Background: an optimization exercise with open tools, aiming at small area, a short achievable clock period and few clock cycles per item. Do not read the settings as production practice.
Where RTL was checked, it was by simulation tests only, not by an equivalence proof against the original.
The series may have gaps, and a smaller design here may also do less where the tests do not look.
Function not checked in runs 13 and 14: the RTL went through the layout flow alone.

==> flow/design.v, too long to show whole: its modules and the start of the top module <==
// module accumulator_multiplier: 2354 lines
module accumulator_multiplier
(
    input logic clock, reset,
    input logic [31:0] multiplicand, multiplier,
    output logic [63:0] out,
    output logic done
);
  // ...
==> flow/flow/run.sh <==
#!/bin/bash
# Own layout flow: the standard flow (standard.sh) with two changes.
# 1. Yosys's generic "abc -fast" pre-mapping inside synth is skipped (synth -noabc).
#    It scrambles the full-adder structure of the multiplier tree, so extract_fa then
#    maps the adders with an inverter on nearly every pin. The final ABC mapping and
#    the register set are the standard synthesis's.
# 2. The port buffers are buf_1 cells instead of the slow clkdlybuf4s50_1 that
#    buffer_ports picks by default; every port still gets its buffer.
set -euo pipefail
cd "$(dirname "$0")/.."
sed '1s/-noshare/-noshare -noabc/' synth_recipe.tcl > flow_synth.tcl
sed 's#/synth_recipe\.tcl#/flow_synth.tcl#g' standard.sh > flow_standard.sh
grep -q flow_synth.tcl flow_standard.sh
EXTRA=(BUFFER_PORTS_ARGS="-buffer_cell sky130_fd_sc_hd__buf_1")
bash flow_standard.sh "${EXTRA[@]}" synth > flow_synth.log 2>&1
bash flow_standard.sh "${EXTRA[@]}" finish > flow_layout.log 2>&1
test -s out/final.def
==> flow/standard.sh <==
#!/bin/bash
# synth_recipe.tcl (not shown) runs the flow's synth.tcl, then flattens the netlist and writes it again
# the make line also repeats each setting of config.mk as NAME=value (left out here)
make -C /OpenROAD-flow-scripts/flow DESIGN_CONFIG=/design/flow/config.mk WORK_HOME=/design/flow/orfs CLKGATE_MAP_FILE= SYNTH_SCRIPT=/design/flow/synth_recipe.tcl "${@:-finish}"
==> flow/config.mk <==
export PLATFORM = sky130hd
export DESIGN_NAME = accumulator_multiplier
export DESIGN_NICKNAME = accumulator_multiplier
export VERILOG_FILES = /design/flow/design.v
export SDC_FILE = /design/flow/constraint.sdc
export NUM_CORES = 4
export LEC_CHECK = 0
export ABC_AREA = 1
export CAP_MARGIN = 20
export CORE_MARGIN = 2
export CORE_UTILIZATION = 40
export SETUP_SLACK_MARGIN = 1.15
export SLEW_MARGIN = 20
==> flow/constraint.sdc <==
create_clock -name core_clock -period 6.0 [get_ports {clock}]
set_input_delay 1.2000 -clock core_clock [delete_from_list [all_inputs] [get_ports {clock}]]
set_output_delay 1.2000 -clock core_clock [all_outputs]
set_load 0.01 [all_outputs]
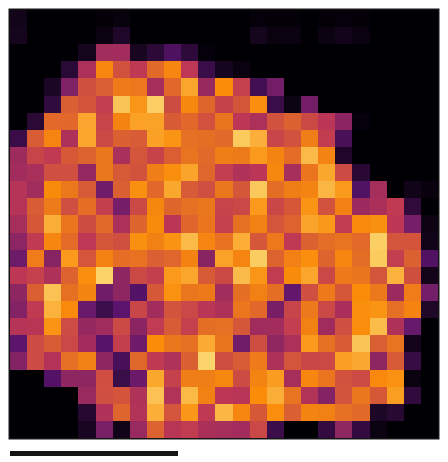
*Local utilization, run 1*
The bar under the picture is 100 um long. The die is cut into 25 by 25 equal tiles; black is low, pale yellow is high, 0 to 100% covered.
emptiest ninth of the die = upper right
mean over tiles = 43%
tiles over 75% full = 12%
fullest tile = 91%
nearly empty tiles = 22%
Final Core Density: 46.4%
core area: 0.0618 mm2

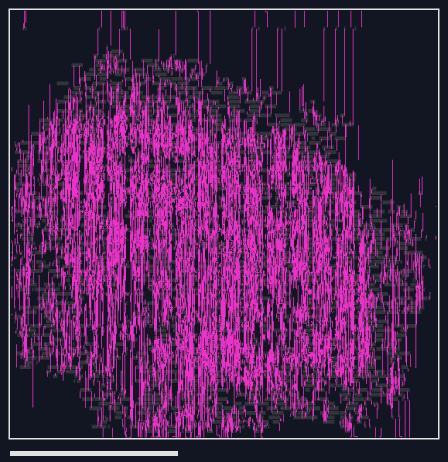
*Signal wires on met2, run 1*
The bar under the picture is 100 um long. Cells faint in the background.
longest straight run = 118 um
main direction = vertical
share of all routed wire = 46%
wire length on this layer = 41.2 mm
nets with wire on the layer = 2844
total routed wirelength: 90.4 mm
global-route met2 utilization: 44.2%
total number of vias: 20900

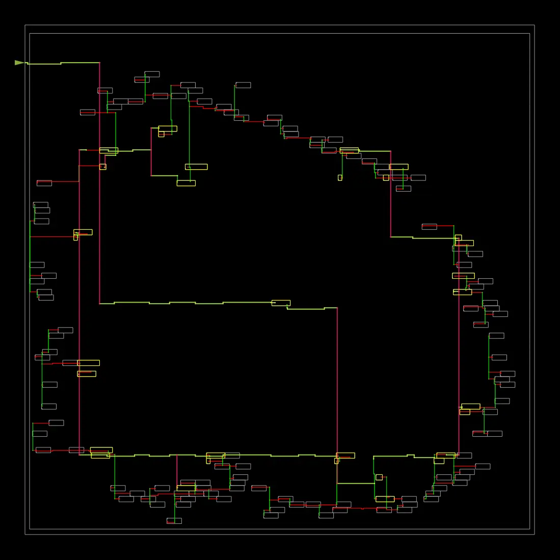
*Clock wiring as the flow saved it, run 1*
Num CTS Buffers: 17
CLK BUF: 19

==> run_results.csv, run 1 <==
group,metric,value,unit
drt,vias_per_cell,6.10,
layout,final_common_cell,"xor2_1",
worst_setup_path,cp.depth,15,
cts,clock_sinks,115,
floorplanning,start_util,40.6,%
cts,cts_resized,42,
floorplanning,fp-row-count,91,
global_routing,busiest_layer,"met2",
timing,drv_slew,0,
layout,syn_to_final_growth,14.2,%
synthesis,synthMuxAreaShare,0,%
global_routing,use_met3,7.22,%
layout,diodes,2,
floorplanning,io_pins,131,
worst_setup_path,critPathBufInv,5,
placed_design,place_congestion,0.952,
timing,hold_ws,1.05,ns
layout,seq_cells,115,
timing,rsz0062_at_grt,"yes",
synthesis,synthXorXnorAreaFrac,19.2,%
timing,finalHoldViolCount,0,
layout,clk_share,2.21,%
global_routing,use_met1,36.4,%
min_path,hp-class,"in -> reg",
status,status,"timing/DRC/antenna clean",
job,max_cap_viol_count,0,
drt,wl_met2,41.2,mm
drt,firstDrtPassIters,6,
synthesis,ys.flop_type,"dfxtp_1",
layout,nonClkBufAreaFrac,9.00,%
layout,design_area,0.0287,mm2
layout,multiInputGateArea,0.0214,mm2
synthesis,synth_area_per_cell,9.78,um2
global_routing,grt_usage,28.5,%
synthesis,synth.distinct_cells,32,
global_routing,grt_max_degree,63,
drt,wl_met1,34.0,mm
floorplanning,die_y,254,um
layout,layout_common_cells,"xor2_1, o22ai_1, fa_1",
global_routing,grt_pass1_wl,136,mm
global_routing,grt_overflow,0,
drt,drc_errors,0,
synthesis,yosys_warnings,1,
worst_setup_path,cp_max_fo,5,
layout,fin_cells,3423,
timing,finalSetupTns,0,ns
layout,multi_input_area_share,74.7,%
worst_setup_path,path_cells,"buf_8 -> buf_8 -> nand2_4 -> inv_2 -> nor2_4 -> clkinvlp_4 -> buf_6 -> o22ai_4 -> xor2_2 -> fa_2 -> fa_2 -> fa_2 -> fa_2 -> fa_1 -> fa_1",
placed_design,io_buffers,130,
worst_setup_path,cpLargestDelayFamily,"adder cells",
worst_setup_path,startpoint_type,"primary input",
placed_design,pre_cts_slack,0.261,ns
floorplanning,fp.dieArea,0.0647,mm2
synthesis,synthTopCellsByArea,"fa_1, xor2_1, o22ai_1, dfxtp_1, ha_1",
synthesis,synthTopCellsByCount,"xor2_1, fa_1, o22ai_1, clkbuf_1, inv_1",
worst_setup_path,critical-path-slowest-cell,"fa_1",
timing,min_period_over_period,82.0,%
synthesis,synth_fa_ha_area_share,45.2,%
synthesis,yosysSeqAreaShare,9.18,%
layout,ff_latch_area,0.00230,mm2
cts,hold_buffers,0,
drt,ant_nets,0,
synthesis,synth_edf_count,0,
worst_setup_path,path_class,"in -> reg",
placed_design,placed_cells,3334,
timing,setup_slack,1.08,ns
layout,drive_above_1_share,17.4,%
synthesis,synthCells,2565,
cts,cts-htree-levels,4,
timing,slew_headroom,50.3,%
min_path,hold_depth,3,
cts,post-cts-setup-buffer-count,20,
synthesis,yosysTopAreaCellShare,39.7,%
global_routing,grt_pass1_vias,22100,
global_routing,antenna_found_initial,2,
layout,dominant_cells,"multi-input combinational cells",
synthesis,ys_ff_latch,115,
timing,min_period,4.92,ns
cts,cts_tree,"built",
synthesis,synth_top_family_by_area,"adder cells",
synthesis,synth_compound_area_share,13.9,%
timing,fmax,203,MHz
placed_design,dp_hpwl,65.0,mm
synthesis,synth_largest_area_cell,"fa_1",
layout,fin_nets,3246,
worst_setup_path,end_kind,"flip-flop",
Testbench counts for the RTL of run 1, summed over its fixed seeds: cycles 4,800, items 2,400.
==> run 2, diff against run 1 <==
--- a/flow/config.mk
+++ b/flow/config.mk
@@ -9,5 +9,5 @@
 export CAP_MARGIN = 20
 export CORE_MARGIN = 2
 export CORE_UTILIZATION = 40
-export SETUP_SLACK_MARGIN = 1.15
+export SETUP_SLACK_MARGIN = 1.0
 export SLEW_MARGIN = 20
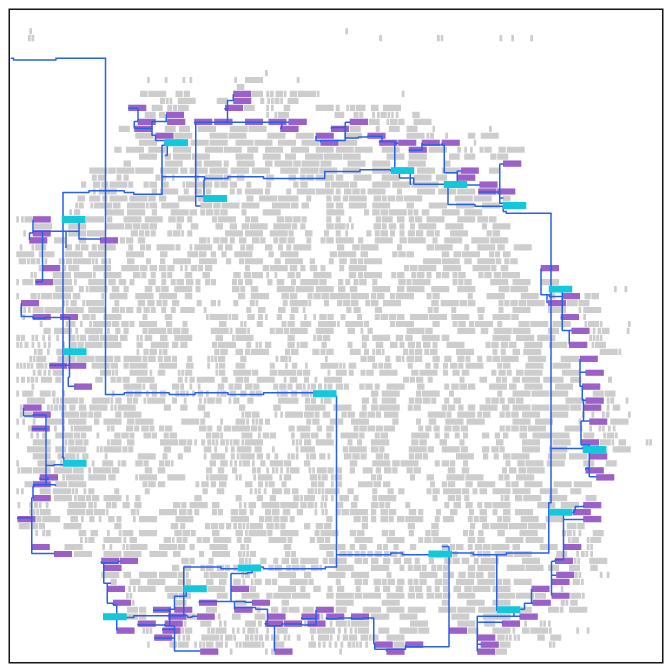
*Clock wires, drivers and flops, run 2*
cyan -> cells driving clock nets  # count 17
purple -> flip-flops  # count 115
blue -> clock wires  # length 2190 um
routed clock nets = 18

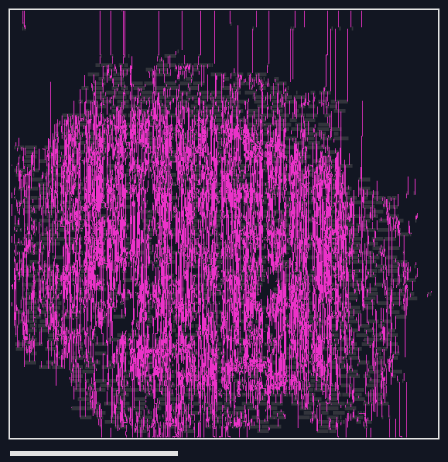
*Signal wires on met2, run 2*
The bar under the picture is 100 um long. Cells faint in the background.
longest straight run = 87.9 um
main direction = vertical
share of all routed wire = 45%
wire length on this layer = 39.1 mm
nets with wire on the layer = 2762
total number of vias: 20600
global-route met2 utilization: 42.0%
total routed wirelength: 87.8 mm

==> run_results.csv, run 2 <==
group,metric,value,unit
floorplanning,die_y,254,um
synthesis,yosys_warnings,1,
drt,drc_errors,0,
drt,firstDrtPassIters,9,
synthesis,synth_compound_area_share,13.9,%
synthesis,yosysSeqAreaShare,9.18,%
timing,slew_headroom,50.0,%
layout,syn_to_final_growth,8.30,%
global_routing,grt_overflow,0,
synthesis,synth_area_per_cell,9.78,um2
synthesis,ys_ff_latch,115,
synthesis,synthTopCellsByCount,"xor2_1, fa_1, o22ai_1, clkbuf_1, inv_1",
synthesis,synth_fa_ha_area_share,45.2,%
worst_setup_path,path_cells,"clkbuf_2 -> inv_1 -> o21ai_2 -> buf_4 -> o22ai_1 -> xor2_1 -> fa_1 -> fa_1 -> fa_1 -> fa_1 -> fa_1 -> fa_1",
drt,wl_met1,33.4,mm
timing,min_period_over_period,83.3,%
worst_setup_path,startpoint_type,"primary input",
layout,diodes,4,
worst_setup_path,cp.depth,12,
placed_design,io_buffers,130,
layout,layout_common_cells,"xor2_1, o22ai_1, fa_1",
layout,clk_share,2.20,%
synthesis,synth_edf_count,0,
timing,fmax,200,MHz
worst_setup_path,cpLargestDelayFamily,"adder cells",
global_routing,antenna_found_initial,5,
layout,fin_nets,3201,
layout,seq_cells,115,
floorplanning,fp-row-count,91,
layout,final.clkbuf_count,21,
drt,vias_per_cell,6.10,
cts,cts_resized,2,
floorplanning,io_pins,131,
status,status,"timing/DRC/antenna clean",
floorplanning,core-area,0.0618,mm2
placed_design,place_congestion,0.955,
synthesis,synthCells,2565,
worst_setup_path,cp_max_fo,13,
layout,ff_latch_area,0.00230,mm2
global_routing,grt_max_degree,46,
synthesis,ys.flop_type,"dfxtp_1",
global_routing,use_met1,35.5,%
timing,finalSetupTns,0,ns
worst_setup_path,critical-path-slowest-cell,"fa_1",
global_routing,grt_pass1_wl,135,mm
min_path,hp-class,"in -> reg",
cts,cts-htree-levels,4,
timing,setup_slack,1.00,ns
layout,dominant_cells,"multi-input combinational cells",
cts,clock_sinks,115,
job,max_cap_viol_count,0,
synthesis,synth_largest_area_cell,"fa_1",
placed_design,placed_cells,3342,
global_routing,grt_usage,27.9,%
layout,multiInputGateArea,0.0208,mm2
floorplanning,start_util,40.6,%
synthesis,synthTopCellsByArea,"fa_1, xor2_1, o22ai_1, dfxtp_1, ha_1",
cts,cts_made_buffers,17,
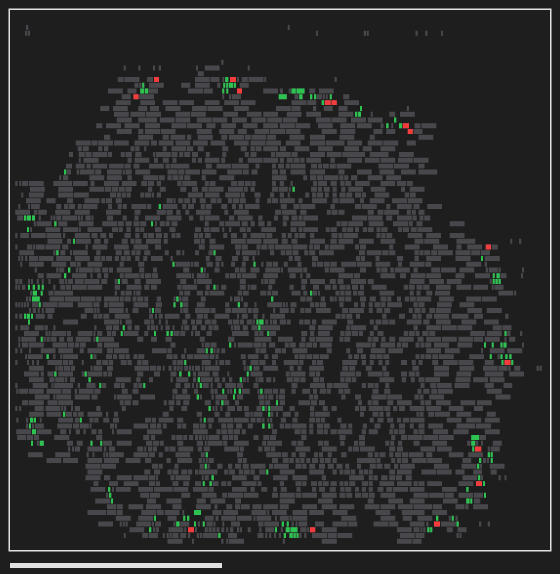
*Gate-type map, run 2*
The bar under the picture is 100 um long.
green -> NAND gates  # cells 179, most used nand2_1, where all over the die
red -> AND-OR and OR-AND gates  # cells 15, most used a31o_2
post-route insts no fill: 3380
multi-input gate share of total cell area: 76.7%
commonest non-fill, non-tap cell in the layout: xor2_1

==> run 3, diff against run 2 <==
--- a/flow/flow/run.sh
+++ b/flow/flow/run.sh
@@ -11,7 +11,7 @@
 sed '1s/-noshare/-noshare -noabc/' synth_recipe.tcl > flow_synth.tcl
 sed 's#/synth_recipe\.tcl#/flow_synth.tcl#g' standard.sh > flow_standard.sh
 grep -q flow_synth.tcl flow_standard.sh
-EXTRA=(BUFFER_PORTS_ARGS="-buffer_cell sky130_fd_sc_hd__buf_1")
+EXTRA=(BUFFER_PORTS_ARGS="-buffer_cell sky130_fd_sc_hd__buf_1" RECOVER_POWER=100)
 bash flow_standard.sh "${EXTRA[@]}" synth > flow_synth.log 2>&1
 bash flow_standard.sh "${EXTRA[@]}" finish > flow_layout.log 2>&1
 test -s out/final.def
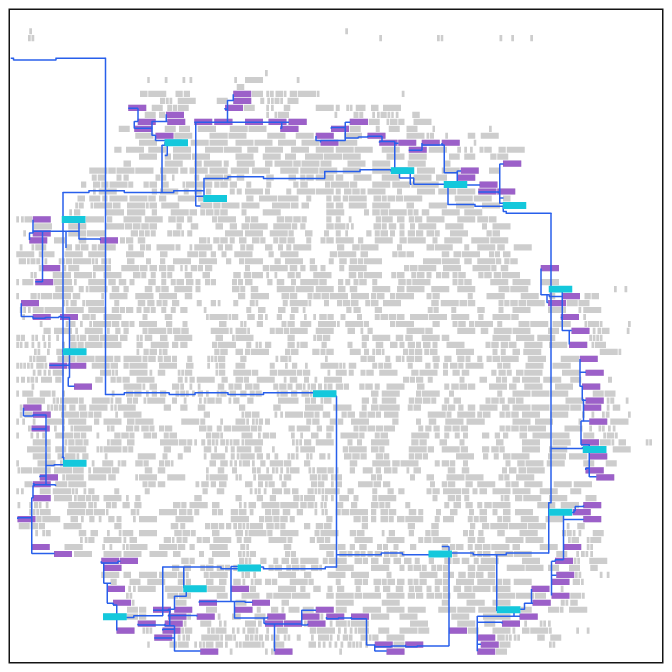
*Clock wires, drivers and flops, run 3*
purple -> flip-flops  # count 115
cyan -> cells driving clock nets  # count 17
blue -> clock wires  # length 2190 um
flops lie = all over the die

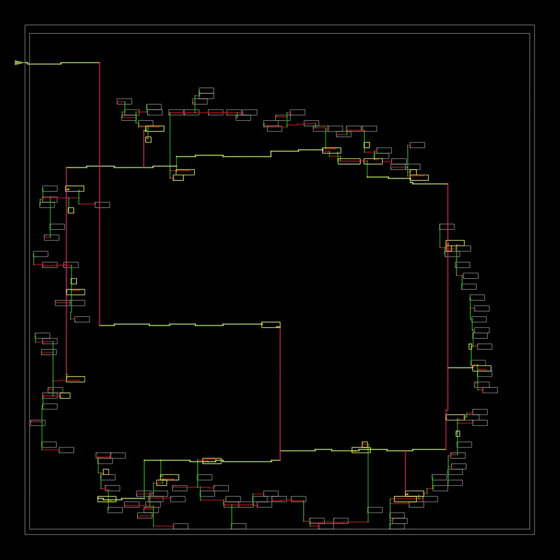
*Clock wiring as the flow saved it, run 3*
CLK BUF: 21
Seq cells: 115
clock sink count: 115

==> run_results.csv, run 3 <==
group,metric,value,unit
global_routing,use_met1,35.5,%
layout,layout_common_cells,"xor2_1, fa_1, o22ai_1",
synthesis,synth_compound_area_share,13.9,%
worst_setup_path,cp.depth,12,
layout,clk_share,2.20,%
synthesis,ys.flop_type,"dfxtp_1",
layout,final_common_cell,"xor2_1",
worst_setup_path,cp_max_fo,13,
cts,cts-htree-levels,4,
floorplanning,io_pins,131,
worst_setup_path,startpoint_type,"primary input",
layout,multiInputGateArea,0.0208,mm2
placed_design,placed_cells,3342,
layout,fin_nets,3201,
worst_setup_path,path_class,"in -> reg",
synthesis,synth_largest_area_cell,"fa_1",
layout,sh_seq_area,8.50,%
global_routing,grt_usage,27.9,%
synthesis,yosys_warnings,1,
synthesis,yosysSeqAreaShare,9.18,%
worst_setup_path,cpLargestDelayFamily,"adder cells",
placed_design,place_congestion,0.955,
synthesis,synthTopCellsByCount,"xor2_1, fa_1, o22ai_1, clkbuf_1, inv_1",
synthesis,synth_fa_ha_area_share,45.2,%
global_routing,grt_max_degree,46,
drt,drc_errors,0,
drt,firstDrtPassIters,6,
min_path,hp-class,"in -> reg",
global_routing,use_met2,42.0,%
floorplanning,start_util,40.6,%
timing,setup_slack,0.546,ns
layout,fin_cells,3380,
status,status,"timing/DRC/antenna clean",
drt,vias,20600,
cts,cts_resized,2,
timing,finalHoldViolCount,0,
synthesis,synthCells,2565,
worst_setup_path,path_cells,"clkbuf_2 -> inv_1 -> o21ai_2 -> clkbuf_1 -> o22ai_1 -> xor2_1 -> fa_1 -> fa_1 -> fa_1 -> fa_1 -> fa_1 -> fa_1",
floorplanning,fp-row-count,91,
layout,ff_latch_area,0.00230,mm2
timing,min_period_over_period,90.9,%
timing,slew_headroom,22.0,%
layout,dominant_cells,"multi-input combinational cells",
global_routing,antenna_found_initial,5,
timing,finalSetupTns,0,ns
job,max_cap_viol_count,0,
synthesis,synth_area_per_cell,9.78,um2
drt,wl,87.9,mm
floorplanning,die_y,254,um
layout,syn_to_final_growth,7.98,%
global_routing,grt_pass1_wl,135,mm
cts,hold_buffers,0,
synthesis,synthTopCellsByArea,"fa_1, xor2_1, o22ai_1, dfxtp_1, ha_1",
layout,diodes,4,
drt,vias_per_cell,6.10,
worst_setup_path,critical-path-slowest-cell,"clkbuf_1",
global_routing,grt_overflow,0,
drt,wl_met1,33.2,mm
synthesis,ys_ff_latch,115,
placed_design,io_buffers,130,
timing,fmax,183,MHz
floorplanning,core-area,0.0618,mm2
cts,cts_made_buffers,17,
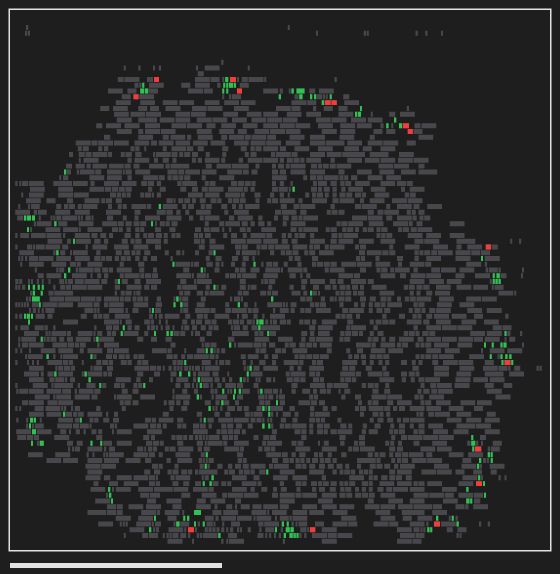
*Gate-type map, run 3*
The bar under the picture is 100 um long.
green -> NAND gates  # cells 179, most used nand2_1, where all over the die
red -> AND-OR and OR-AND gates  # cells 15
multi-input gate share of total cell area: 76.7%

==> run 4, diff against run 3 <==
--- a/flow/flow/run.sh
+++ b/flow/flow/run.sh
@@ -11,7 +11,7 @@
 sed '1s/-noshare/-noshare -noabc/' synth_recipe.tcl > flow_synth.tcl
 sed 's#/synth_recipe\.tcl#/flow_synth.tcl#g' standard.sh > flow_standard.sh
 grep -q flow_synth.tcl flow_standard.sh
-EXTRA=(BUFFER_PORTS_ARGS="-buffer_cell sky130_fd_sc_hd__buf_1" RECOVER_POWER=100)
+EXTRA=(BUFFER_PORTS_ARGS="-buffer_cell sky130_fd_sc_hd__buf_1")
 bash flow_standard.sh "${EXTRA[@]}" synth > flow_synth.log 2>&1
 bash flow_standard.sh "${EXTRA[@]}" finish > flow_layout.log 2>&1
 test -s out/final.def
--- a/flow/config.mk
+++ b/flow/config.mk
@@ -8,6 +8,7 @@
 export ABC_AREA = 1
 export CAP_MARGIN = 20
 export CORE_MARGIN = 2
-export CORE_UTILIZATION = 40
+export CORE_UTILIZATION = 55
+export CTS_BUF_LIST = sky130_fd_sc_hd__clkbuf_4 sky130_fd_sc_hd__clkbuf_8
 export SETUP_SLACK_MARGIN = 1.0
 export SLEW_MARGIN = 20
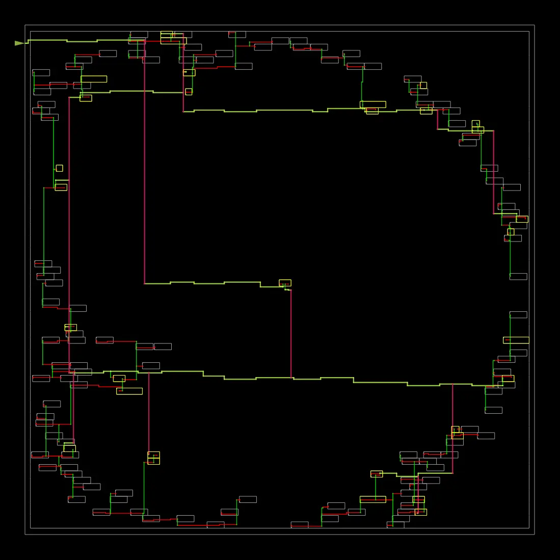
*Clock wiring as the flow saved it, run 4*
CLK BUF: 19

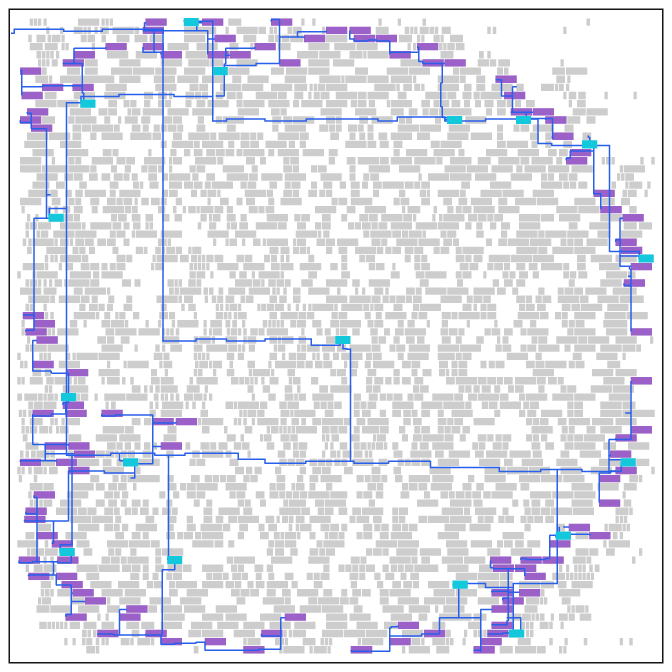
*Clock wires, drivers and flops, run 4*
blue -> clock wires  # length 2300 um
cyan -> cells driving clock nets  # count 17
purple -> flip-flops  # count 115
routed clock nets = 18

==> run_results.csv, run 4 <==
group,metric,value,unit
status,status,"timing/DRC/antenna clean",
synthesis,synth_compound_area_share,13.9,%
synthesis,synth_largest_area_cell,"fa_1",
global_routing,antenna_found_initial,4,
placed_design,placed_cells,3106,
cts,cts_made_buffers,17,
floorplanning,io_pins,131,
global_routing,grt_usage,38.3,%
timing,slew_headroom,51.5,%
worst_setup_path,path_class,"in -> reg",
layout,multi_input_area_share,77.3,%
global_routing,grt_pass1_wl,134,mm
timing,finalHoldViolCount,0,
layout,fin_cells,3155,
synthesis,synthTopCellsByArea,"fa_1, xor2_1, o22ai_1, dfxtp_1, ha_1",
min_path,hp-class,"in -> reg",
timing,setup_slack,1.04,ns
synthesis,synthCells,2565,
worst_setup_path,cpLargestDelayFamily,"adder cells",
layout,diodes,2,
floorplanning,core-area,0.0452,mm2
timing,fmax,202,MHz
worst_setup_path,startpoint_type,"primary input",
global_routing,grt_max_degree,50,
global_routing,use_met1,51.3,%
timing,finalSetupTns,0,ns
layout,final_common_cell,"xor2_1",
floorplanning,fp-row-count,78,
synthesis,synthTopCellsByCount,"xor2_1, fa_1, o22ai_1, clkbuf_1, inv_1",
layout,layout_common_cells,"xor2_1, o22ai_1, fa_1",
layout,syn_to_final_growth,7.40,%
job,max_cap_viol_count,0,
layout,fin_nets,3216,
synthesis,synth_fa_ha_area_share,45.2,%
placed_design,io_buffers,130,
drt,drc_errors,0,
synthesis,ys.flop_type,"dfxtp_1",
worst_setup_path,path_cells,"clkbuf_2 -> nor2_1 -> o21ai_4 -> buf_12 -> o22ai_1 -> xor2_1 -> fa_1 -> fa_1 -> fa_1 -> fa_1 -> fa_1 -> fa_1",
global_routing,grt_overflow,0,
worst_setup_path,cp_max_fo,23,
synthesis,yosysSeqAreaShare,9.18,%
cts,clock_sinks,115,
layout,multiInputGateArea,0.0208,mm2
worst_setup_path,critical-path-slowest-cell,"fa_1",
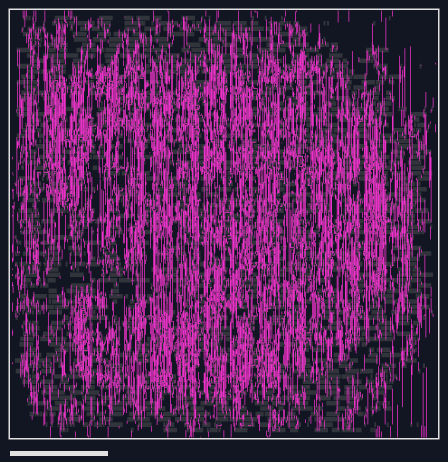
*Signal wires on met2, run 4*
The bar under the picture is 50 um long. Cells faint in the background.
nets with wire on the layer = 2758
longest straight run = 94.6 um
wire length on this layer = 37.8 mm
total number of vias: 20600
total routed wirelength: 87.8 mm
global-route met2 utilization: 55.3%

==> run 5, diff against run 4 <==
--- a/flow/design.v
+++ b/flow/design.v
@@ -13,110 +13,132 @@
 logic r_s603;
 logic r_s767;
 logic r_s887;
-logic r_s959;
-logic r_c960;
-logic r_s961;
-logic r_c962;
-logic r_s963;
-logic r_c964;
-logic r_s965;
-logic r_c966;
-logic r_s967;
-logic r_c968;
-logic r_s969;
-logic r_c970;
-logic r_s971;
-logic r_c972;
-logic r_s973;
-logic r_c974;
-logic r_s975;
-logic r_c976;
-logic r_s977;
-logic r_c978;
-logic r_s979;
-logic r_c980;
-logic r_s981;
-logic r_c982;
-logic r_s983;
-logic r_c984;
-logic r_s985;
-logic r_c986;
-logic r_s987;
-logic r_c988;
-logic r_s989;
-logic r_c990;
-logic r_s991;
-logic r_c992;
-logic r_s993;
-logic r_c994;
-logic r_s995;
-logic r_c996;
-logic r_s997;
-logic r_c998;
-logic r_s999;
-logic r_c1000;
-logic r_s1001;
-logic r_c1002;
-logic r_s1003;
-logic r_c1004;
-logic r_s1005;
-logic r_c1006;
-logic r_s1007;
-logic r_c1008;
-logic r_s1009;
-logic r_c1010;
-logic r_s1011;
-logic r_c1012;
-logic r_s1013;
-logic r_c1014;
-logic r_s1015;
-logic r_c1016;
-logic r_s1017;
-logic r_c1018;
-logic r_s1019;
-logic r_c1020;
-logic r_s1021;
-logic r_c1022;
-logic r_s1023;
-logic r_c1024;
-logic r_s1025;
-logic r_c1026;
-logic r_s1027;
-logic r_c1028;
-logic r_s1029;
-logic r_c1030;
-logic r_s1031;
-logic r_c1032;
-logic r_s1033;
-logic r_c1034;
-logic r_s1035;
-logic r_c1036;
-logic r_s1037;
-logic r_c1038;
-logic r_s1039;
-logic r_c1040;
-logic r_s1041;
-logic r_c1042;
-logic r_s1043;
-logic r_c1044;
-logic r_s1045;
-logic r_c1046;
+logic r_c888;
+logic r_c366;
+logic r_s367;
+logic r_c368;
+logic r_s369;
+logic r_s371;
+logic r_s605;
+logic r_c606;
+logic r_s607;
+logic r_c608;
+logic r_s609;
+logic r_c610;
+logic r_s611;
+logic r_c612;
+logic r_s769;
+logic r_c770;
+logic r_s771;
+logic r_c772;
+logic r_s773;
+logic r_c774;
+logic r_s775;
+logic r_c776;
+logic r_s777;
+logic r_c778;
+logic r_s779;
+logic r_s889;
+logic r_c780;
+logic r_c890;
+logic r_s891;
+logic r_c892;
+logic r_s893;
+logic r_c894;
+logic r_s895;
+logic r_c896;
+logic r_s897;
+logic r_c898;
+logic r_s899;
+logic r_c900;
+logic r_s901;
+logic r_c902;
+logic r_s903;
+logic r_c904;
+logic r_s905;
+logic r_c906;
+logic r_s907;
+logic r_c800;
+logic r_c908;
+logic r_s909;
+logic r_s805;
+logic r_c910;
+logic r_s911;
+logic r_s809;
+logic r_c912;
+logic r_s913;
+logic r_s813;
+logic r_c914;
+logic r_s915;
+logic r_s819;
+logic r_c916;
+logic r_s917;
+logic r_s821;
+logic r_c918;
+logic r_s919;
+logic r_s827;
+logic r_c920;
+logic r_s921;
+logic r_s831;
+logic r_c922;
+logic r_s923;
+logic r_s835;
+logic r_c924;
+logic r_s925;
+logic r_s839;
+logic r_c926;
+logic r_s927;
+logic r_s841;
+logic r_c928;
+logic r_s929;
+logic r_s847;
+logic r_c930;
+logic r_s931;
+logic r_c848;
+logic r_c932;
+logic r_s933;
+logic r_s853;
+logic r_c934;
+logic r_s935;
+logic r_c936;
+logic r_s937;
+logic r_c856;
+logic r_c938;
+logic r_s939;
+logic r_c940;
+logic r_s941;
+logic r_s861;
+logic r_c942;
+logic r_s943;
+logic r_c944;
+logic r_s945;
+logic r_s865;
+logic r_c946;
+logic r_s947;
+logic r_c948;
+logic r_c868;
+logic r_s869;
+logic r_c870;
+logic r_s871;
 logic r_s949;
-logic r_s1047;
-logic r_c1048;
+logic r_c950;
+logic r_c874;
+logic r_s875;
 logic r_s951;
-logic r_s1049;
-logic r_c1050;
+logic r_c952;
+logic r_c878;
+logic r_s879;
 logic r_s953;
-logic r_s1051;
-logic r_c1052;
+logic r_c954;
+logic r_c758;
+logic r_s759;
 logic r_s881;
 logic r_s955;
-logic r_s883;
 logic r_c956;
+logic r_s883;
 logic r_s957;
-logic r_s765;
 logic r_c958;
+logic r_s765;
 logic r_s885;
 logic r_s601;
 logic r_c886;
@@ -1702,100 +1724,100 @@
 wire c956 = (c762 & s763) | (c762 & c882) | (s763 & c882);
 wire s957 = c598 ^ s599 ^ c884;
 wire c958 = (c598 & s599) | (c598 & c884) | (s599 & c884);
-wire s959 = c366 ^ s367 ^ c888;
-wire c960 = (c366 & s367) | (c366 & c888) | (s367 & c888);
-wire s961 = c368 ^ s369;
-wire c962 = c368 & s369;
-wire s963 = s371 ^ s605;
-wire c964 = s371 & s605;
-wire s965 = c606 ^ s607;
-wire c966 = c606 & s607;
-wire s967 = c608 ^ s609;
-wire c968 = c608 & s609;
-wire s969 = c610 ^ s611;
-wire c970 = c610 & s611;
-wire s971 = c612 ^ s769;
-wire c972 = c612 & s769;
-wire s973 = c770 ^ s771;
-wire c974 = c770 & s771;
-wire s975 = c772 ^ s773;
-wire c976 = c772 & s773;
-wire s977 = c774 ^ s775;
-wire c978 = c774 & s775;
-wire s979 = c776 ^ s777;
-wire c980 = c776 & s777;
-wire s981 = c778 ^ s779;
-wire c982 = c778 & s779;
-wire s983 = c780 ^ s889;
-wire c984 = c780 & s889;
-wire s985 = c890 ^ s891;
-wire c986 = c890 & s891;
-wire s987 = c892 ^ s893;
-wire c988 = c892 & s893;
-wire s989 = c894 ^ s895;
-wire c990 = c894 & s895;
-wire s991 = c896 ^ s897;
-wire c992 = c896 & s897;
-wire s993 = c898 ^ s899;
-wire c994 = c898 & s899;
-wire s995 = c900 ^ s901;
-wire c996 = c900 & s901;
-wire s997 = c902 ^ s903;
-wire c998 = c902 & s903;
-wire s999 = c904 ^ s905;
-wire c1000 = c904 & s905;
-wire s1001 = c800 ^ s907 ^ c906;
-wire c1002 = (c800 & s907) | (c800 & c906) | (s907 & c906);
-wire s1003 = s805 ^ c908 ^ s909;
-wire c1004 = (s805 & c908) | (s805 & s909) | (c908 & s909);
-wire s1005 = s809 ^ c910 ^ s911;
-wire c1006 = (s809 & c910) | (s809 & s911) | (c910 & s911);
-wire s1007 = s813 ^ c912 ^ s913;
-wire c1008 = (s813 & c912) | (s813 & s913) | (c912 & s913);
-wire s1009 = s819 ^ c914 ^ s915;
-wire c1010 = (s819 & c914) | (s819 & s915) | (c914 & s915);
-wire s1011 = s821 ^ c916 ^ s917;
-wire c1012 = (s821 & c916) | (s821 & s917) | (c916 & s917);
-wire s1013 = s827 ^ c918 ^ s919;
-wire c1014 = (s827 & c918) | (s827 & s919) | (c918 & s919);
-wire s1015 = s831 ^ c920 ^ s921;
-wire c1016 = (s831 & c920) | (s831 & s921) | (c920 & s921);
-wire s1017 = s835 ^ c922 ^ s923;
-wire c1018 = (s835 & c922) | (s835 & s923) | (c922 & s923);
-wire s1019 = s839 ^ c924 ^ s925;
-wire c1020 = (s839 & c924) | (s839 & s925) | (c924 & s925);
-wire s1021 = s841 ^ c926 ^ s927;
-wire c1022 = (s841 & c926) | (s841 & s927) | (c926 & s927);
-wire s1023 = s847 ^ c928 ^ s929;
-wire c1024 = (s847 & c928) | (s847 & s929) | (c928 & s929);
-wire s1025 = c848 ^ c930 ^ s931;
-wire c1026 = (c848 & c930) | (c848 & s931) | (c930 & s931);
-wire s1027 = s853 ^ c932 ^ s933;
-wire c1028 = (s853 & c932) | (s853 & s933) | (c932 & s933);
-wire s1029 = c934 ^ s935;
-wire c1030 = c934 & s935;
-wire s1031 = c856 ^ s937 ^ c936;
-wire c1032 = (c856 & s937) | (c856 & c936) | (s937 & c936);
-wire s1033 = c938 ^ s939;
-wire c1034 = c938 & s939;
-wire s1035 = s861 ^ c940 ^ s941;
-wire c1036 = (s861 & c940) | (s861 & s941) | (c940 & s941);
-wire s1037 = c942 ^ s943;
-wire c1038 = c942 & s943;
-wire s1039 = s865 ^ c944 ^ s945;
-wire c1040 = (s865 & c944) | (s865 & s945) | (c944 & s945);
-wire s1041 = c946 ^ s947;
-wire c1042 = c946 & s947;
-wire s1043 = c868 ^ s869 ^ c948;
-wire c1044 = (c868 & s869) | (c868 & c948) | (s869 & c948);
-wire s1045 = c870 ^ s871;
-wire c1046 = c870 & s871;
-wire s1047 = c874 ^ s875 ^ c950;
-wire c1048 = (c874 & s875) | (c874 & c950) | (s875 & c950);
-wire s1049 = c878 ^ s879 ^ c952;
-wire c1050 = (c878 & s879) | (c878 & c952) | (s879 & c952);
-wire s1051 = c758 ^ s759 ^ c954;
-wire c1052 = (c758 & s759) | (c758 & c954) | (s759 & c954);
+wire s959 = r_c888 ^ r_c366 ^ r_s367;
+wire c960 = (r_c888 & r_c366) | (r_c888 & r_s367) | (r_c366 & r_s367);
+wire s961 = r_c368 ^ r_s369;
+wire c962 = r_c368 & r_s369;
+wire s963 = r_s371 ^ r_s605;
+wire c964 = r_s371 & r_s605;
+wire s965 = r_c606 ^ r_s607;
+wire c966 = r_c606 & r_s607;
+wire s967 = r_c608 ^ r_s609;
+wire c968 = r_c608 & r_s609;
+wire s969 = r_c610 ^ r_s611;
+wire c970 = r_c610 & r_s611;
+wire s971 = r_c612 ^ r_s769;
+wire c972 = r_c612 & r_s769;
+wire s973 = r_c770 ^ r_s771;
+wire c974 = r_c770 & r_s771;
+wire s975 = r_c772 ^ r_s773;
+wire c976 = r_c772 & r_s773;
+wire s977 = r_c774 ^ r_s775;
+wire c978 = r_c774 & r_s775;
+wire s979 = r_c776 ^ r_s777;
+wire c980 = r_c776 & r_s777;
+wire s981 = r_c778 ^ r_s779;
+wire c982 = r_c778 & r_s779;
+wire s983 = r_s889 ^ r_c780;
+wire c984 = r_s889 & r_c780;
+wire s985 = r_c890 ^ r_s891;
+wire c986 = r_c890 & r_s891;
+wire s987 = r_c892 ^ r_s893;
+wire c988 = r_c892 & r_s893;
+wire s989 = r_c894 ^ r_s895;
+wire c990 = r_c894 & r_s895;
+wire s991 = r_c896 ^ r_s897;
+wire c992 = r_c896 & r_s897;
+wire s993 = r_c898 ^ r_s899;
+wire c994 = r_c898 & r_s899;
+wire s995 = r_c900 ^ r_s901;
+wire c996 = r_c900 & r_s901;
+wire s997 = r_c902 ^ r_s903;
+wire c998 = r_c902 & r_s903;
+wire s999 = r_c904 ^ r_s905;
+wire c1000 = r_c904 & r_s905;
+wire s1001 = r_c906 ^ r_s907 ^ r_c800;
+wire c1002 = (r_c906 & r_s907) | (r_c906 & r_c800) | (r_s907 & r_c800);
+wire s1003 = r_c908 ^ r_s909 ^ r_s805;
+wire c1004 = (r_c908 & r_s909) | (r_c908 & r_s805) | (r_s909 & r_s805);
+wire s1005 = r_c910 ^ r_s911 ^ r_s809;
+wire c1006 = (r_c910 & r_s911) | (r_c910 & r_s809) | (r_s911 & r_s809);
+wire s1007 = r_c912 ^ r_s913 ^ r_s813;
+wire c1008 = (r_c912 & r_s913) | (r_c912 & r_s813) | (r_s913 & r_s813);
+wire s1009 = r_c914 ^ r_s915 ^ r_s819;
+wire c1010 = (r_c914 & r_s915) | (r_c914 & r_s819) | (r_s915 & r_s819);
+wire s1011 = r_c916 ^ r_s917 ^ r_s821;
+wire c1012 = (r_c916 & r_s917) | (r_c916 & r_s821) | (r_s917 & r_s821);
+wire s1013 = r_c918 ^ r_s919 ^ r_s827;
+wire c1014 = (r_c918 & r_s919) | (r_c918 & r_s827) | (r_s919 & r_s827);
+wire s1015 = r_c920 ^ r_s921 ^ r_s831;
+wire c1016 = (r_c920 & r_s921) | (r_c920 & r_s831) | (r_s921 & r_s831);
+wire s1017 = r_c922 ^ r_s923 ^ r_s835;
+wire c1018 = (r_c922 & r_s923) | (r_c922 & r_s835) | (r_s923 & r_s835);
+wire s1019 = r_c924 ^ r_s925 ^ r_s839;
+wire c1020 = (r_c924 & r_s925) | (r_c924 & r_s839) | (r_s925 & r_s839);
+wire s1021 = r_c926 ^ r_s927 ^ r_s841;
+wire c1022 = (r_c926 & r_s927) | (r_c926 & r_s841) | (r_s927 & r_s841);
+wire s1023 = r_c928 ^ r_s929 ^ r_s847;
+wire c1024 = (r_c928 & r_s929) | (r_c928 & r_s847) | (r_s929 & r_s847);
+wire s1025 = r_c930 ^ r_s931 ^ r_c848;
+wire c1026 = (r_c930 & r_s931) | (r_c930 & r_c848) | (r_s931 & r_c848);
+wire s1027 = r_c932 ^ r_s933 ^ r_s853;
+wire c1028 = (r_c932 & r_s933) | (r_c932 & r_s853) | (r_s933 & r_s853);
+wire s1029 = r_c934 ^ r_s935;
+wire c1030 = r_c934 & r_s935;
+wire s1031 = r_c936 ^ r_s937 ^ r_c856;
+wire c1032 = (r_c936 & r_s937) | (r_c936 & r_c856) | (r_s937 & r_c856);
+wire s1033 = r_c938 ^ r_s939;
+wire c1034 = r_c938 & r_s939;
+wire s1035 = r_c940 ^ r_s941 ^ r_s861;
+wire c1036 = (r_c940 & r_s941) | (r_c940 & r_s861) | (r_s941 & r_s861);
+wire s1037 = r_c942 ^ r_s943;
+wire c1038 = r_c942 & r_s943;
+wire s1039 = r_c944 ^ r_s945 ^ r_s865;
+wire c1040 = (r_c944 & r_s945) | (r_c944 & r_s865) | (r_s945 & r_s865);
+wire s1041 = r_c946 ^ r_s947;
+wire c1042 = r_c946 & r_s947;
+wire s1043 = r_c948 ^ r_c868 ^ r_s869;
+wire c1044 = (r_c948 & r_c868) | (r_c948 & r_s869) | (r_c868 & r_s869);
+wire s1045 = r_c870 ^ r_s871;
+wire c1046 = r_c870 & r_s871;
+wire s1047 = r_c950 ^ r_c874 ^ r_s875;
+wire c1048 = (r_c950 & r_c874) | (r_c950 & r_s875) | (r_c874 & r_s875);
+wire s1049 = r_c952 ^ r_c878 ^ r_s879;
+wire c1050 = (r_c952 & r_c878) | (r_c952 & r_s879) | (r_c878 & r_s879);
+wire s1051 = r_c954 ^ r_c758 ^ r_s759;
+wire c1052 = (r_c954 & r_c758) | (r_c954 & r_s759) | (r_c758 & r_s759);
 always_ff @(posedge clock) begin
     r_neg_0 <= neg_0;
     r_pp_0_0 <= pp_0_0;
@@ -1805,116 +1827,138 @@
     r_s603 <= s603;
     r_s767 <= s767;
     r_s887 <= s887;
-    r_s959 <= s959;
-    r_c960 <= c960;
-    r_s961 <= s961;
-    r_c962 <= c962;
-    r_s963 <= s963;
-    r_c964 <= c964;
-    r_s965 <= s965;
-    r_c966 <= c966;
-    r_s967 <= s967;
-    r_c968 <= c968;
-    r_s969 <= s969;
-    r_c970 <= c970;
-    r_s971 <= s971;
-    r_c972 <= c972;
-    r_s973 <= s973;
-    r_c974 <= c974;
-    r_s975 <= s975;
-    r_c976 <= c976;
-    r_s977 <= s977;
-    r_c978 <= c978;
-    r_s979 <= s979;
-    r_c980 <= c980;
-    r_s981 <= s981;
-    r_c982 <= c982;
-    r_s983 <= s983;
-    r_c984 <= c984;
-    r_s985 <= s985;
-    r_c986 <= c986;
-    r_s987 <= s987;
-    r_c988 <= c988;
-    r_s989 <= s989;
-    r_c990 <= c990;
-    r_s991 <= s991;
-    r_c992 <= c992;
-    r_s993 <= s993;
-    r_c994 <= c994;
-    r_s995 <= s995;
-    r_c996 <= c996;
-    r_s997 <= s997;
-    r_c998 <= c998;
-    r_s999 <= s999;
-    r_c1000 <= c1000;
-    r_s1001 <= s1001;
-    r_c1002 <= c1002;
-    r_s1003 <= s1003;
-    r_c1004 <= c1004;
-    r_s1005 <= s1005;
-    r_c1006 <= c1006;
-    r_s1007 <= s1007;
-    r_c1008 <= c1008;
-    r_s1009 <= s1009;
-    r_c1010 <= c1010;
-    r_s1011 <= s1011;
-    r_c1012 <= c1012;
-    r_s1013 <= s1013;
-    r_c1014 <= c1014;
-    r_s1015 <= s1015;
-    r_c1016 <= c1016;
-    r_s1017 <= s1017;
-    r_c1018 <= c1018;
-    r_s1019 <= s1019;
-    r_c1020 <= c1020;
-    r_s1021 <= s1021;
-    r_c1022 <= c1022;
-    r_s1023 <= s1023;
-    r_c1024 <= c1024;
-    r_s1025 <= s1025;
-    r_c1026 <= c1026;
-    r_s1027 <= s1027;
-    r_c1028 <= c1028;
-    r_s1029 <= s1029;
-    r_c1030 <= c1030;
-    r_s1031 <= s1031;
-    r_c1032 <= c1032;
-    r_s1033 <= s1033;
-    r_c1034 <= c1034;
-    r_s1035 <= s1035;
-    r_c1036 <= c1036;
-    r_s1037 <= s1037;
-    r_c1038 <= c1038;
-    r_s1039 <= s1039;
-    r_c1040 <= c1040;
-    r_s1041 <= s1041;
-    r_c1042 <= c1042;
-    r_s1043 <= s1043;
-    r_c1044 <= c1044;
-    r_s1045 <= s1045;
-    r_c1046 <= c1046;
+    r_c888 <= c888;
+    r_c366 <= c366;
+    r_s367 <= s367;
+    r_c368 <= c368;
+    r_s369 <= s369;
+    r_s371 <= s371;
+    r_s605 <= s605;
+    r_c606 <= c606;
+    r_s607 <= s607;
+    r_c608 <= c608;
+    r_s609 <= s609;
+    r_c610 <= c610;
+    r_s611 <= s611;
+    r_c612 <= c612;
+    r_s769 <= s769;
+    r_c770 <= c770;
+    r_s771 <= s771;
+    r_c772 <= c772;
+    r_s773 <= s773;
+    r_c774 <= c774;
+    r_s775 <= s775;
+    r_c776 <= c776;
+    r_s777 <= s777;
+    r_c778 <= c778;
+    r_s779 <= s779;
+    r_s889 <= s889;
+    r_c780 <= c780;
+    r_c890 <= c890;
+    r_s891 <= s891;
+    r_c892 <= c892;
+    r_s893 <= s893;
+    r_c894 <= c894;
+    r_s895 <= s895;
+    r_c896 <= c896;
+    r_s897 <= s897;
+    r_c898 <= c898;
+    r_s899 <= s899;
+    r_c900 <= c900;
+    r_s901 <= s901;
+    r_c902 <= c902;
+    r_s903 <= s903;
+    r_c904 <= c904;
+    r_s905 <= s905;
+    r_c906 <= c906;
+    r_s907 <= s907;
+    r_c800 <= c800;
+    r_c908 <= c908;
+    r_s909 <= s909;
+    r_s805 <= s805;
+    r_c910 <= c910;
+    r_s911 <= s911;
+    r_s809 <= s809;
+    r_c912 <= c912;
+    r_s913 <= s913;
+    r_s813 <= s813;
+    r_c914 <= c914;
+    r_s915 <= s915;
+    r_s819 <= s819;
+    r_c916 <= c916;
+    r_s917 <= s917;
+    r_s821 <= s821;
+    r_c918 <= c918;
+    r_s919 <= s919;
+    r_s827 <= s827;
+    r_c920 <= c920;
+    r_s921 <= s921;
+    r_s831 <= s831;
+    r_c922 <= c922;
+    r_s923 <= s923;
+    r_s835 <= s835;
+    r_c924 <= c924;
+    r_s925 <= s925;
+    r_s839 <= s839;
+    r_c926 <= c926;
+    r_s927 <= s927;
+    r_s841 <= s841;
+    r_c928 <= c928;
+    r_s929 <= s929;
+    r_s847 <= s847;
+    r_c930 <= c930;
+    r_s931 <= s931;
+    r_c848 <= c848;
+    r_c932 <= c932;
+    r_s933 <= s933;
+    r_s853 <= s853;
+    r_c934 <= c934;
+    r_s935 <= s935;
+    r_c936 <= c936;
+    r_s937 <= s937;
+    r_c856 <= c856;
+    r_c938 <= c938;
+    r_s939 <= s939;
+    r_c940 <= c940;
+    r_s941 <= s941;
+    r_s861 <= s861;
+    r_c942 <= c942;
+    r_s943 <= s943;
+    r_c944 <= c944;
+    r_s945 <= s945;
+    r_s865 <= s865;
+    r_c946 <= c946;
+    r_s947 <= s947;
+    r_c948 <= c948;
+    r_c868 <= c868;
+    r_s869 <= s869;
+    r_c870 <= c870;
+    r_s871 <= s871;
     r_s949 <= s949;
-    r_s1047 <= s1047;
-    r_c1048 <= c1048;
+    r_c950 <= c950;
+    r_c874 <= c874;
+    r_s875 <= s875;
     r_s951 <= s951;
-    r_s1049 <= s1049;
-    r_c1050 <= c1050;
+    r_c952 <= c952;
+    r_c878 <= c878;
+    r_s879 <= s879;
     r_s953 <= s953;
-    r_s1051 <= s1051;
-    r_c1052 <= c1052;
+    r_c954 <= c954;
+    r_c758 <= c758;
+    r_s759 <= s759;
     r_s881 <= s881;
     r_s955 <= s955;
-    r_s883 <= s883;
     r_c956 <= c956;
+    r_s883 <= s883;
     r_s957 <= s957;
-    r_s765 <= s765;
     r_c958 <= c958;
+    r_s765 <= s765;
     r_s885 <= s885;
     r_s601 <= s601;
     r_c886 <= c886;
 end
-wire [63:0] row_x = {r_s601, r_s885, r_s765, r_s957, r_s883, r_s955, r_c1052, r_s1051, r_c1050, r_s1049, r_c1048, r_s1047, r_c1046, r_c1044, r_c1042, r_c1040, r_c1038, r_c1036, r_c1034, r_c1032, r_c1030, r_c1028, r_c1026, r_c1024, r_c1022, r_c1020, r_c1018, r_c1016, r_c1014, r_c1012, r_c1010, r_c1008, r_c1006, r_c1004, r_c1002, r_c1000, r_c998, r_c996, r_c994, r_c992, r_c990, r_c988, r_c986, r_c984, r_c982, r_c980, r_c978, r_c976, r_c974, r_c972, r_c970, r_c968, r_c966, r_c964, r_c962, r_c960, r_s959, r_s887, r_s767, r_s603, r_s363, r_s1, r_pp_0_1, r_neg_0};
-wire [63:0] row_y = {r_c886, 1'b0, r_c958, 1'b0, r_c956, 1'b0, r_s881, 1'b0, r_s953, 1'b0, r_s951, 1'b0, r_s949, r_s1045, r_s1043, r_s1041, r_s1039, r_s1037, r_s1035, r_s1033, r_s1031, r_s1029, r_s1027, r_s1025, r_s1023, r_s1021, r_s1019, r_s1017, r_s1015, r_s1013, r_s1011, r_s1009, r_s1007, r_s1005, r_s1003, r_s1001, r_s999, r_s997, r_s995, r_s993, r_s991, r_s989, r_s987, r_s985, r_s983, r_s981, r_s979, r_s977, r_s975, r_s973, r_s971, r_s969, r_s967, r_s965, r_s963, r_s961, 1'b0, 1'b0, 1'b0, 1'b0, 1'b0, 1'b0, 1'b0, r_pp_0_0};
+wire [63:0] row_x = {r_s601, r_s885, r_c958, r_s957, r_c956, r_s955, c1052, s1051, c1050, s1049, c1048, s1047, c1046, c1044, c1042, c1040, c1038, c1036, c1034, c1032, c1030, c1028, c1026, c1024, c1022, c1020, c1018, c1016, c1014, c1012, c1010, c1008, c1006, c1004, c1002, c1000, c998, c996, c994, c992, c990, c988, c986, c984, c982, c980, c978, c976, c974, c972, c970, c968, c966, c964, c962, c960, s959, r_s887, r_s767, r_s603, r_s363, r_s1, r_pp_0_1, r_neg_0};
+wire [63:0] row_y = {r_c886, 1'b0, r_s765, 1'b0, r_s883, 1'b0, r_s881, 1'b0, r_s953, 1'b0, r_s951, 1'b0, r_s949, s1045, s1043, s1041, s1039, s1037, s1035, s1033, s1031, s1029, s1027, s1025, s1023, s1021, s1019, s1017, s1015, s1013, s1011, s1009, s1007, s1005, s1003, s1001, s999, s997, s995, s993, s991, s989, s987, s985, s983, s981, s979, s977, s975, s973, s971, s969, s967, s965, s963, s961, 1'b0, 1'b0, 1'b0, 1'b0, 1'b0, 1'b0, 1'b0, r_pp_0_0};
 wire cpa_g0 = row_x[0] & row_y[0];
 wire cpa_p0 = row_x[0] ^ row_y[0];
 wire cpa_g1 = row_x[1] & row_y[1];
--- a/flow/config.mk
+++ b/flow/config.mk
@@ -8,7 +8,6 @@
 export ABC_AREA = 1
 export CAP_MARGIN = 20
 export CORE_MARGIN = 2
-export CORE_UTILIZATION = 55
-export CTS_BUF_LIST = sky130_fd_sc_hd__clkbuf_4 sky130_fd_sc_hd__clkbuf_8
+export CORE_UTILIZATION = 40
 export SETUP_SLACK_MARGIN = 1.0
 export SLEW_MARGIN = 20
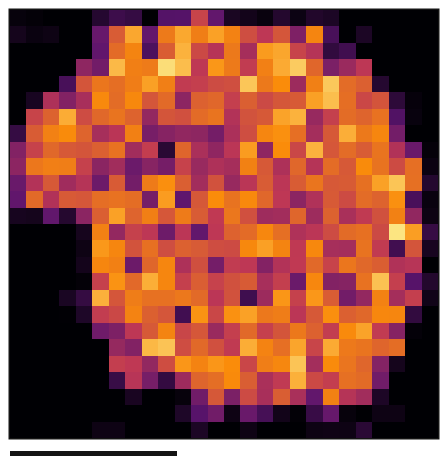
*Local utilization, run 5*
The bar under the picture is 100 um long. The die is cut into 26 by 26 equal tiles; black is low, pale yellow is high, 0 to 100% covered.
mean over tiles = 40%
tiles over 75% full = 8.4%
fullest tile = 94%
emptiest ninth of the die = lower left
nearly empty tiles = 23%
Final Core Density: 43.4%
core area: 0.0631 mm2
initial core utilization: 40.5%

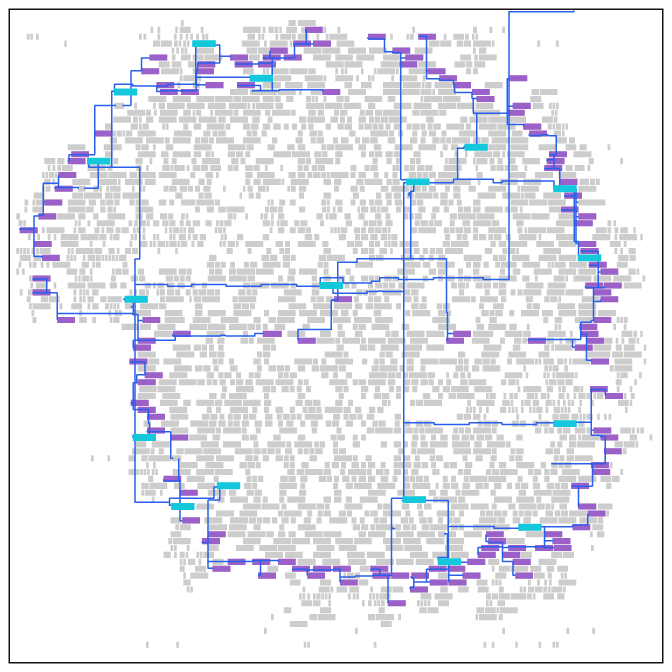
*Clock wires, drivers and flops, run 5*
cyan -> cells driving clock nets  # count 17
blue -> clock wires  # length 2560 um
purple -> flip-flops  # count 137
flops lie = all over the die
routed clock nets = 18

==> run_results.csv, run 5 <==
group,metric,value,unit
floorplanning,fp.dieArea,0.0659,mm2
timing,drv_slew,0,
cts,cts_root_buffer,"clkbuf_16",
cts,cts_resized,3,
worst_setup_path,critical-path-slowest-cell,"o21ai_2",
worst_setup_path,cp_max_fo,18,
synthesis,synth_simple_gate_area_share,3.98,%
drt,wl_met1,33.2,mm
drt,ant_nets,0,
timing,slew_headroom,32.5,%
layout,n_fill_cell,6126,
timing,setup_viol,0,
cts,clock_sinks,137,
drt,drc_errors,0,
worst_setup_path,slowest_delay,0.66,ns
layout,design_area,0.0274,mm2
timing,setup_slack,1.11,ns
synthesis,yosysSeqAreaShare,10.7,%
job,max_cap_viol_count,0,
global_routing,grt_pass1_wl,129,mm
layout,fin_nets,3211,
cts,post-cts-setup-buffer-count,0,
min_path,hp-class,"in -> reg",
floorplanning,io_pins,131,
worst_setup_path,cpLargestDelayFamily,"adder cells",
layout,layout_common_cells,"xor2_1, o22ai_1, fa_1",
layout,syn_to_final_growth,7.28,%
layout,nNonClkInverters,169,
drt,wl_met3,9.75,mm
cts,cts_made_buffers,17,
synthesis,yosysMostFrequentCell,"xor2_1",
layout,multiInputGateArea,0.0208,mm2
status,status,"timing/DRC/antenna clean",
synthesis,synthTopCellsByCount,"xor2_1, fa_1, o22ai_1, clkbuf_1, inv_1",
synthesis,synth_compound_area_share,13.7,%
global_routing,grt_overflow,0,
cts,hold_buffers,0,
layout,multi_input_cells,1955,
layout,diodes,1,
global_routing,use_met2,39.5,%
synthesis,synth_area_per_cell,9.88,um2
layout,nonClkBufAreaFrac,5.69,%
drt,vias,20500,
layout,final_common_cell,"xor2_1",
layout,final.clkbuf_count,17,
global_routing,grt_usage,25.9,%
synthesis,synthCells,2585,
synthesis,synthTopCellsByArea,"fa_1, xor2_1, o22ai_1, dfxtp_1, ha_1",
synthesis,ys.flop_type,"dfxtp_1",
synthesis,synth_fa_ha_area_share,44.4,%
worst_setup_path,path_class,"in -> reg",
worst_setup_path,path_cells,"clkbuf_2 -> inv_1 -> o21ai_2 -> buf_4 -> o22ai_1 -> xor2_1 -> fa_1 -> fa_1 -> fa_1 -> fa_1 -> fa_1",
global_routing,grt_max_degree,49,
synthesis,synth_largest_area_cell,"fa_1",
global_routing,antenna_found_initial,2,
drt,firstDrtPassIters,7,
floorplanning,fp-row-count,92,
worst_setup_path,startpoint_type,"primary input",
timing,fmax,204,MHz
placed_design,placed_cells,3362,
worst_setup_path,critical_path_required,6.37,ns
timing,finalSetupTns,0,ns
timing,finalHoldViolCount,0,
global_routing,use_met1,34.5,%
global_routing,use_met3,6.92,%
placed_design,io_buffers,130,
drt,wl,84.9,mm
Testbench counts for the RTL of run 5, summed over its fixed seeds: cycles 4,800, items 2,400.
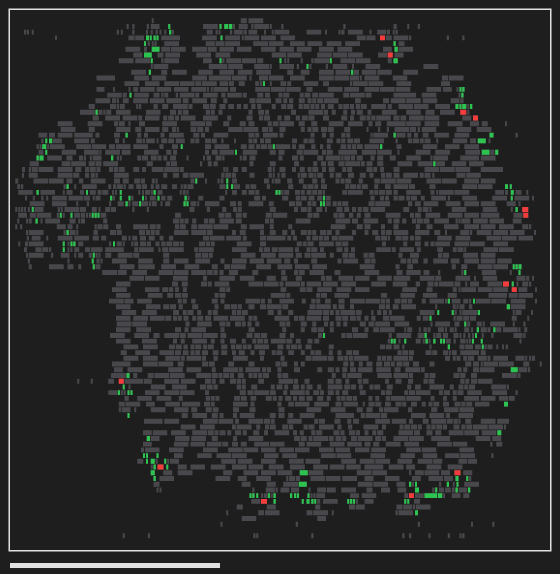
*Gate-type map, run 5*
The bar under the picture is 100 um long.
green -> NAND gates  # cells 180, most used nand2_1, where all over the die
red -> AND-OR and OR-AND gates  # cells 13, most used a21o_1, where all over the die
multi-input gate share of total cell area: 75.9%
post-route insts no fill: 3395

==> run 6, diff against run 5 <==
--- a/flow/config.mk
+++ b/flow/config.mk
@@ -9,5 +9,5 @@
 export CAP_MARGIN = 20
 export CORE_MARGIN = 2
 export CORE_UTILIZATION = 40
-export SETUP_SLACK_MARGIN = 1.0
+export SETUP_SLACK_MARGIN = 1.2
 export SLEW_MARGIN = 20
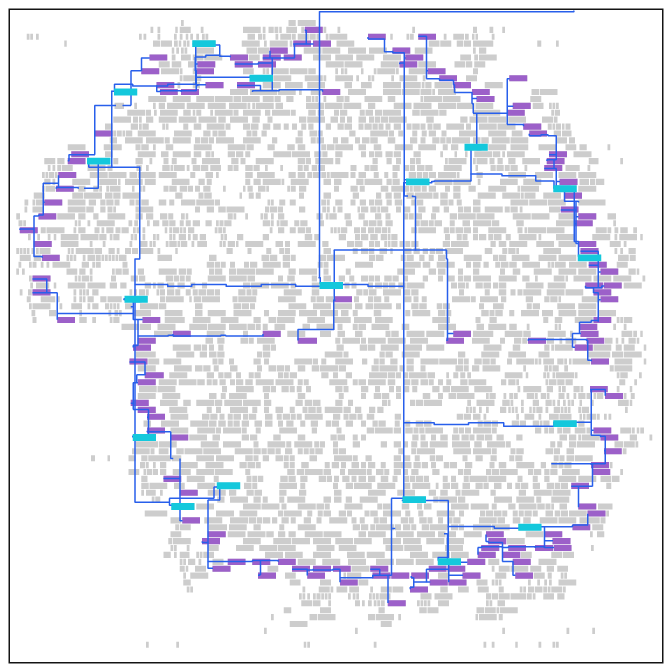
*Clock wires, drivers and flops, run 6*
cyan -> cells driving clock nets  # count 17
purple -> flip-flops  # count 137
blue -> clock wires  # length 2560 um
flops lie = all over the die

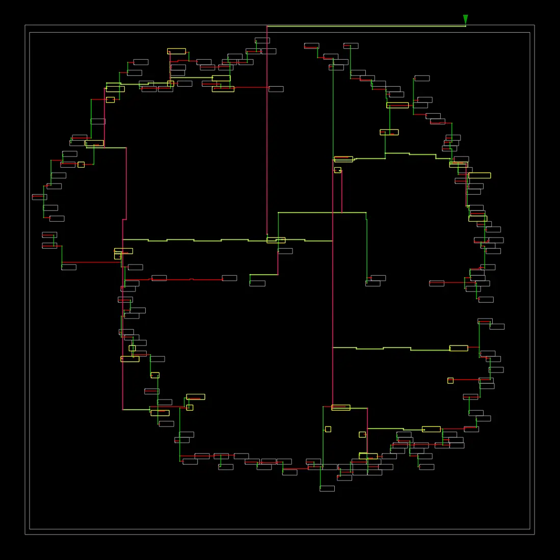
*Clock wiring as the flow saved it, run 6*
CLK BUF: 17
clock sink count: 137
Seq cells: 137

==> run_results.csv, run 6 <==
group,metric,value,unit
layout,layout_common_cells,"xor2_1, o22ai_1, fa_1",
timing,slew_headroom,34.4,%
timing,fmax,210,MHz
layout,nonClkBufAreaFrac,5.85,%
synthesis,synth_area_per_cell,9.88,um2
layout,final_common_cell,"xor2_1",
global_routing,use_met1,34.5,%
synthesis,synth_compound_area_share,13.7,%
drt,wl,84.8,mm
floorplanning,core-area,0.0631,mm2
worst_setup_path,path_class,"in -> reg",
drt,wl_met3,9.91,mm
worst_setup_path,startpoint_type,"primary input",
layout,design_area,0.0276,mm2
cts,cts_root_buffer,"clkbuf_16",
cts,cts_resized,21,
status,status,"timing/DRC/antenna clean",
synthesis,synthCells,2585,
placed_design,io_buffers,130,
timing,finalSetupTns,0,ns
synthesis,synth_fa_ha_area_share,44.4,%
floorplanning,io_pins,131,
layout,syn_to_final_growth,8.13,%
layout,diodes,1,
synthesis,yosysMostFrequentCell,"xor2_1",
timing,drv_slew,0,
timing,setup_viol,0,
worst_setup_path,path_cells,"buf_2 -> inv_1 -> o21ai_2 -> buf_4 -> o22ai_1 -> xor2_1 -> fa_1 -> fa_1 -> fa_1 -> fa_1 -> fa_1",
synthesis,synth_simple_gate_area_share,3.98,%
timing,finalHoldViolCount,0,
worst_setup_path,cpLargestDelayFamily,"adder cells",
global_routing,grt_usage,25.9,%
floorplanning,start_util,40.5,%
layout,multi_input_cells,1955,
drt,wl_met1,32.7,mm
placed_design,placed_cells,3362,
min_path,hp-class,"in -> reg",
synthesis,synth_largest_area_cell,"fa_1",
layout,multiInputGateArea,0.0209,mm2
global_routing,antenna_found_initial,1,
worst_setup_path,critical-path-slowest-cell,"fa_1",
layout,fin_util,43.8,%
cts,cts_made_buffers,17,
floorplanning,fp.dieArea,0.0659,mm2
layout,fin_nets,3215,
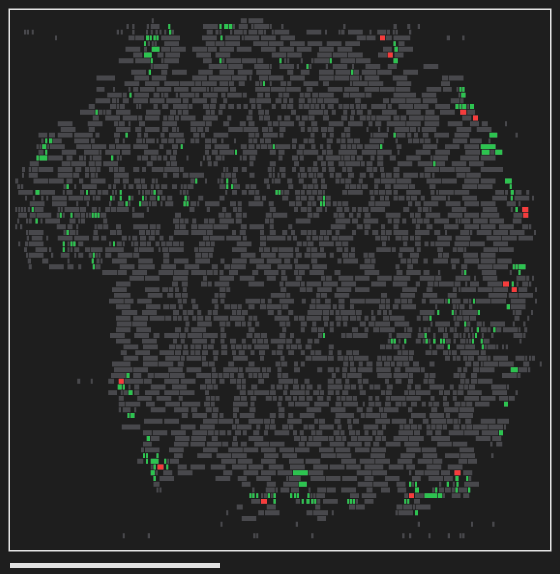
*Gate-type map, run 6*
The bar under the picture is 100 um long.
red -> AND-OR and OR-AND gates  # cells 13, most used a21o_1, where all over the die
green -> NAND gates  # cells 180, most used nand2_1, where all over the die
post-route insts no fill: 3399
multi-input gate share of total cell area: 75.8%

==> run 7, diff against run 6 <==
--- a/flow/config.mk
+++ b/flow/config.mk
@@ -9,5 +9,5 @@
 export CAP_MARGIN = 20
 export CORE_MARGIN = 2
 export CORE_UTILIZATION = 40
-export SETUP_SLACK_MARGIN = 1.2
+export SETUP_SLACK_MARGIN = 1.4
 export SLEW_MARGIN = 20
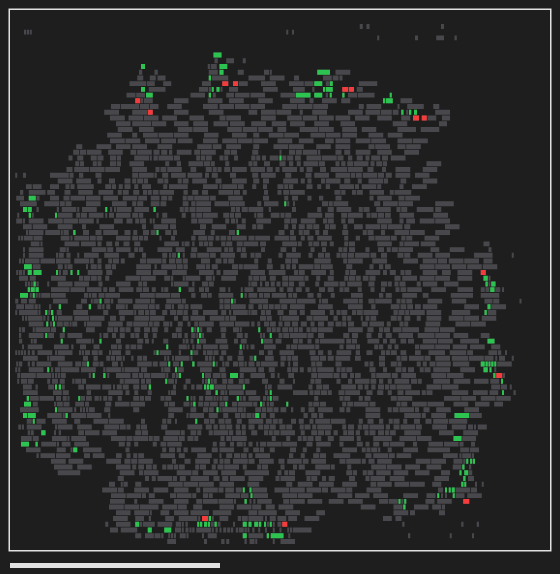
*Gate-type map, run 7*
The bar under the picture is 100 um long.
green -> NAND gates  # cells 180, most used nand2_1, where all over the die
red -> AND-OR and OR-AND gates  # cells 13, most used a21o_1
multi-input gate share of total cell area: 74.7%
post-route insts no fill: 3425

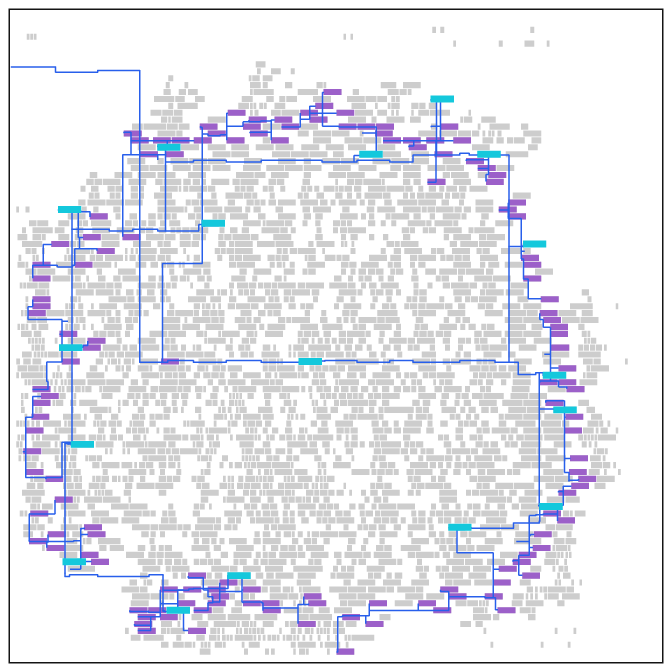
*Clock wires, drivers and flops, run 7*
purple -> flip-flops  # count 137
cyan -> cells driving clock nets  # count 17
blue -> clock wires  # length 2370 um
routed clock nets = 18

==> run_results.csv, run 7 <==
group,metric,value,unit
status,status,"timing/DRC/antenna clean",
cts,cts_resized,87,
placed_design,io_buffers,130,
layout,fin_nets,3239,
global_routing,grt_pass1_vias,22100,
layout,layout_common_cells,"xor2_1, o22ai_1, fa_1",
drt,firstDrtPassIters,6,
worst_setup_path,cp.depth,13,
global_routing,grt_usage,27.2,%
worst_setup_path,path_cells,"buf_2 -> buf_8 -> nor2_1 -> nor2_2 -> clkinvlp_4 -> buf_12 -> o22ai_2 -> xor2_2 -> fa_2 -> fa_1 -> fa_1 -> fa_1 -> fa_1",
global_routing,use_met1,34.1,%
worst_setup_path,cpLargestDelayFamily,"adder cells",
cts,cts_tree,"built",
worst_setup_path,critPathBufInv,4,
synthesis,synth_largest_area_cell,"fa_1",
synthesis,synth_fa_ha_area_share,44.4,%
synthesis,synth_edf_count,0,
min_path,hp-class,"in -> reg",
drt,first_iter_violations,2672,
layout,syn_to_final_growth,12.3,%
timing,min_period,4.61,ns
synthesis,synthXorXnorAreaFrac,18.8,%
worst_setup_path,cp_max_fo,15,
drt,wire_per_inst,26.4,um
worst_setup_path,startpoint_type,"primary input",
timing,slew_headroom,40.8,%
layout,seq_cells,137,
placed_design,placed_cells,3342,
timing,drv_slew,0,
global_routing,grt_max_degree,65,
drt,ant_nets,0,
layout,diodes,2,
layout,nonClkBufAreaFrac,7.55,%
worst_setup_path,path_class,"in -> reg",
cts,clock_sinks,137,
global_routing,antenna_found_initial,2,
synthesis,synth_simple_gate_area_share,3.98,%
cts,cts_made_buffers,17,
layout,fin_util,45.5,%
timing,min_period_over_period,76.8,%
timing,finalHoldViolCount,0,
synthesis,synth_area_per_cell,9.88,um2
drt,wl_met3,11.7,mm
floorplanning,core-area,0.0631,mm2
drt,wl_met1,33.0,mm
synthesis,synthCells,2585,
placed_design,place_congestion,0.922,
worst_setup_path,end_kind,"flip-flop",
cts,post-cts-setup-buffer-count,12,
timing,fmax,217,MHz
layout,final.clkbuf_count,18,
layout,multi_input_cells,1956,
placed_design,dp_hpwl,62.5,mm
floorplanning,start_util,40.5,%
timing,finalSetupTns,0,ns
synthesis,synth_compound_area_share,13.7,%
floorplanning,fp-row-count,92,
floorplanning,io_pins,131,
cts,cts_buffer_depth,2,
synthesis,yosysMostFrequentCell,"xor2_1",
floorplanning,fp.dieArea,0.0659,mm2
synthesis,syn-num-nets,3260,
layout,final_common_cell,"xor2_1",
layout,design_area,0.0287,mm2
min_path,hold_depth,3,
worst_setup_path,critical-path-slowest-cell,"fa_2",
timing,setup_viol,0,
layout,multiInputGateArea,0.0214,mm2
cts,cts_root_buffer,"clkbuf_16",
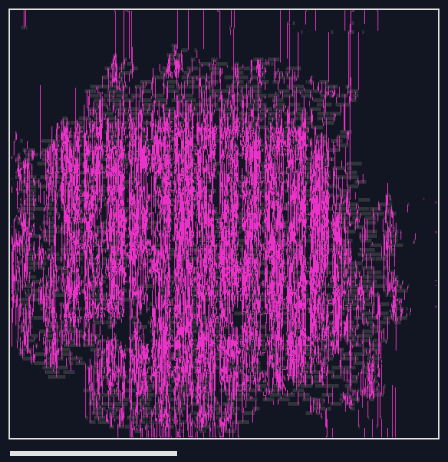
*Signal wires on met2, run 7*
The bar under the picture is 100 um long. Cells faint in the background.
wire length on this layer = 39.7 mm
share of all routed wire = 44%
nets with wire on the layer = 2815
main direction = vertical
longest straight run = 95.0 um
total routed wirelength: 90.3 mm
total number of vias: 21000
global-route met2 utilization: 41.4%

==> run 8, diff against run 7 <==
--- a/flow/config.mk
+++ b/flow/config.mk
@@ -9,5 +9,5 @@
 export CAP_MARGIN = 20
 export CORE_MARGIN = 2
 export CORE_UTILIZATION = 40
-export SETUP_SLACK_MARGIN = 1.4
+export SETUP_SLACK_MARGIN = 1.3
 export SLEW_MARGIN = 20
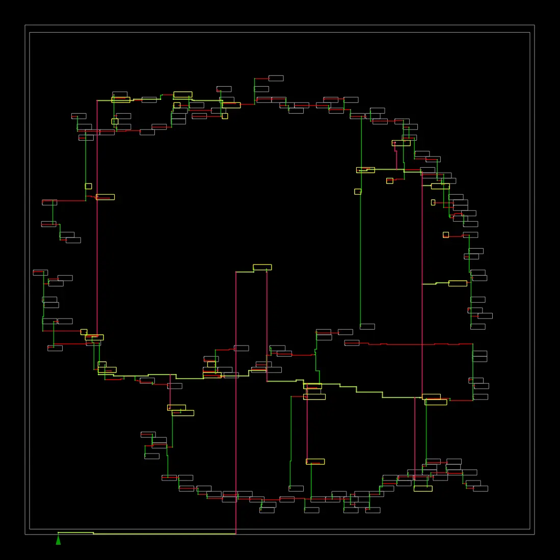
*Clock wiring as the flow saved it, run 8*

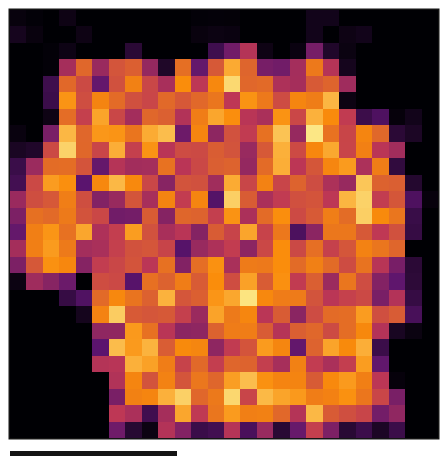
*Local utilization, run 8*
The bar under the picture is 100 um long. The die is cut into 26 by 26 equal tiles; black is low, pale yellow is high, 0 to 100% covered.
mean over tiles = 41%
fullest tile = 95%
tiles over 75% full = 12%
nearly empty tiles = 24%
Final Core Density: 44.5%

==> run_results.csv, run 8 <==
group,metric,value,unit
layout,multi_input_area_share,75.3,%
layout,multiInputGateArea,0.0211,mm2
cts,cts_made_buffers,17,
cts,post-cts-setup-buffer-count,5,
synthesis,synthXorXnorAreaFrac,18.8,%
floorplanning,io_pins,131,
timing,finalSetupTns,0,ns
layout,fin_nets,3230,
worst_setup_path,critPathBufInv,2,
worst_setup_path,startpoint_type,"flip-flop",
global_routing,use_met1,34.8,%
synthesis,synth_area_per_cell,9.88,um2
floorplanning,core-area,0.0631,mm2
layout,design_area,0.0281,mm2
layout,fin_cells,3413,
min_path,hp-class,"in -> reg",
cts,cts_root_buffer,"clkbuf_16",
worst_setup_path,end_kind,"output port",
worst_setup_path,path_class,"reg -> out",
floorplanning,fp.dieArea,0.0659,mm2
worst_setup_path,path_cells,"fa_2 -> ha_4 -> a21o_1 -> nor2_4 -> nand2_2 -> a21oi_4 -> nand2_8 -> buf_6 -> nand2_4 -> nand2_8 -> nand2_4 -> nand2_4 -> nand2_4 -> nand2_4 -> nand2_2 -> nand2_2 -> ha_4 -> xnor2_2 -> buf_2",
global_routing,grt_pass1_vias,22100,
floorplanning,fp-row-count,92,
placed_design,io_buffers,130,
timing,min_period,4.73,ns
placed_design,placed_cells,3358,
cts,cts_resized,68,
timing,slew_headroom,34.6,%
layout,nonClkBufAreaFrac,6.71,%
worst_setup_path,cp.depth,19,
placed_design,dp_hpwl,62.3,mm
synthesis,synth_edf_count,0,
global_routing,grt_max_degree,61,
worst_setup_path,critical_path_required,4.80,ns
cts,cts_tree,"built",
timing,worstMarginPinSlew,0.980,ns
drt,wl_met3,9.93,mm
timing,setup_viol,0,
drt,wire_per_inst,25.5,um
cts,clock_sinks,137,
worst_setup_path,cpLargestDelayFamily,"adder cells",
drt,wl_met1,33.6,mm
synthesis,synthCells,2585,
synthesis,synth_top_family_by_area,"adder cells",
layout,final.clkbuf_count,17,
synthesis,synth_fa_ha_area_share,44.4,%
timing,min_period_over_period,78.8,%
global_routing,antenna_found_initial,1,
worst_setup_path,critical-path-slowest-cell,"fa_2",
synthesis,synth_compound_area_share,13.7,%
synthesis,syn-num-nets,3260,
layout,syn_to_final_growth,9.92,%
cts,cts_buffer_depth,2,
synthesis,synth_largest_area_cell,"fa_1",
synthesis,synth_area,0.0255,mm2
placed_design,place_congestion,1.02,
worst_setup_path,cp_max_fo,4,
min_path,hold_depth,3,
layout,diodes,0,
layout,final_common_cell,"xor2_1",
drt,firstDrtPassIters,6,
status,status,"timing/DRC/antenna clean",
global_routing,grt_usage,26.7,%
drt,ant_nets,0,
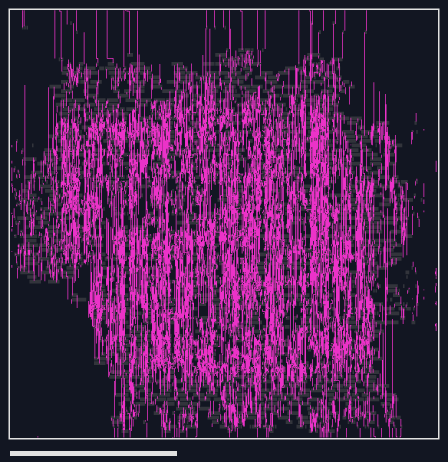
*Signal wires on met2, run 8*
The bar under the picture is 100 um long. Cells faint in the background.
share of all routed wire = 45%
longest straight run = 86.0 um
main direction = vertical
wire length on this layer = 38.9 mm
global-route met2 utilization: 40.6%
total number of vias: 20600
total routed wirelength: 86.9 mm

==> run 9, diff against run 8 <==
--- a/flow/config.mk
+++ b/flow/config.mk
@@ -9,5 +9,6 @@
 export CAP_MARGIN = 20
 export CORE_MARGIN = 2
 export CORE_UTILIZATION = 40
+export CTS_BUF_LIST = sky130_fd_sc_hd__clkbuf_4 sky130_fd_sc_hd__clkbuf_8
 export SETUP_SLACK_MARGIN = 1.3
 export SLEW_MARGIN = 20
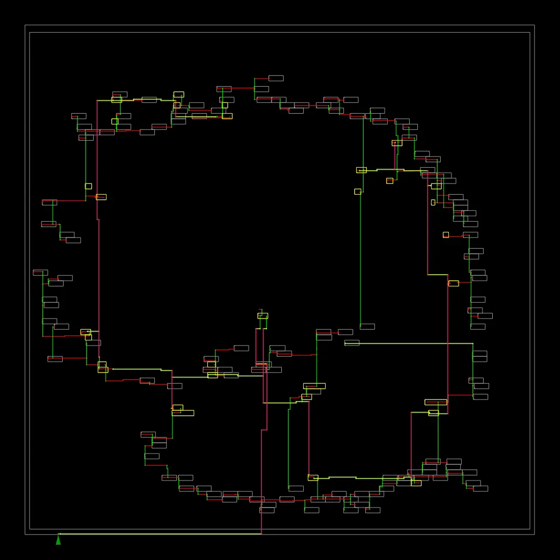
*Clock wiring as the flow saved it, run 9*

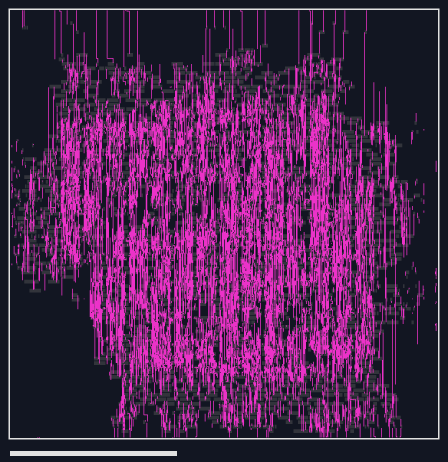
*Signal wires on met2, run 9*
The bar under the picture is 100 um long. Cells faint in the background.
main direction = vertical
longest straight run = 78.3 um
global-route met2 utilization: 40.9%
total number of vias: 20700

==> run_results.csv, run 9 <==
group,metric,value,unit
status,status,"timing/DRC/antenna clean",
synthesis,synth_largest_area_cell,"fa_1",
timing,setup_viol,0,
layout,final_common_cell,"xor2_1",
worst_setup_path,end_kind,"output port",
floorplanning,die_x,257,um
layout,multiInputGateArea,0.0213,mm2
worst_setup_path,cp_max_fo,4,
floorplanning,fp.dieArea,0.0659,mm2
floorplanning,core-area,0.0631,mm2
drt,wire_per_inst,25.4,um
worst_setup_path,cpLargestDelayFamily,"adder cells",
global_routing,grt_max_degree,61,
synthesis,yosys_warnings,1,
timing,worstMarginPinSlew,0.982,ns
floorplanning,fp-row-count,92,
placed_design,place_congestion,1.02,
cts,cts-htree-levels,4,
cts,cts_resized,114,
synthesis,synth_fa_ha_area_share,44.4,%
layout,design_area,0.0281,mm2
layout,diodes,1,
placed_design,dp_hpwl,62.3,mm
cts,post-cts-setup-buffer-count,8,
cts,cts_made_buffers,17,
synthesis,synthXorXnorAreaFrac,18.8,%
floorplanning,io_pins,131,
timing,hold_ws,0.868,ns
drt,wl_met3,10.2,mm
drt,wl_met2,39.3,mm
timing,min_period_over_period,81.1,%
layout,nNonClkInverters,169,
worst_setup_path,path_class,"reg -> out",
global_routing,antenna_found_initial,1,
synthesis,synthCells,2585,
worst_setup_path,critical_path_required,4.80,ns
cts,cts_buffer_depth,2,
synthesis,synthTopCellsByArea,"fa_1, xor2_1, o22ai_1, dfxtp_1, ha_1",
timing,slew_headroom,34.5,%
placed_design,io_buffers,130,
layout,nonClkBufAreaFrac,6.87,%
drt,wl,86.8,mm
drt,ant_nets,0,
synthesis,synth_area_per_cell,9.88,um2
worst_setup_path,crit_top_cell,"nand2_8",
min_path,hold_depth,3,
layout,multi_input_cells,1955,
synthesis,syn-num-nets,3260,
layout,final.clkbuf_count,17,
global_routing,grt_pass1_vias,22100,
global_routing,use_met3,7.29,%
worst_setup_path,path_cells,"fa_2 -> ha_4 -> a21o_1 -> nor2_4 -> nand2_2 -> a21oi_4 -> nand2_8 -> buf_6 -> nand2_4 -> nand2_8 -> nand2_8 -> nand2_8 -> nand2_4 -> nand2_4 -> nand2_2 -> nand2_2 -> ha_4 -> xnor2_2 -> buf_2",
layout,fin_nets,3231,
drt,vias_per_cell,6.07,
placed_design,placed_cells,3358,
timing,min_period,4.87,ns
layout,drive_above_1_share,13.3,%
synthesis,synthArstFlopShare,0,%
worst_setup_path,worstPathArrival,3.67,ns
synthesis,yosysSeqAreaShare,10.7,%
layout,n_fill_cell,6031,
layout,clk_share,1.49,%
floorplanning,start_util,40.5,%
synthesis,synth.distinct_cells,34,
layout,layout_common_cells,"xor2_1, o22ai_1, fa_1",
cts,cts_tree,"built",
min_path,hp-class,"in -> reg",
synthesis,synth_edf_count,0,
timing,finalSetupTns,0,ns
cts,clock_sinks,137,
worst_setup_path,critPathBufInv,2,
layout,fin_util,44.5,%
layout,sh_seq_area,9.79,%
timing,setup_slack,1.13,ns
global_routing,use_met1,34.8,%
layout,syn_to_final_growth,9.90,%
worst_setup_path,critical-path-slowest-cell,"fa_2",
worst_setup_path,cp.depth,19,
worst_setup_path,slowest_delay,0.63,ns
worst_setup_path,startpoint_type,"flip-flop",
drt,wl_met1,32.9,mm
job,max_cap_viol_count,0,
cts,cts_root_buffer,"clkbuf_8",
synthesis,synth_area,0.0255,mm2
synthesis,synth_compound_area_share,13.7,%
global_routing,grt_usage,26.7,%
synthesis,synth_top_family_by_area,"adder cells",
synthesis,ys_ff_latch,137,
cts,hold_buffers,0,
placed_design,pre_cts_slack,0.547,ns
drt,firstDrtPassIters,7,
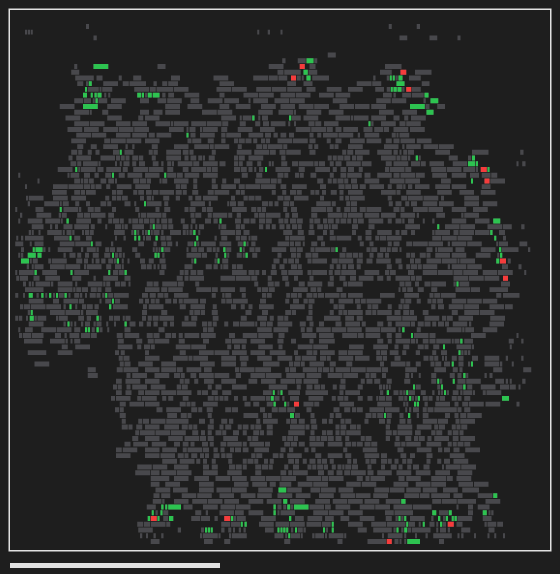
*Gate-type map, run 9*
The bar under the picture is 100 um long.
green -> NAND gates  # cells 180, most used nand2_1, where all over the die
red -> AND-OR and OR-AND gates  # cells 13, most used a21o_1
post-route insts no fill: 3415
multi-input gate share of total cell area: 75.8%

==> run 10, diff against run 9 <==
--- a/flow/config.mk
+++ b/flow/config.mk
@@ -8,7 +8,6 @@
 export ABC_AREA = 1
 export CAP_MARGIN = 20
 export CORE_MARGIN = 2
-export CORE_UTILIZATION = 40
-export CTS_BUF_LIST = sky130_fd_sc_hd__clkbuf_4 sky130_fd_sc_hd__clkbuf_8
+export CORE_UTILIZATION = 70
 export SETUP_SLACK_MARGIN = 1.3
 export SLEW_MARGIN = 20
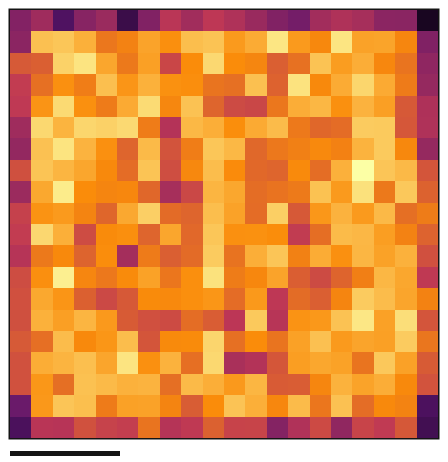
*Local utilization, run 10*
The bar under the picture is 50 um long. The die is cut into 20 by 20 equal tiles; black is low, pale yellow is high, 0 to 100% covered.
mean over tiles = 71%
fullest tile = 100%
tiles over 75% full = 46%
initial core utilization: 71.5%
Final Core Density: 76.6%
core area: 0.0357 mm2

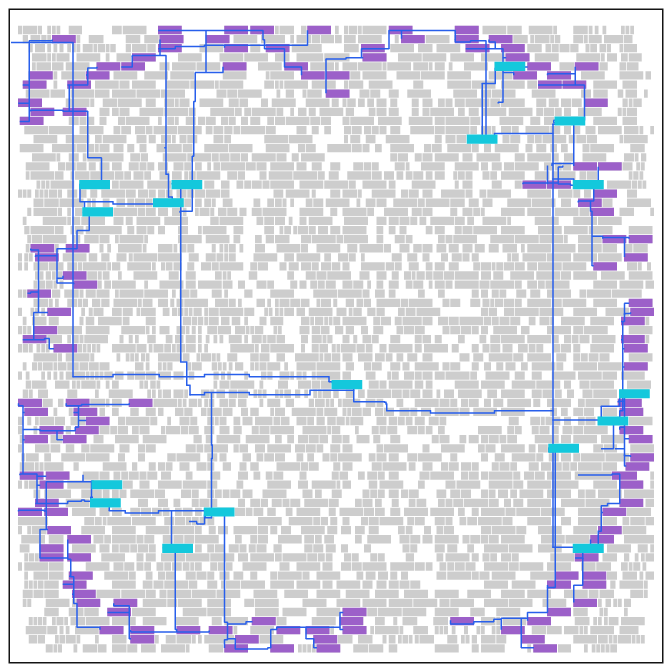
*Clock wires, drivers and flops, run 10*
purple -> flip-flops  # count 137
cyan -> cells driving clock nets  # count 17
blue -> clock wires  # length 2200 um
flops lie = all over the die
routed clock nets = 18

==> run_results.csv, run 10 <==
group,metric,value,unit
synthesis,synthTopCellsByArea,"fa_1, xor2_1, o22ai_1, dfxtp_1, ha_1",
synthesis,synth_top_family_by_area,"adder cells",
layout,diodes,2,
drt,wl,85.7,mm
worst_setup_path,startpoint_type,"primary input",
layout,layout_common_cells,"xor2_1, o22ai_1, fa_1",
placed_design,dp_hpwl,59.0,mm
cts,cts_made_buffers,17,
cts,cts_root_buffer,"clkbuf_16",
timing,min_period_over_period,77.7,%
drt,ant_nets,0,
synthesis,synth_fa_ha_area_share,44.4,%
placed_design,pre_cts_slack,0.478,ns
synthesis,synthArstFlopShare,0,%
synthesis,synthCells,2585,
cts,post-cts-setup-buffer-count,3,
layout,clk_share,2.28,%
drt,vias_per_cell,7.15,
drt,wl_met1,29.7,mm
timing,worstMarginPinSlew,0.920,ns
global_routing,antenna_found_initial,8,
layout,fin_nets,3222,
job,max_cap_viol_count,0,
worst_setup_path,crit_top_cell,"fa_1",
cts,cts_tree,"built",
worst_setup_path,worstPathArrival,5.01,ns
drt,vias,21600,
worst_setup_path,path_cells,"buf_1 -> inv_1 -> buf_12 -> o22ai_1 -> xor2_1 -> fa_1 -> fa_1 -> fa_1 -> fa_1 -> fa_1",
timing,min_period,4.66,ns
global_routing,grt_pass1_vias,22400,
synthesis,syn-num-nets,3260,
worst_setup_path,critical-path-slowest-cell,"inv_1",
min_path,hold_depth,3,
worst_setup_path,critPathBufInv,3,
synthesis,synth_edf_count,0,
worst_setup_path,path_class,"in -> reg",
timing,setup_viol,0,
cts,cts_buffer_depth,2,
floorplanning,die_x,195,um
drt,wl_met2,36.2,mm
status,status,"timing/DRC/antenna clean",
synthesis,synth_compound_area_share,13.7,%
layout,multiInputGateArea,0.0210,mm2
placed_design,place_congestion,0.976,
layout,syn_to_final_growth,7.20,%
drt,firstDrtPassIters,14,
layout,nonClkBufAreaFrac,6.54,%
synthesis,ys_ff_latch,137,
layout,multi_input_area_share,76.6,%
worst_setup_path,cpLargestDelayFamily,"adder cells",
synthesis,synth_largest_area_cell,"fa_1",
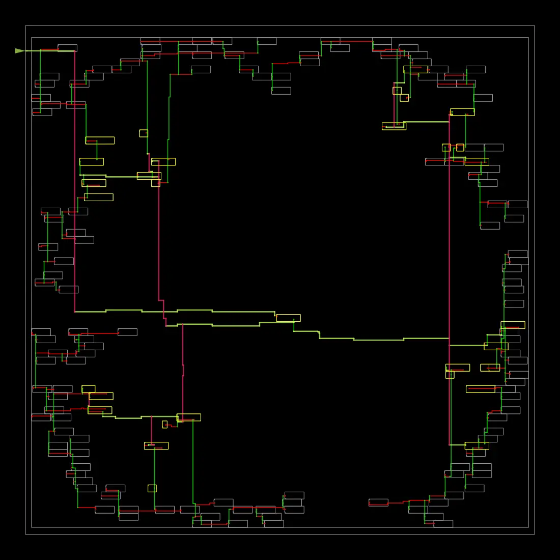
*Clock wiring as the flow saved it, run 10*
CLK BUF: 18

==> run 11, diff against run 10 <==
--- a/flow/config.mk
+++ b/flow/config.mk
@@ -8,6 +8,6 @@
 export ABC_AREA = 1
 export CAP_MARGIN = 20
 export CORE_MARGIN = 2
-export CORE_UTILIZATION = 70
+export CORE_UTILIZATION = 60
 export SETUP_SLACK_MARGIN = 1.3
 export SLEW_MARGIN = 20
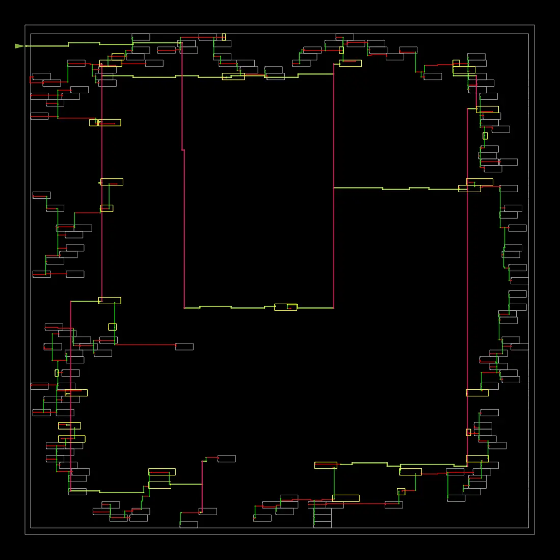
*Clock wiring as the flow saved it, run 11*
CLK BUF: 21

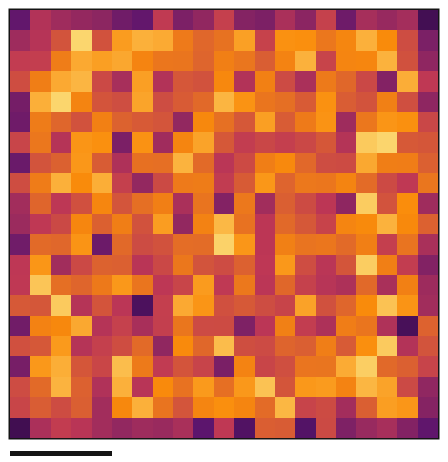
*Local utilization, run 11*
The bar under the picture is 50 um long. The die is cut into 21 by 21 equal tiles; black is low, pale yellow is high, 0 to 100% covered.
mean over tiles = 61%
tiles over 75% full = 19%
fullest tile = 91%
Final Core Density: 65.5%
initial core utilization: 60.9%
core area: 0.0419 mm2

==> run_results.csv, run 11 <==
group,metric,value,unit
floorplanning,die_x,210,um
worst_setup_path,critical-path-slowest-cell,"fa_1",
synthesis,synth_edf_count,0,
placed_design,place_congestion,0.964,
drt,firstDrtPassIters,6,
layout,clk_share,2.29,%
placed_design,dp_hpwl,61.0,mm
timing,setup_slack,1.36,ns
drt,wl_met1,33.3,mm
layout,multiInputGateArea,0.0210,mm2
synthesis,synth_fa_ha_area_share,44.4,%
layout,nonClkBufAreaFrac,6.48,%
layout,layout_common_cells,"xor2_1, o22ai_1, fa_1",
worst_setup_path,startpoint_type,"flip-flop",
worst_setup_path,worstPathArrival,3.44,ns
synthesis,synth_top_family_by_area,"adder cells",
min_path,hold_depth,3,
cts,cts_root_buffer,"clkbuf_16",
synthesis,synthTopCellsByArea,"fa_1, xor2_1, o22ai_1, dfxtp_1, ha_1",
synthesis,syn-num-nets,3260,
layout,fin_nets,3226,
job,max_cap_viol_count,0,
synthesis,synthArstFlopShare,0,%
drt,wl,85.3,mm
cts,cts_buffer_depth,2,
global_routing,grt_pass1_vias,21400,
layout,syn_to_final_growth,7.63,%
worst_setup_path,path_cells,"fa_1 -> ha_4 -> nand2_2 -> nand2_2 -> inv_2 -> nor2_2 -> nor2_2 -> nand2_1 -> a21oi_2 -> nand2_4 -> buf_4 -> buf_4 -> a31o_2 -> fa_2 -> buf_1",
worst_setup_path,cpLargestDelayFamily,"adder cells",
drt,vias_per_cell,6.63,
global_routing,antenna_found_initial,5,
placed_design,placedInstanceArea,0.0263,mm2
placed_design,pre_cts_slack,0.539,ns
synthesis,synthCells,2585,
cts,cts_made_buffers,17,
drt,wl_met2,36.8,mm
synthesis,synth_compound_area_share,13.7,%
status,status,"timing/DRC/antenna clean",
timing,worstMarginPinSlew,1.00,ns
cts,post-cts-setup-buffer-count,5,
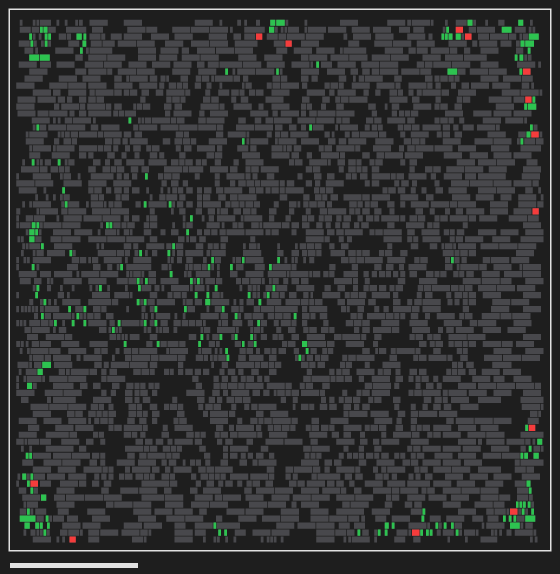
*Gate-type map, run 11*
The bar under the picture is 50 um long.
red -> AND-OR and OR-AND gates  # cells 13, most used a21o_1, where all over the die
green -> NAND gates  # cells 180, most used nand2_1, where all over the die
post-route insts no fill: 3107
multi-input gate share of total cell area: 76.4%

==> run 12, diff against run 11 <==
--- a/flow/config.mk
+++ b/flow/config.mk
@@ -9,5 +9,5 @@
 export CAP_MARGIN = 20
 export CORE_MARGIN = 2
 export CORE_UTILIZATION = 60
-export SETUP_SLACK_MARGIN = 1.3
+export SETUP_SLACK_MARGIN = 1.45
 export SLEW_MARGIN = 20
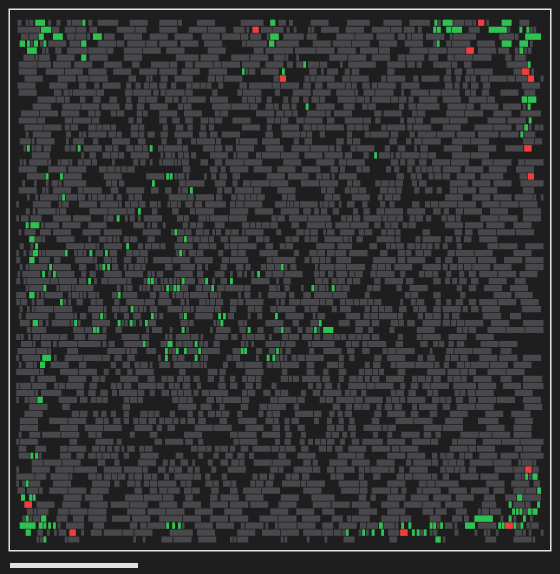
*Gate-type map, run 12*
The bar under the picture is 50 um long.
green -> NAND gates  # cells 180, most used nand2_1, where all over the die
red -> AND-OR and OR-AND gates  # cells 13, most used a21o_1, where all over the die
post-route insts no fill: 3116
multi-input gate share of total cell area: 75.7%

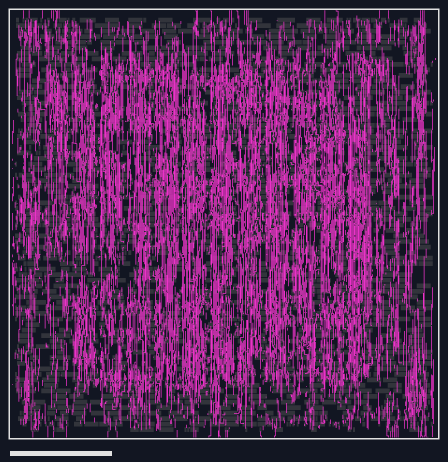
*Signal wires on met2, run 12*
The bar under the picture is 50 um long. Cells faint in the background.
main direction = vertical
wire length on this layer = 37.6 mm
total number of vias: 20900
global-route met2 utilization: 59.0%
total routed wirelength: 88.2 mm

==> run_results.csv, run 12 <==
group,metric,value,unit
status,status,"timing/DRC/antenna clean",
worst_setup_path,path_cells,"fa_2 -> ha_4 -> a21o_1 -> nor2_1 -> nand2_1 -> a21oi_4 -> nand2_8 -> nand2_4 -> nand2_8 -> nand2_4 -> nand2_4 -> nand2_2 -> nand2_2 -> nand2_2 -> nand2_2 -> ha_4 -> xnor2_2 -> buf_2",
timing,setup_slack,1.43,ns
drt,vias_per_cell,6.71,
worst_setup_path,critical-path-slowest-cell,"fa_2",
placed_design,placed_cells,3041,
layout,layout_common_cells,"xor2_1, o22ai_1, fa_1",
worst_setup_path,worstPathArrival,3.37,ns
cts,cts_root_buffer,"clkbuf_16",
synthesis,synthTopCellsByArea,"fa_1, xor2_1, o22ai_1, dfxtp_1, ha_1",
worst_setup_path,startpoint_type,"flip-flop",
timing,worstMarginPinSlew,1.12,ns
floorplanning,fp.dieArea,0.0442,mm2
drt,wl_met1,34.0,mm
floorplanning,core-area,0.0419,mm2
layout,clk_share,2.06,%
cts,post-cts-setup-buffer-count,5,
synthesis,yosysSeqAreaShare,10.7,%
global_routing,antenna_found_initial,7,
drt,wl_met2,37.6,mm
floorplanning,start_util,60.9,%
synthesis,synth.distinct_cells,34,
floorplanning,die_x,210,um
min_path,hp-class,"in -> reg",
synthesis,synth_top_family_by_area,"adder cells",
cts,cts_buffer_depth,2,
drt,firstDrtPassIters,8,
synthesis,syn-num-nets,3260,
synthesis,synth_compound_area_share,13.7,%
global_routing,grt_pass1_wl,132,mm
placed_design,pre_cts_slack,0.757,ns
synthesis,synthCells,2585,
placed_design,place_congestion,0.918,
min_path,hold_depth,3,
worst_setup_path,crit_top_cell,"nand2_2",
worst_setup_path,end_kind,"output port",
synthesis,synthArstFlopShare,0,%
layout,fin_nets,3237,
layout,diodes,4,
layout,nonClkBufAreaFrac,7.65,%
layout,fin_util,67.1,%
global_routing,use_met1,55.7,%
synthesis,synth_edf_count,0,
drt,highest_layer,"met5",
drt,drc_errors,0,
placed_design,dp_hpwl,60.6,mm
layout,n_fill_cell,3369,
synthesis,synth_fa_ha_area_share,44.4,%
global_routing,grt_pass1_vias,21800,
layout,multiInputGateArea,0.0213,mm2
layout,syn_to_final_growth,10.2,%
placed_design,placedInstanceArea,0.0263,mm2
worst_setup_path,cpLargestDelayFamily,"adder cells",
job,max_cap_viol_count,0,
layout,final_common_cell,"xor2_1",
cts,cts_made_buffers,17,
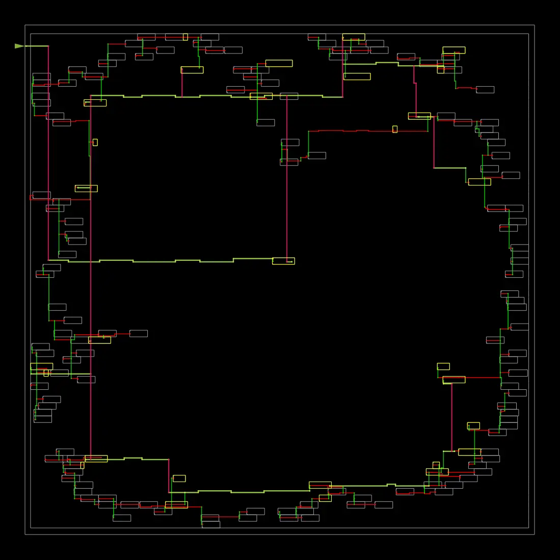
*Clock wiring as the flow saved it, run 12*
CLK BUF: 22

## Run 13: large edit since run 12, in outline
flow/design.v: 2398 -> 2542 lines; modules unchanged: 0
  accumulator_multiplier: edited, 2398 -> 2542 lines
--- a/flow/config.mk
+++ b/flow/config.mk
@@ -9,5 +9,5 @@
 export CAP_MARGIN = 20
 export CORE_MARGIN = 2
-export CORE_UTILIZATION = 60
-export SETUP_SLACK_MARGIN = 1.45
+export CORE_UTILIZATION = 40
+export SETUP_SLACK_MARGIN = 1.0
 export SLEW_MARGIN = 20
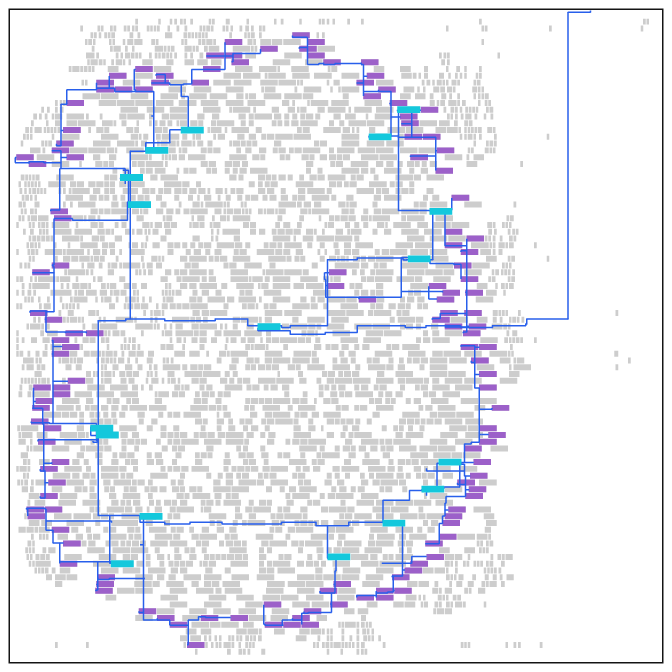
*Clock wires, drivers and flops, run 13*
purple -> flip-flops  # count 137
cyan -> cells driving clock nets  # count 17
blue -> clock wires  # length 2470 um
routed clock nets = 18
flops lie = all over the die

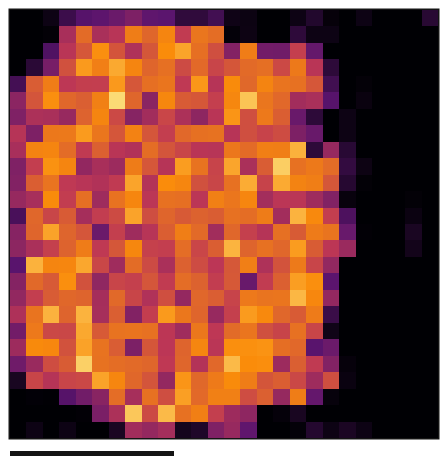
*Local utilization, run 13*
The bar under the picture is 100 um long. The die is cut into 26 by 26 equal tiles; black is low, pale yellow is high, 0 to 100% covered.
emptiest ninth of the die = upper right
mean over tiles = 40%
densest ninth of the die = center
core area: 0.0657 mm2
Final Core Density: 42.9%
initial core utilization: 40.4%

==> run_results.csv, run 13 <==
group,metric,value,unit
status,status,"timing/DRC/antenna clean",
synthesis,synthMuxAreaShare,0,%
layout,multi_input_area_share,76.0,%
timing,rsz0062_at_grt,"no",
min_path,hp-class,"in -> reg",
synthesis,synthTopCellsByArea,"fa_1, xor2_1, o22ai_1, dfxtp_1, ha_1",
cts,cts_root_buffer,"clkbuf_16",
synthesis,synth_fa_ha_area_share,41.0,%
timing,slew_headroom,40.1,%
worst_setup_path,slowest_delay,0.73,ns
synthesis,synthXorXnorAreaFrac,18.0,%
synthesis,synth_simple_gate_area_share,7.67,%
cts,clock_sinks,137,
drt,drc_errors,0,
layout,final_common_cell,"xor2_1",
cts,cts_made_buffers,17,
placed_design,dp_hpwl,63.5,mm
synthesis,synth_top_family_by_area,"adder cells",
synthesis,synthArstFlopShare,0,%
placed_design,pre_cts_slack,0.687,ns
synthesis,synth.distinct_cells,36,
synthesis,yosysSeqAreaShare,10.3,%
layout,seq_cells,137,
worst_setup_path,critical-path-slowest-cell,"o21ai_2",
layout,fin_cells,3732,
global_routing,grt_pass1_wl,135,mm
synthesis,synthTopCellsByCount,"xor2_1, o22ai_1, fa_1, nand2_1, inv_1",
layout,multiInputGateArea,0.0214,mm2
worst_setup_path,crit_top_cell,"fa_1",
layout,sh_seq_area,9.72,%
synthesis,syn-num-nets,3564,
layout,nonClkBufAreaFrac,5.31,%
layout,layout_common_cells,"xor2_1, o22ai_1, fa_1",
global_routing,grt_pass1_vias,22000,
worst_setup_path,cp.depth,11,
layout,syn_to_final_growth,6.20,%
layout,diodes,0,
cts,cts_tree,"built",
worst_setup_path,cpLargestDelayFamily,"adder cells",
floorplanning,die_y,262,um
synthesis,yosysTopAreaCellShare,36.0,%
worst_setup_path,worstPathArrival,5.20,ns
worst_setup_path,critPathBufInv,3,
job,max_cap_viol_count,0,
global_routing,antenna_found_initial,1,
layout,clk_share,2.07,%
timing,setup_slack,1.15,ns
synthesis,yosys_warnings,1,
layout,nonClockBufferCount,251,
floorplanning,fp-row-count,94,
cts,hold_buffers,0,
drt,wl_met1,35.8,mm
floorplanning,die_x,262,um
placed_design,io_buffers,130,
floorplanning,fp.dieArea,0.0685,mm2
placed_design,placedInstanceArea,0.0276,mm2
timing,worstMarginPinSlew,0.898,ns
global_routing,use_met3,7.54,%
synthesis,synth_compound_area_share,13.8,%
drt,highest_layer,"met5",
drt,firstDrtPassIters,9,
drt,wl_met2,37.9,mm
synthesis,synth_edf_count,0,
worst_setup_path,end_kind,"flip-flop",
drt,first_iter_violations,2587,
placed_design,placed_cells,3700,
layout,n_fill_cell,6391,
global_routing,use_met1,35.5,%
synthesis,synthCells,2915,
worst_setup_path,path_cells,"clkbuf_2 -> inv_1 -> o21ai_2 -> buf_4 -> o22ai_1 -> xor2_1 -> fa_1 -> fa_1 -> fa_1 -> fa_1 -> fa_1",
synthesis,ys_ff_latch,137,
cts,cts_buffer_depth,2,
layout,design_area,0.0282,mm2
min_path,hold_depth,3,
worst_setup_path,startpoint_type,"primary input",
placed_design,place_congestion,0.965,
drt,vias_per_cell,5.76,
layout,final.clkbuf_count,18,
layout,fin_nets,3505,
synthesis,ys.flop_type,"dfxtp_1",
drt,ant_nets,0,
cts,clk_pin_slew_worst_paths,0.06,ns
cts,post-cts-setup-buffer-count,0,
synthesis,synth_area_per_cell,9.11,um2
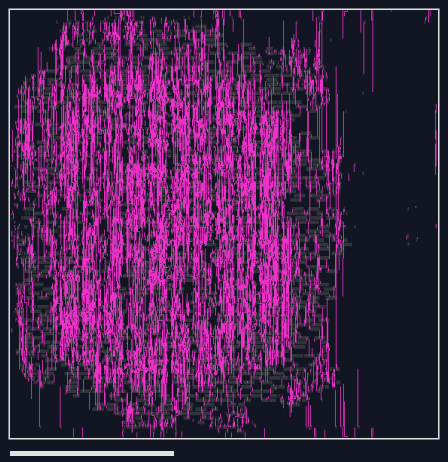
*Signal wires on met2, run 13*
The bar under the picture is 100 um long. Cells faint in the background.
longest straight run = 75.8 um
share of all routed wire = 44%
main direction = vertical
total number of vias: 21500
global-route met2 utilization: 38.9%
total routed wirelength: 87.1 mm

==> run 14: too many edits to list; what changed since run 13 <==
flow/design.v: 2542 -> 2470 lines; modules unchanged: 0
  accumulator_multiplier: edited, 2542 -> 2470 lines
--- a/flow/config.mk
+++ b/flow/config.mk
@@ -10,4 +10,4 @@
 export CORE_MARGIN = 2
 export CORE_UTILIZATION = 40
-export SETUP_SLACK_MARGIN = 1.0
+export SETUP_SLACK_MARGIN = 1.4
 export SLEW_MARGIN = 20
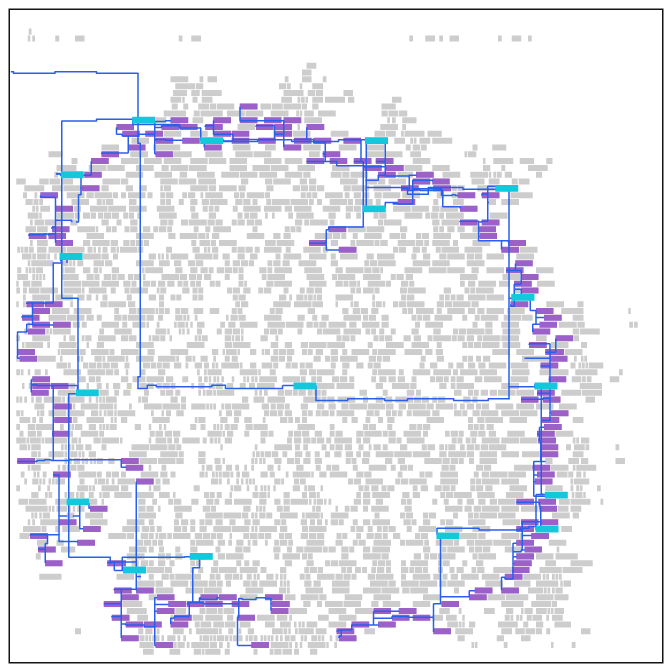
*Clock wires, drivers and flops, run 14*
purple -> flip-flops  # count 173
cyan -> cells driving clock nets  # count 17
blue -> clock wires  # length 2560 um
flops lie = all over the die

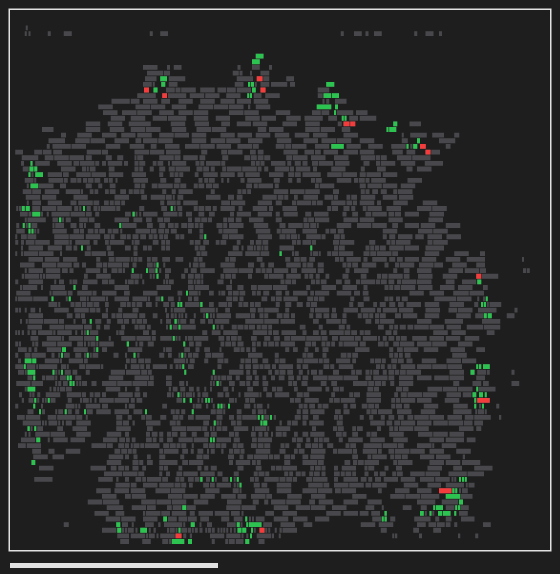
*Gate-type map, run 14*
The bar under the picture is 100 um long.
green -> NAND gates  # cells 180, most used nand2_1, where all over the die
red -> AND-OR and OR-AND gates  # cells 13, most used a21o_1
multi-input gate share of total cell area: 74.2%
post-route insts no fill: 3433

==> run_results.csv, run 14 <==
group,metric,value,unit
min_path,hold_depth,3,
layout,fin_util,44.5,%
placed_design,dp_hpwl,63.2,mm
synthesis,synth_area_per_cell,10.0,um2
cts,post-cts-setup-buffer-count,12,
cts,hold_buffers,0,
layout,design_area,0.0288,mm2
min_path,hp-class,"in -> reg",
synthesis,synthArstFlopShare,0,%
drt,ant_nets,0,
layout,nonClkBufAreaFrac,5.74,%
synthesis,synth_fa_ha_area_share,43.2,%
floorplanning,core-area,0.0647,mm2
global_routing,grt_pass1_wl,135,mm
synthesis,syn-num-nets,3295,
status,status,"timing/DRC/antenna clean",
drt,highest_layer,"met5",
synthesis,synth_top_family_by_area,"adder cells",
drt,wl_met2,39.3,mm
layout,n_fill_cell,6193,
global_routing,antenna_found_initial,7,
cts,cts_tree,"built",
cts,cts_buffer_depth,2,
layout,diodes,3,
cts,cts_root_buffer,"clkbuf_16",
synthesis,yosys_warnings,1,
global_routing,grt_pass1_vias,22500,
drt,drc_errors,0,
layout,final_common_cell,"xor2_1",
synthesis,synthCells,2620,
timing,rsz0062_at_grt,"yes",
timing,setup_slack,0.954,ns
drt,wl_met1,33.0,mm
layout,nonClockBufferCount,246,
worst_setup_path,critPathBufInv,1,
synthesis,yosysTopAreaCellShare,37.9,%
drt,vias_per_cell,6.04,
drt,first_iter_violations,2282,
synthesis,yosysSeqAreaShare,13.2,%
cts,clk_pin_slew_worst_paths,0.07,ns
floorplanning,die_y,260,um
worst_setup_path,cp.depth,19,
worst_setup_path,end_kind,"output port",
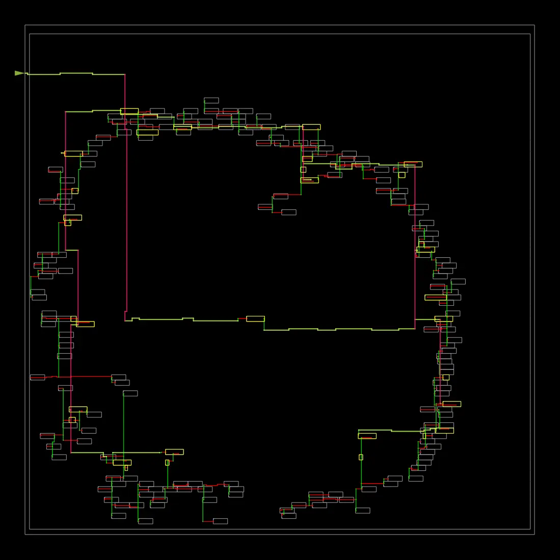
*Clock wiring as the flow saved it, run 14*
CLK BUF: 20
Seq cells: 173
clock sink count: 173


==> gallery <==
Signal wires on met2.
picture 1
The bar under the picture is 50 um long. Cells faint in the background.
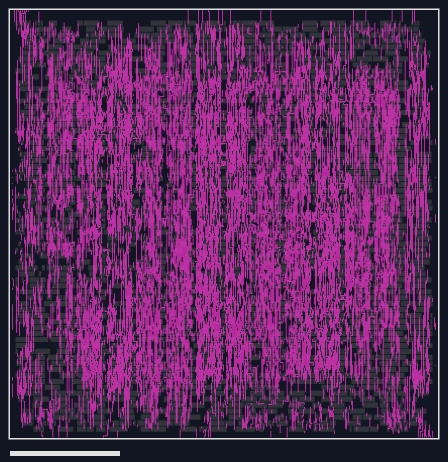
picture 2
The bar under the picture is 100 um long. Cells faint in the background.
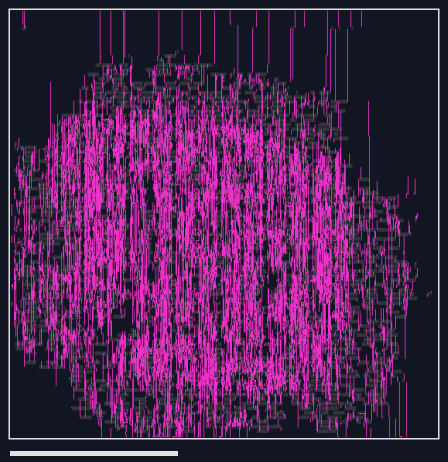
picture 3
The bar under the picture is 100 um long. Cells faint in the background.
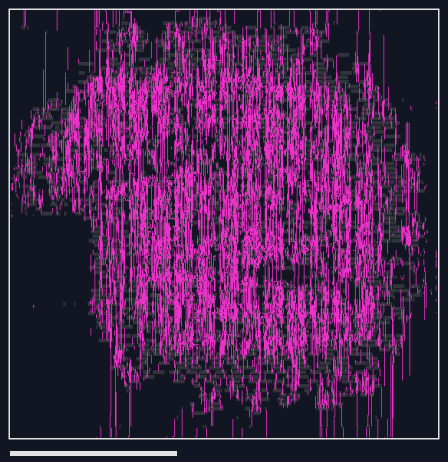
For run 10, see picture 1.
For run 3, see picture 2.
For run 6, see picture 3.
The one with the smallest die is picture 1.


==> layout pictures side by side <==
Signal wires on met2.
panel A
The bar under the picture is 100 um long. Cells faint in the background.
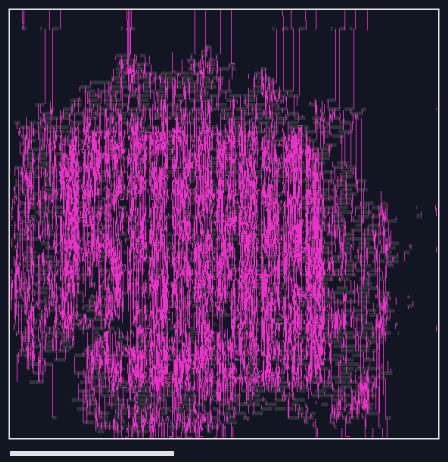
panel B
The bar under the picture is 50 um long. Cells faint in the background.
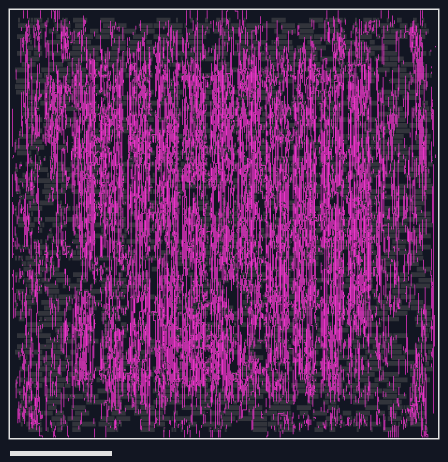
panel C
The bar under the picture is 100 um long. Cells faint in the background.
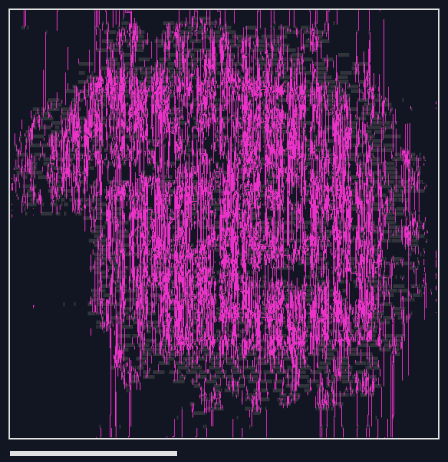
panel C: run 5
panel B: run 11
panel A: run 14
- smallest die: panel B

[what the ideal ports hide]
No port has a modelled driver above. Below, the same layouts with a new extraction and two added sets of constraints.
Step 1 assumes that a clkbuf_16 drives the clock port and a buf_2 every other input.
Step 2 also shifts input and output timing later by t, the mid clock arrival at the registers, as if the neighbouring blocks saw the same clock.
Slacks: no drivers / after step 1 / after step 2; pairs: no drivers / after step 1.
| run | t, ns | slack for setup (ns) | worst setup path at the end | slew at the worst register clock pin (ns) |
|---|---|---|---|---|
| run 1 | 0.563 | 1.083 / 1.112 / 0.549 | input to register | 0.06 / 0.06 |
| run 2 | 0.556 | 1.002 / 1.044 / 0.487 | input to register | 0.06 / 0.06 |
| run 3 | 0.557 | 0.546 / 0.587 / 0.029 | input to register | 0.06 / 0.06 |
| run 4 | 0.633 | 1.039 / 1.028 / 0.395 | input to register | 0.09 / 0.09 |
| run 5 | 0.562 | 1.106 / 1.100 / 0.577 | input to register | 0.09 / 0.09 |
| run 6 | 0.554 | 1.236 / 1.254 / 0.699 | input to register | 0.09 / 0.09 |
| run 7 | 0.557 | 1.395 / 1.336 / 0.878 | input to register | 0.07 / 0.07 |
| run 8 | 0.552 | 1.275 / 1.217 / 0.818 | input to register | 0.08 / 0.08 |
| run 9 | 0.619 | 1.133 / 1.080 / 0.762 | input to register | 0.11 / 0.11 |
| run 10 | 0.528 | 1.337 / 1.327 / 0.817 | input to register | 0.07 / 0.07 |
| run 11 | 0.552 | 1.360 / 1.299 / 0.804 | input to register | 0.06 / 0.06 |
| run 12 | 0.546 | 1.425 / 1.366 / 0.876 | input to register | 0.07 / 0.07 |
| run 13 | 0.542 | 1.147 / 1.159 / 0.617 | input to register | 0.07 / 0.07 |
| run 14 | 0.550 | 0.954 / 0.890 / 0.907 | input to register | 0.07 / 0.07 |
After both steps every run listed still meets setup and hold. The setup slack of run 4, which loses most, moves by -0.011 ns with the drivers and by -0.644 ns with both steps.
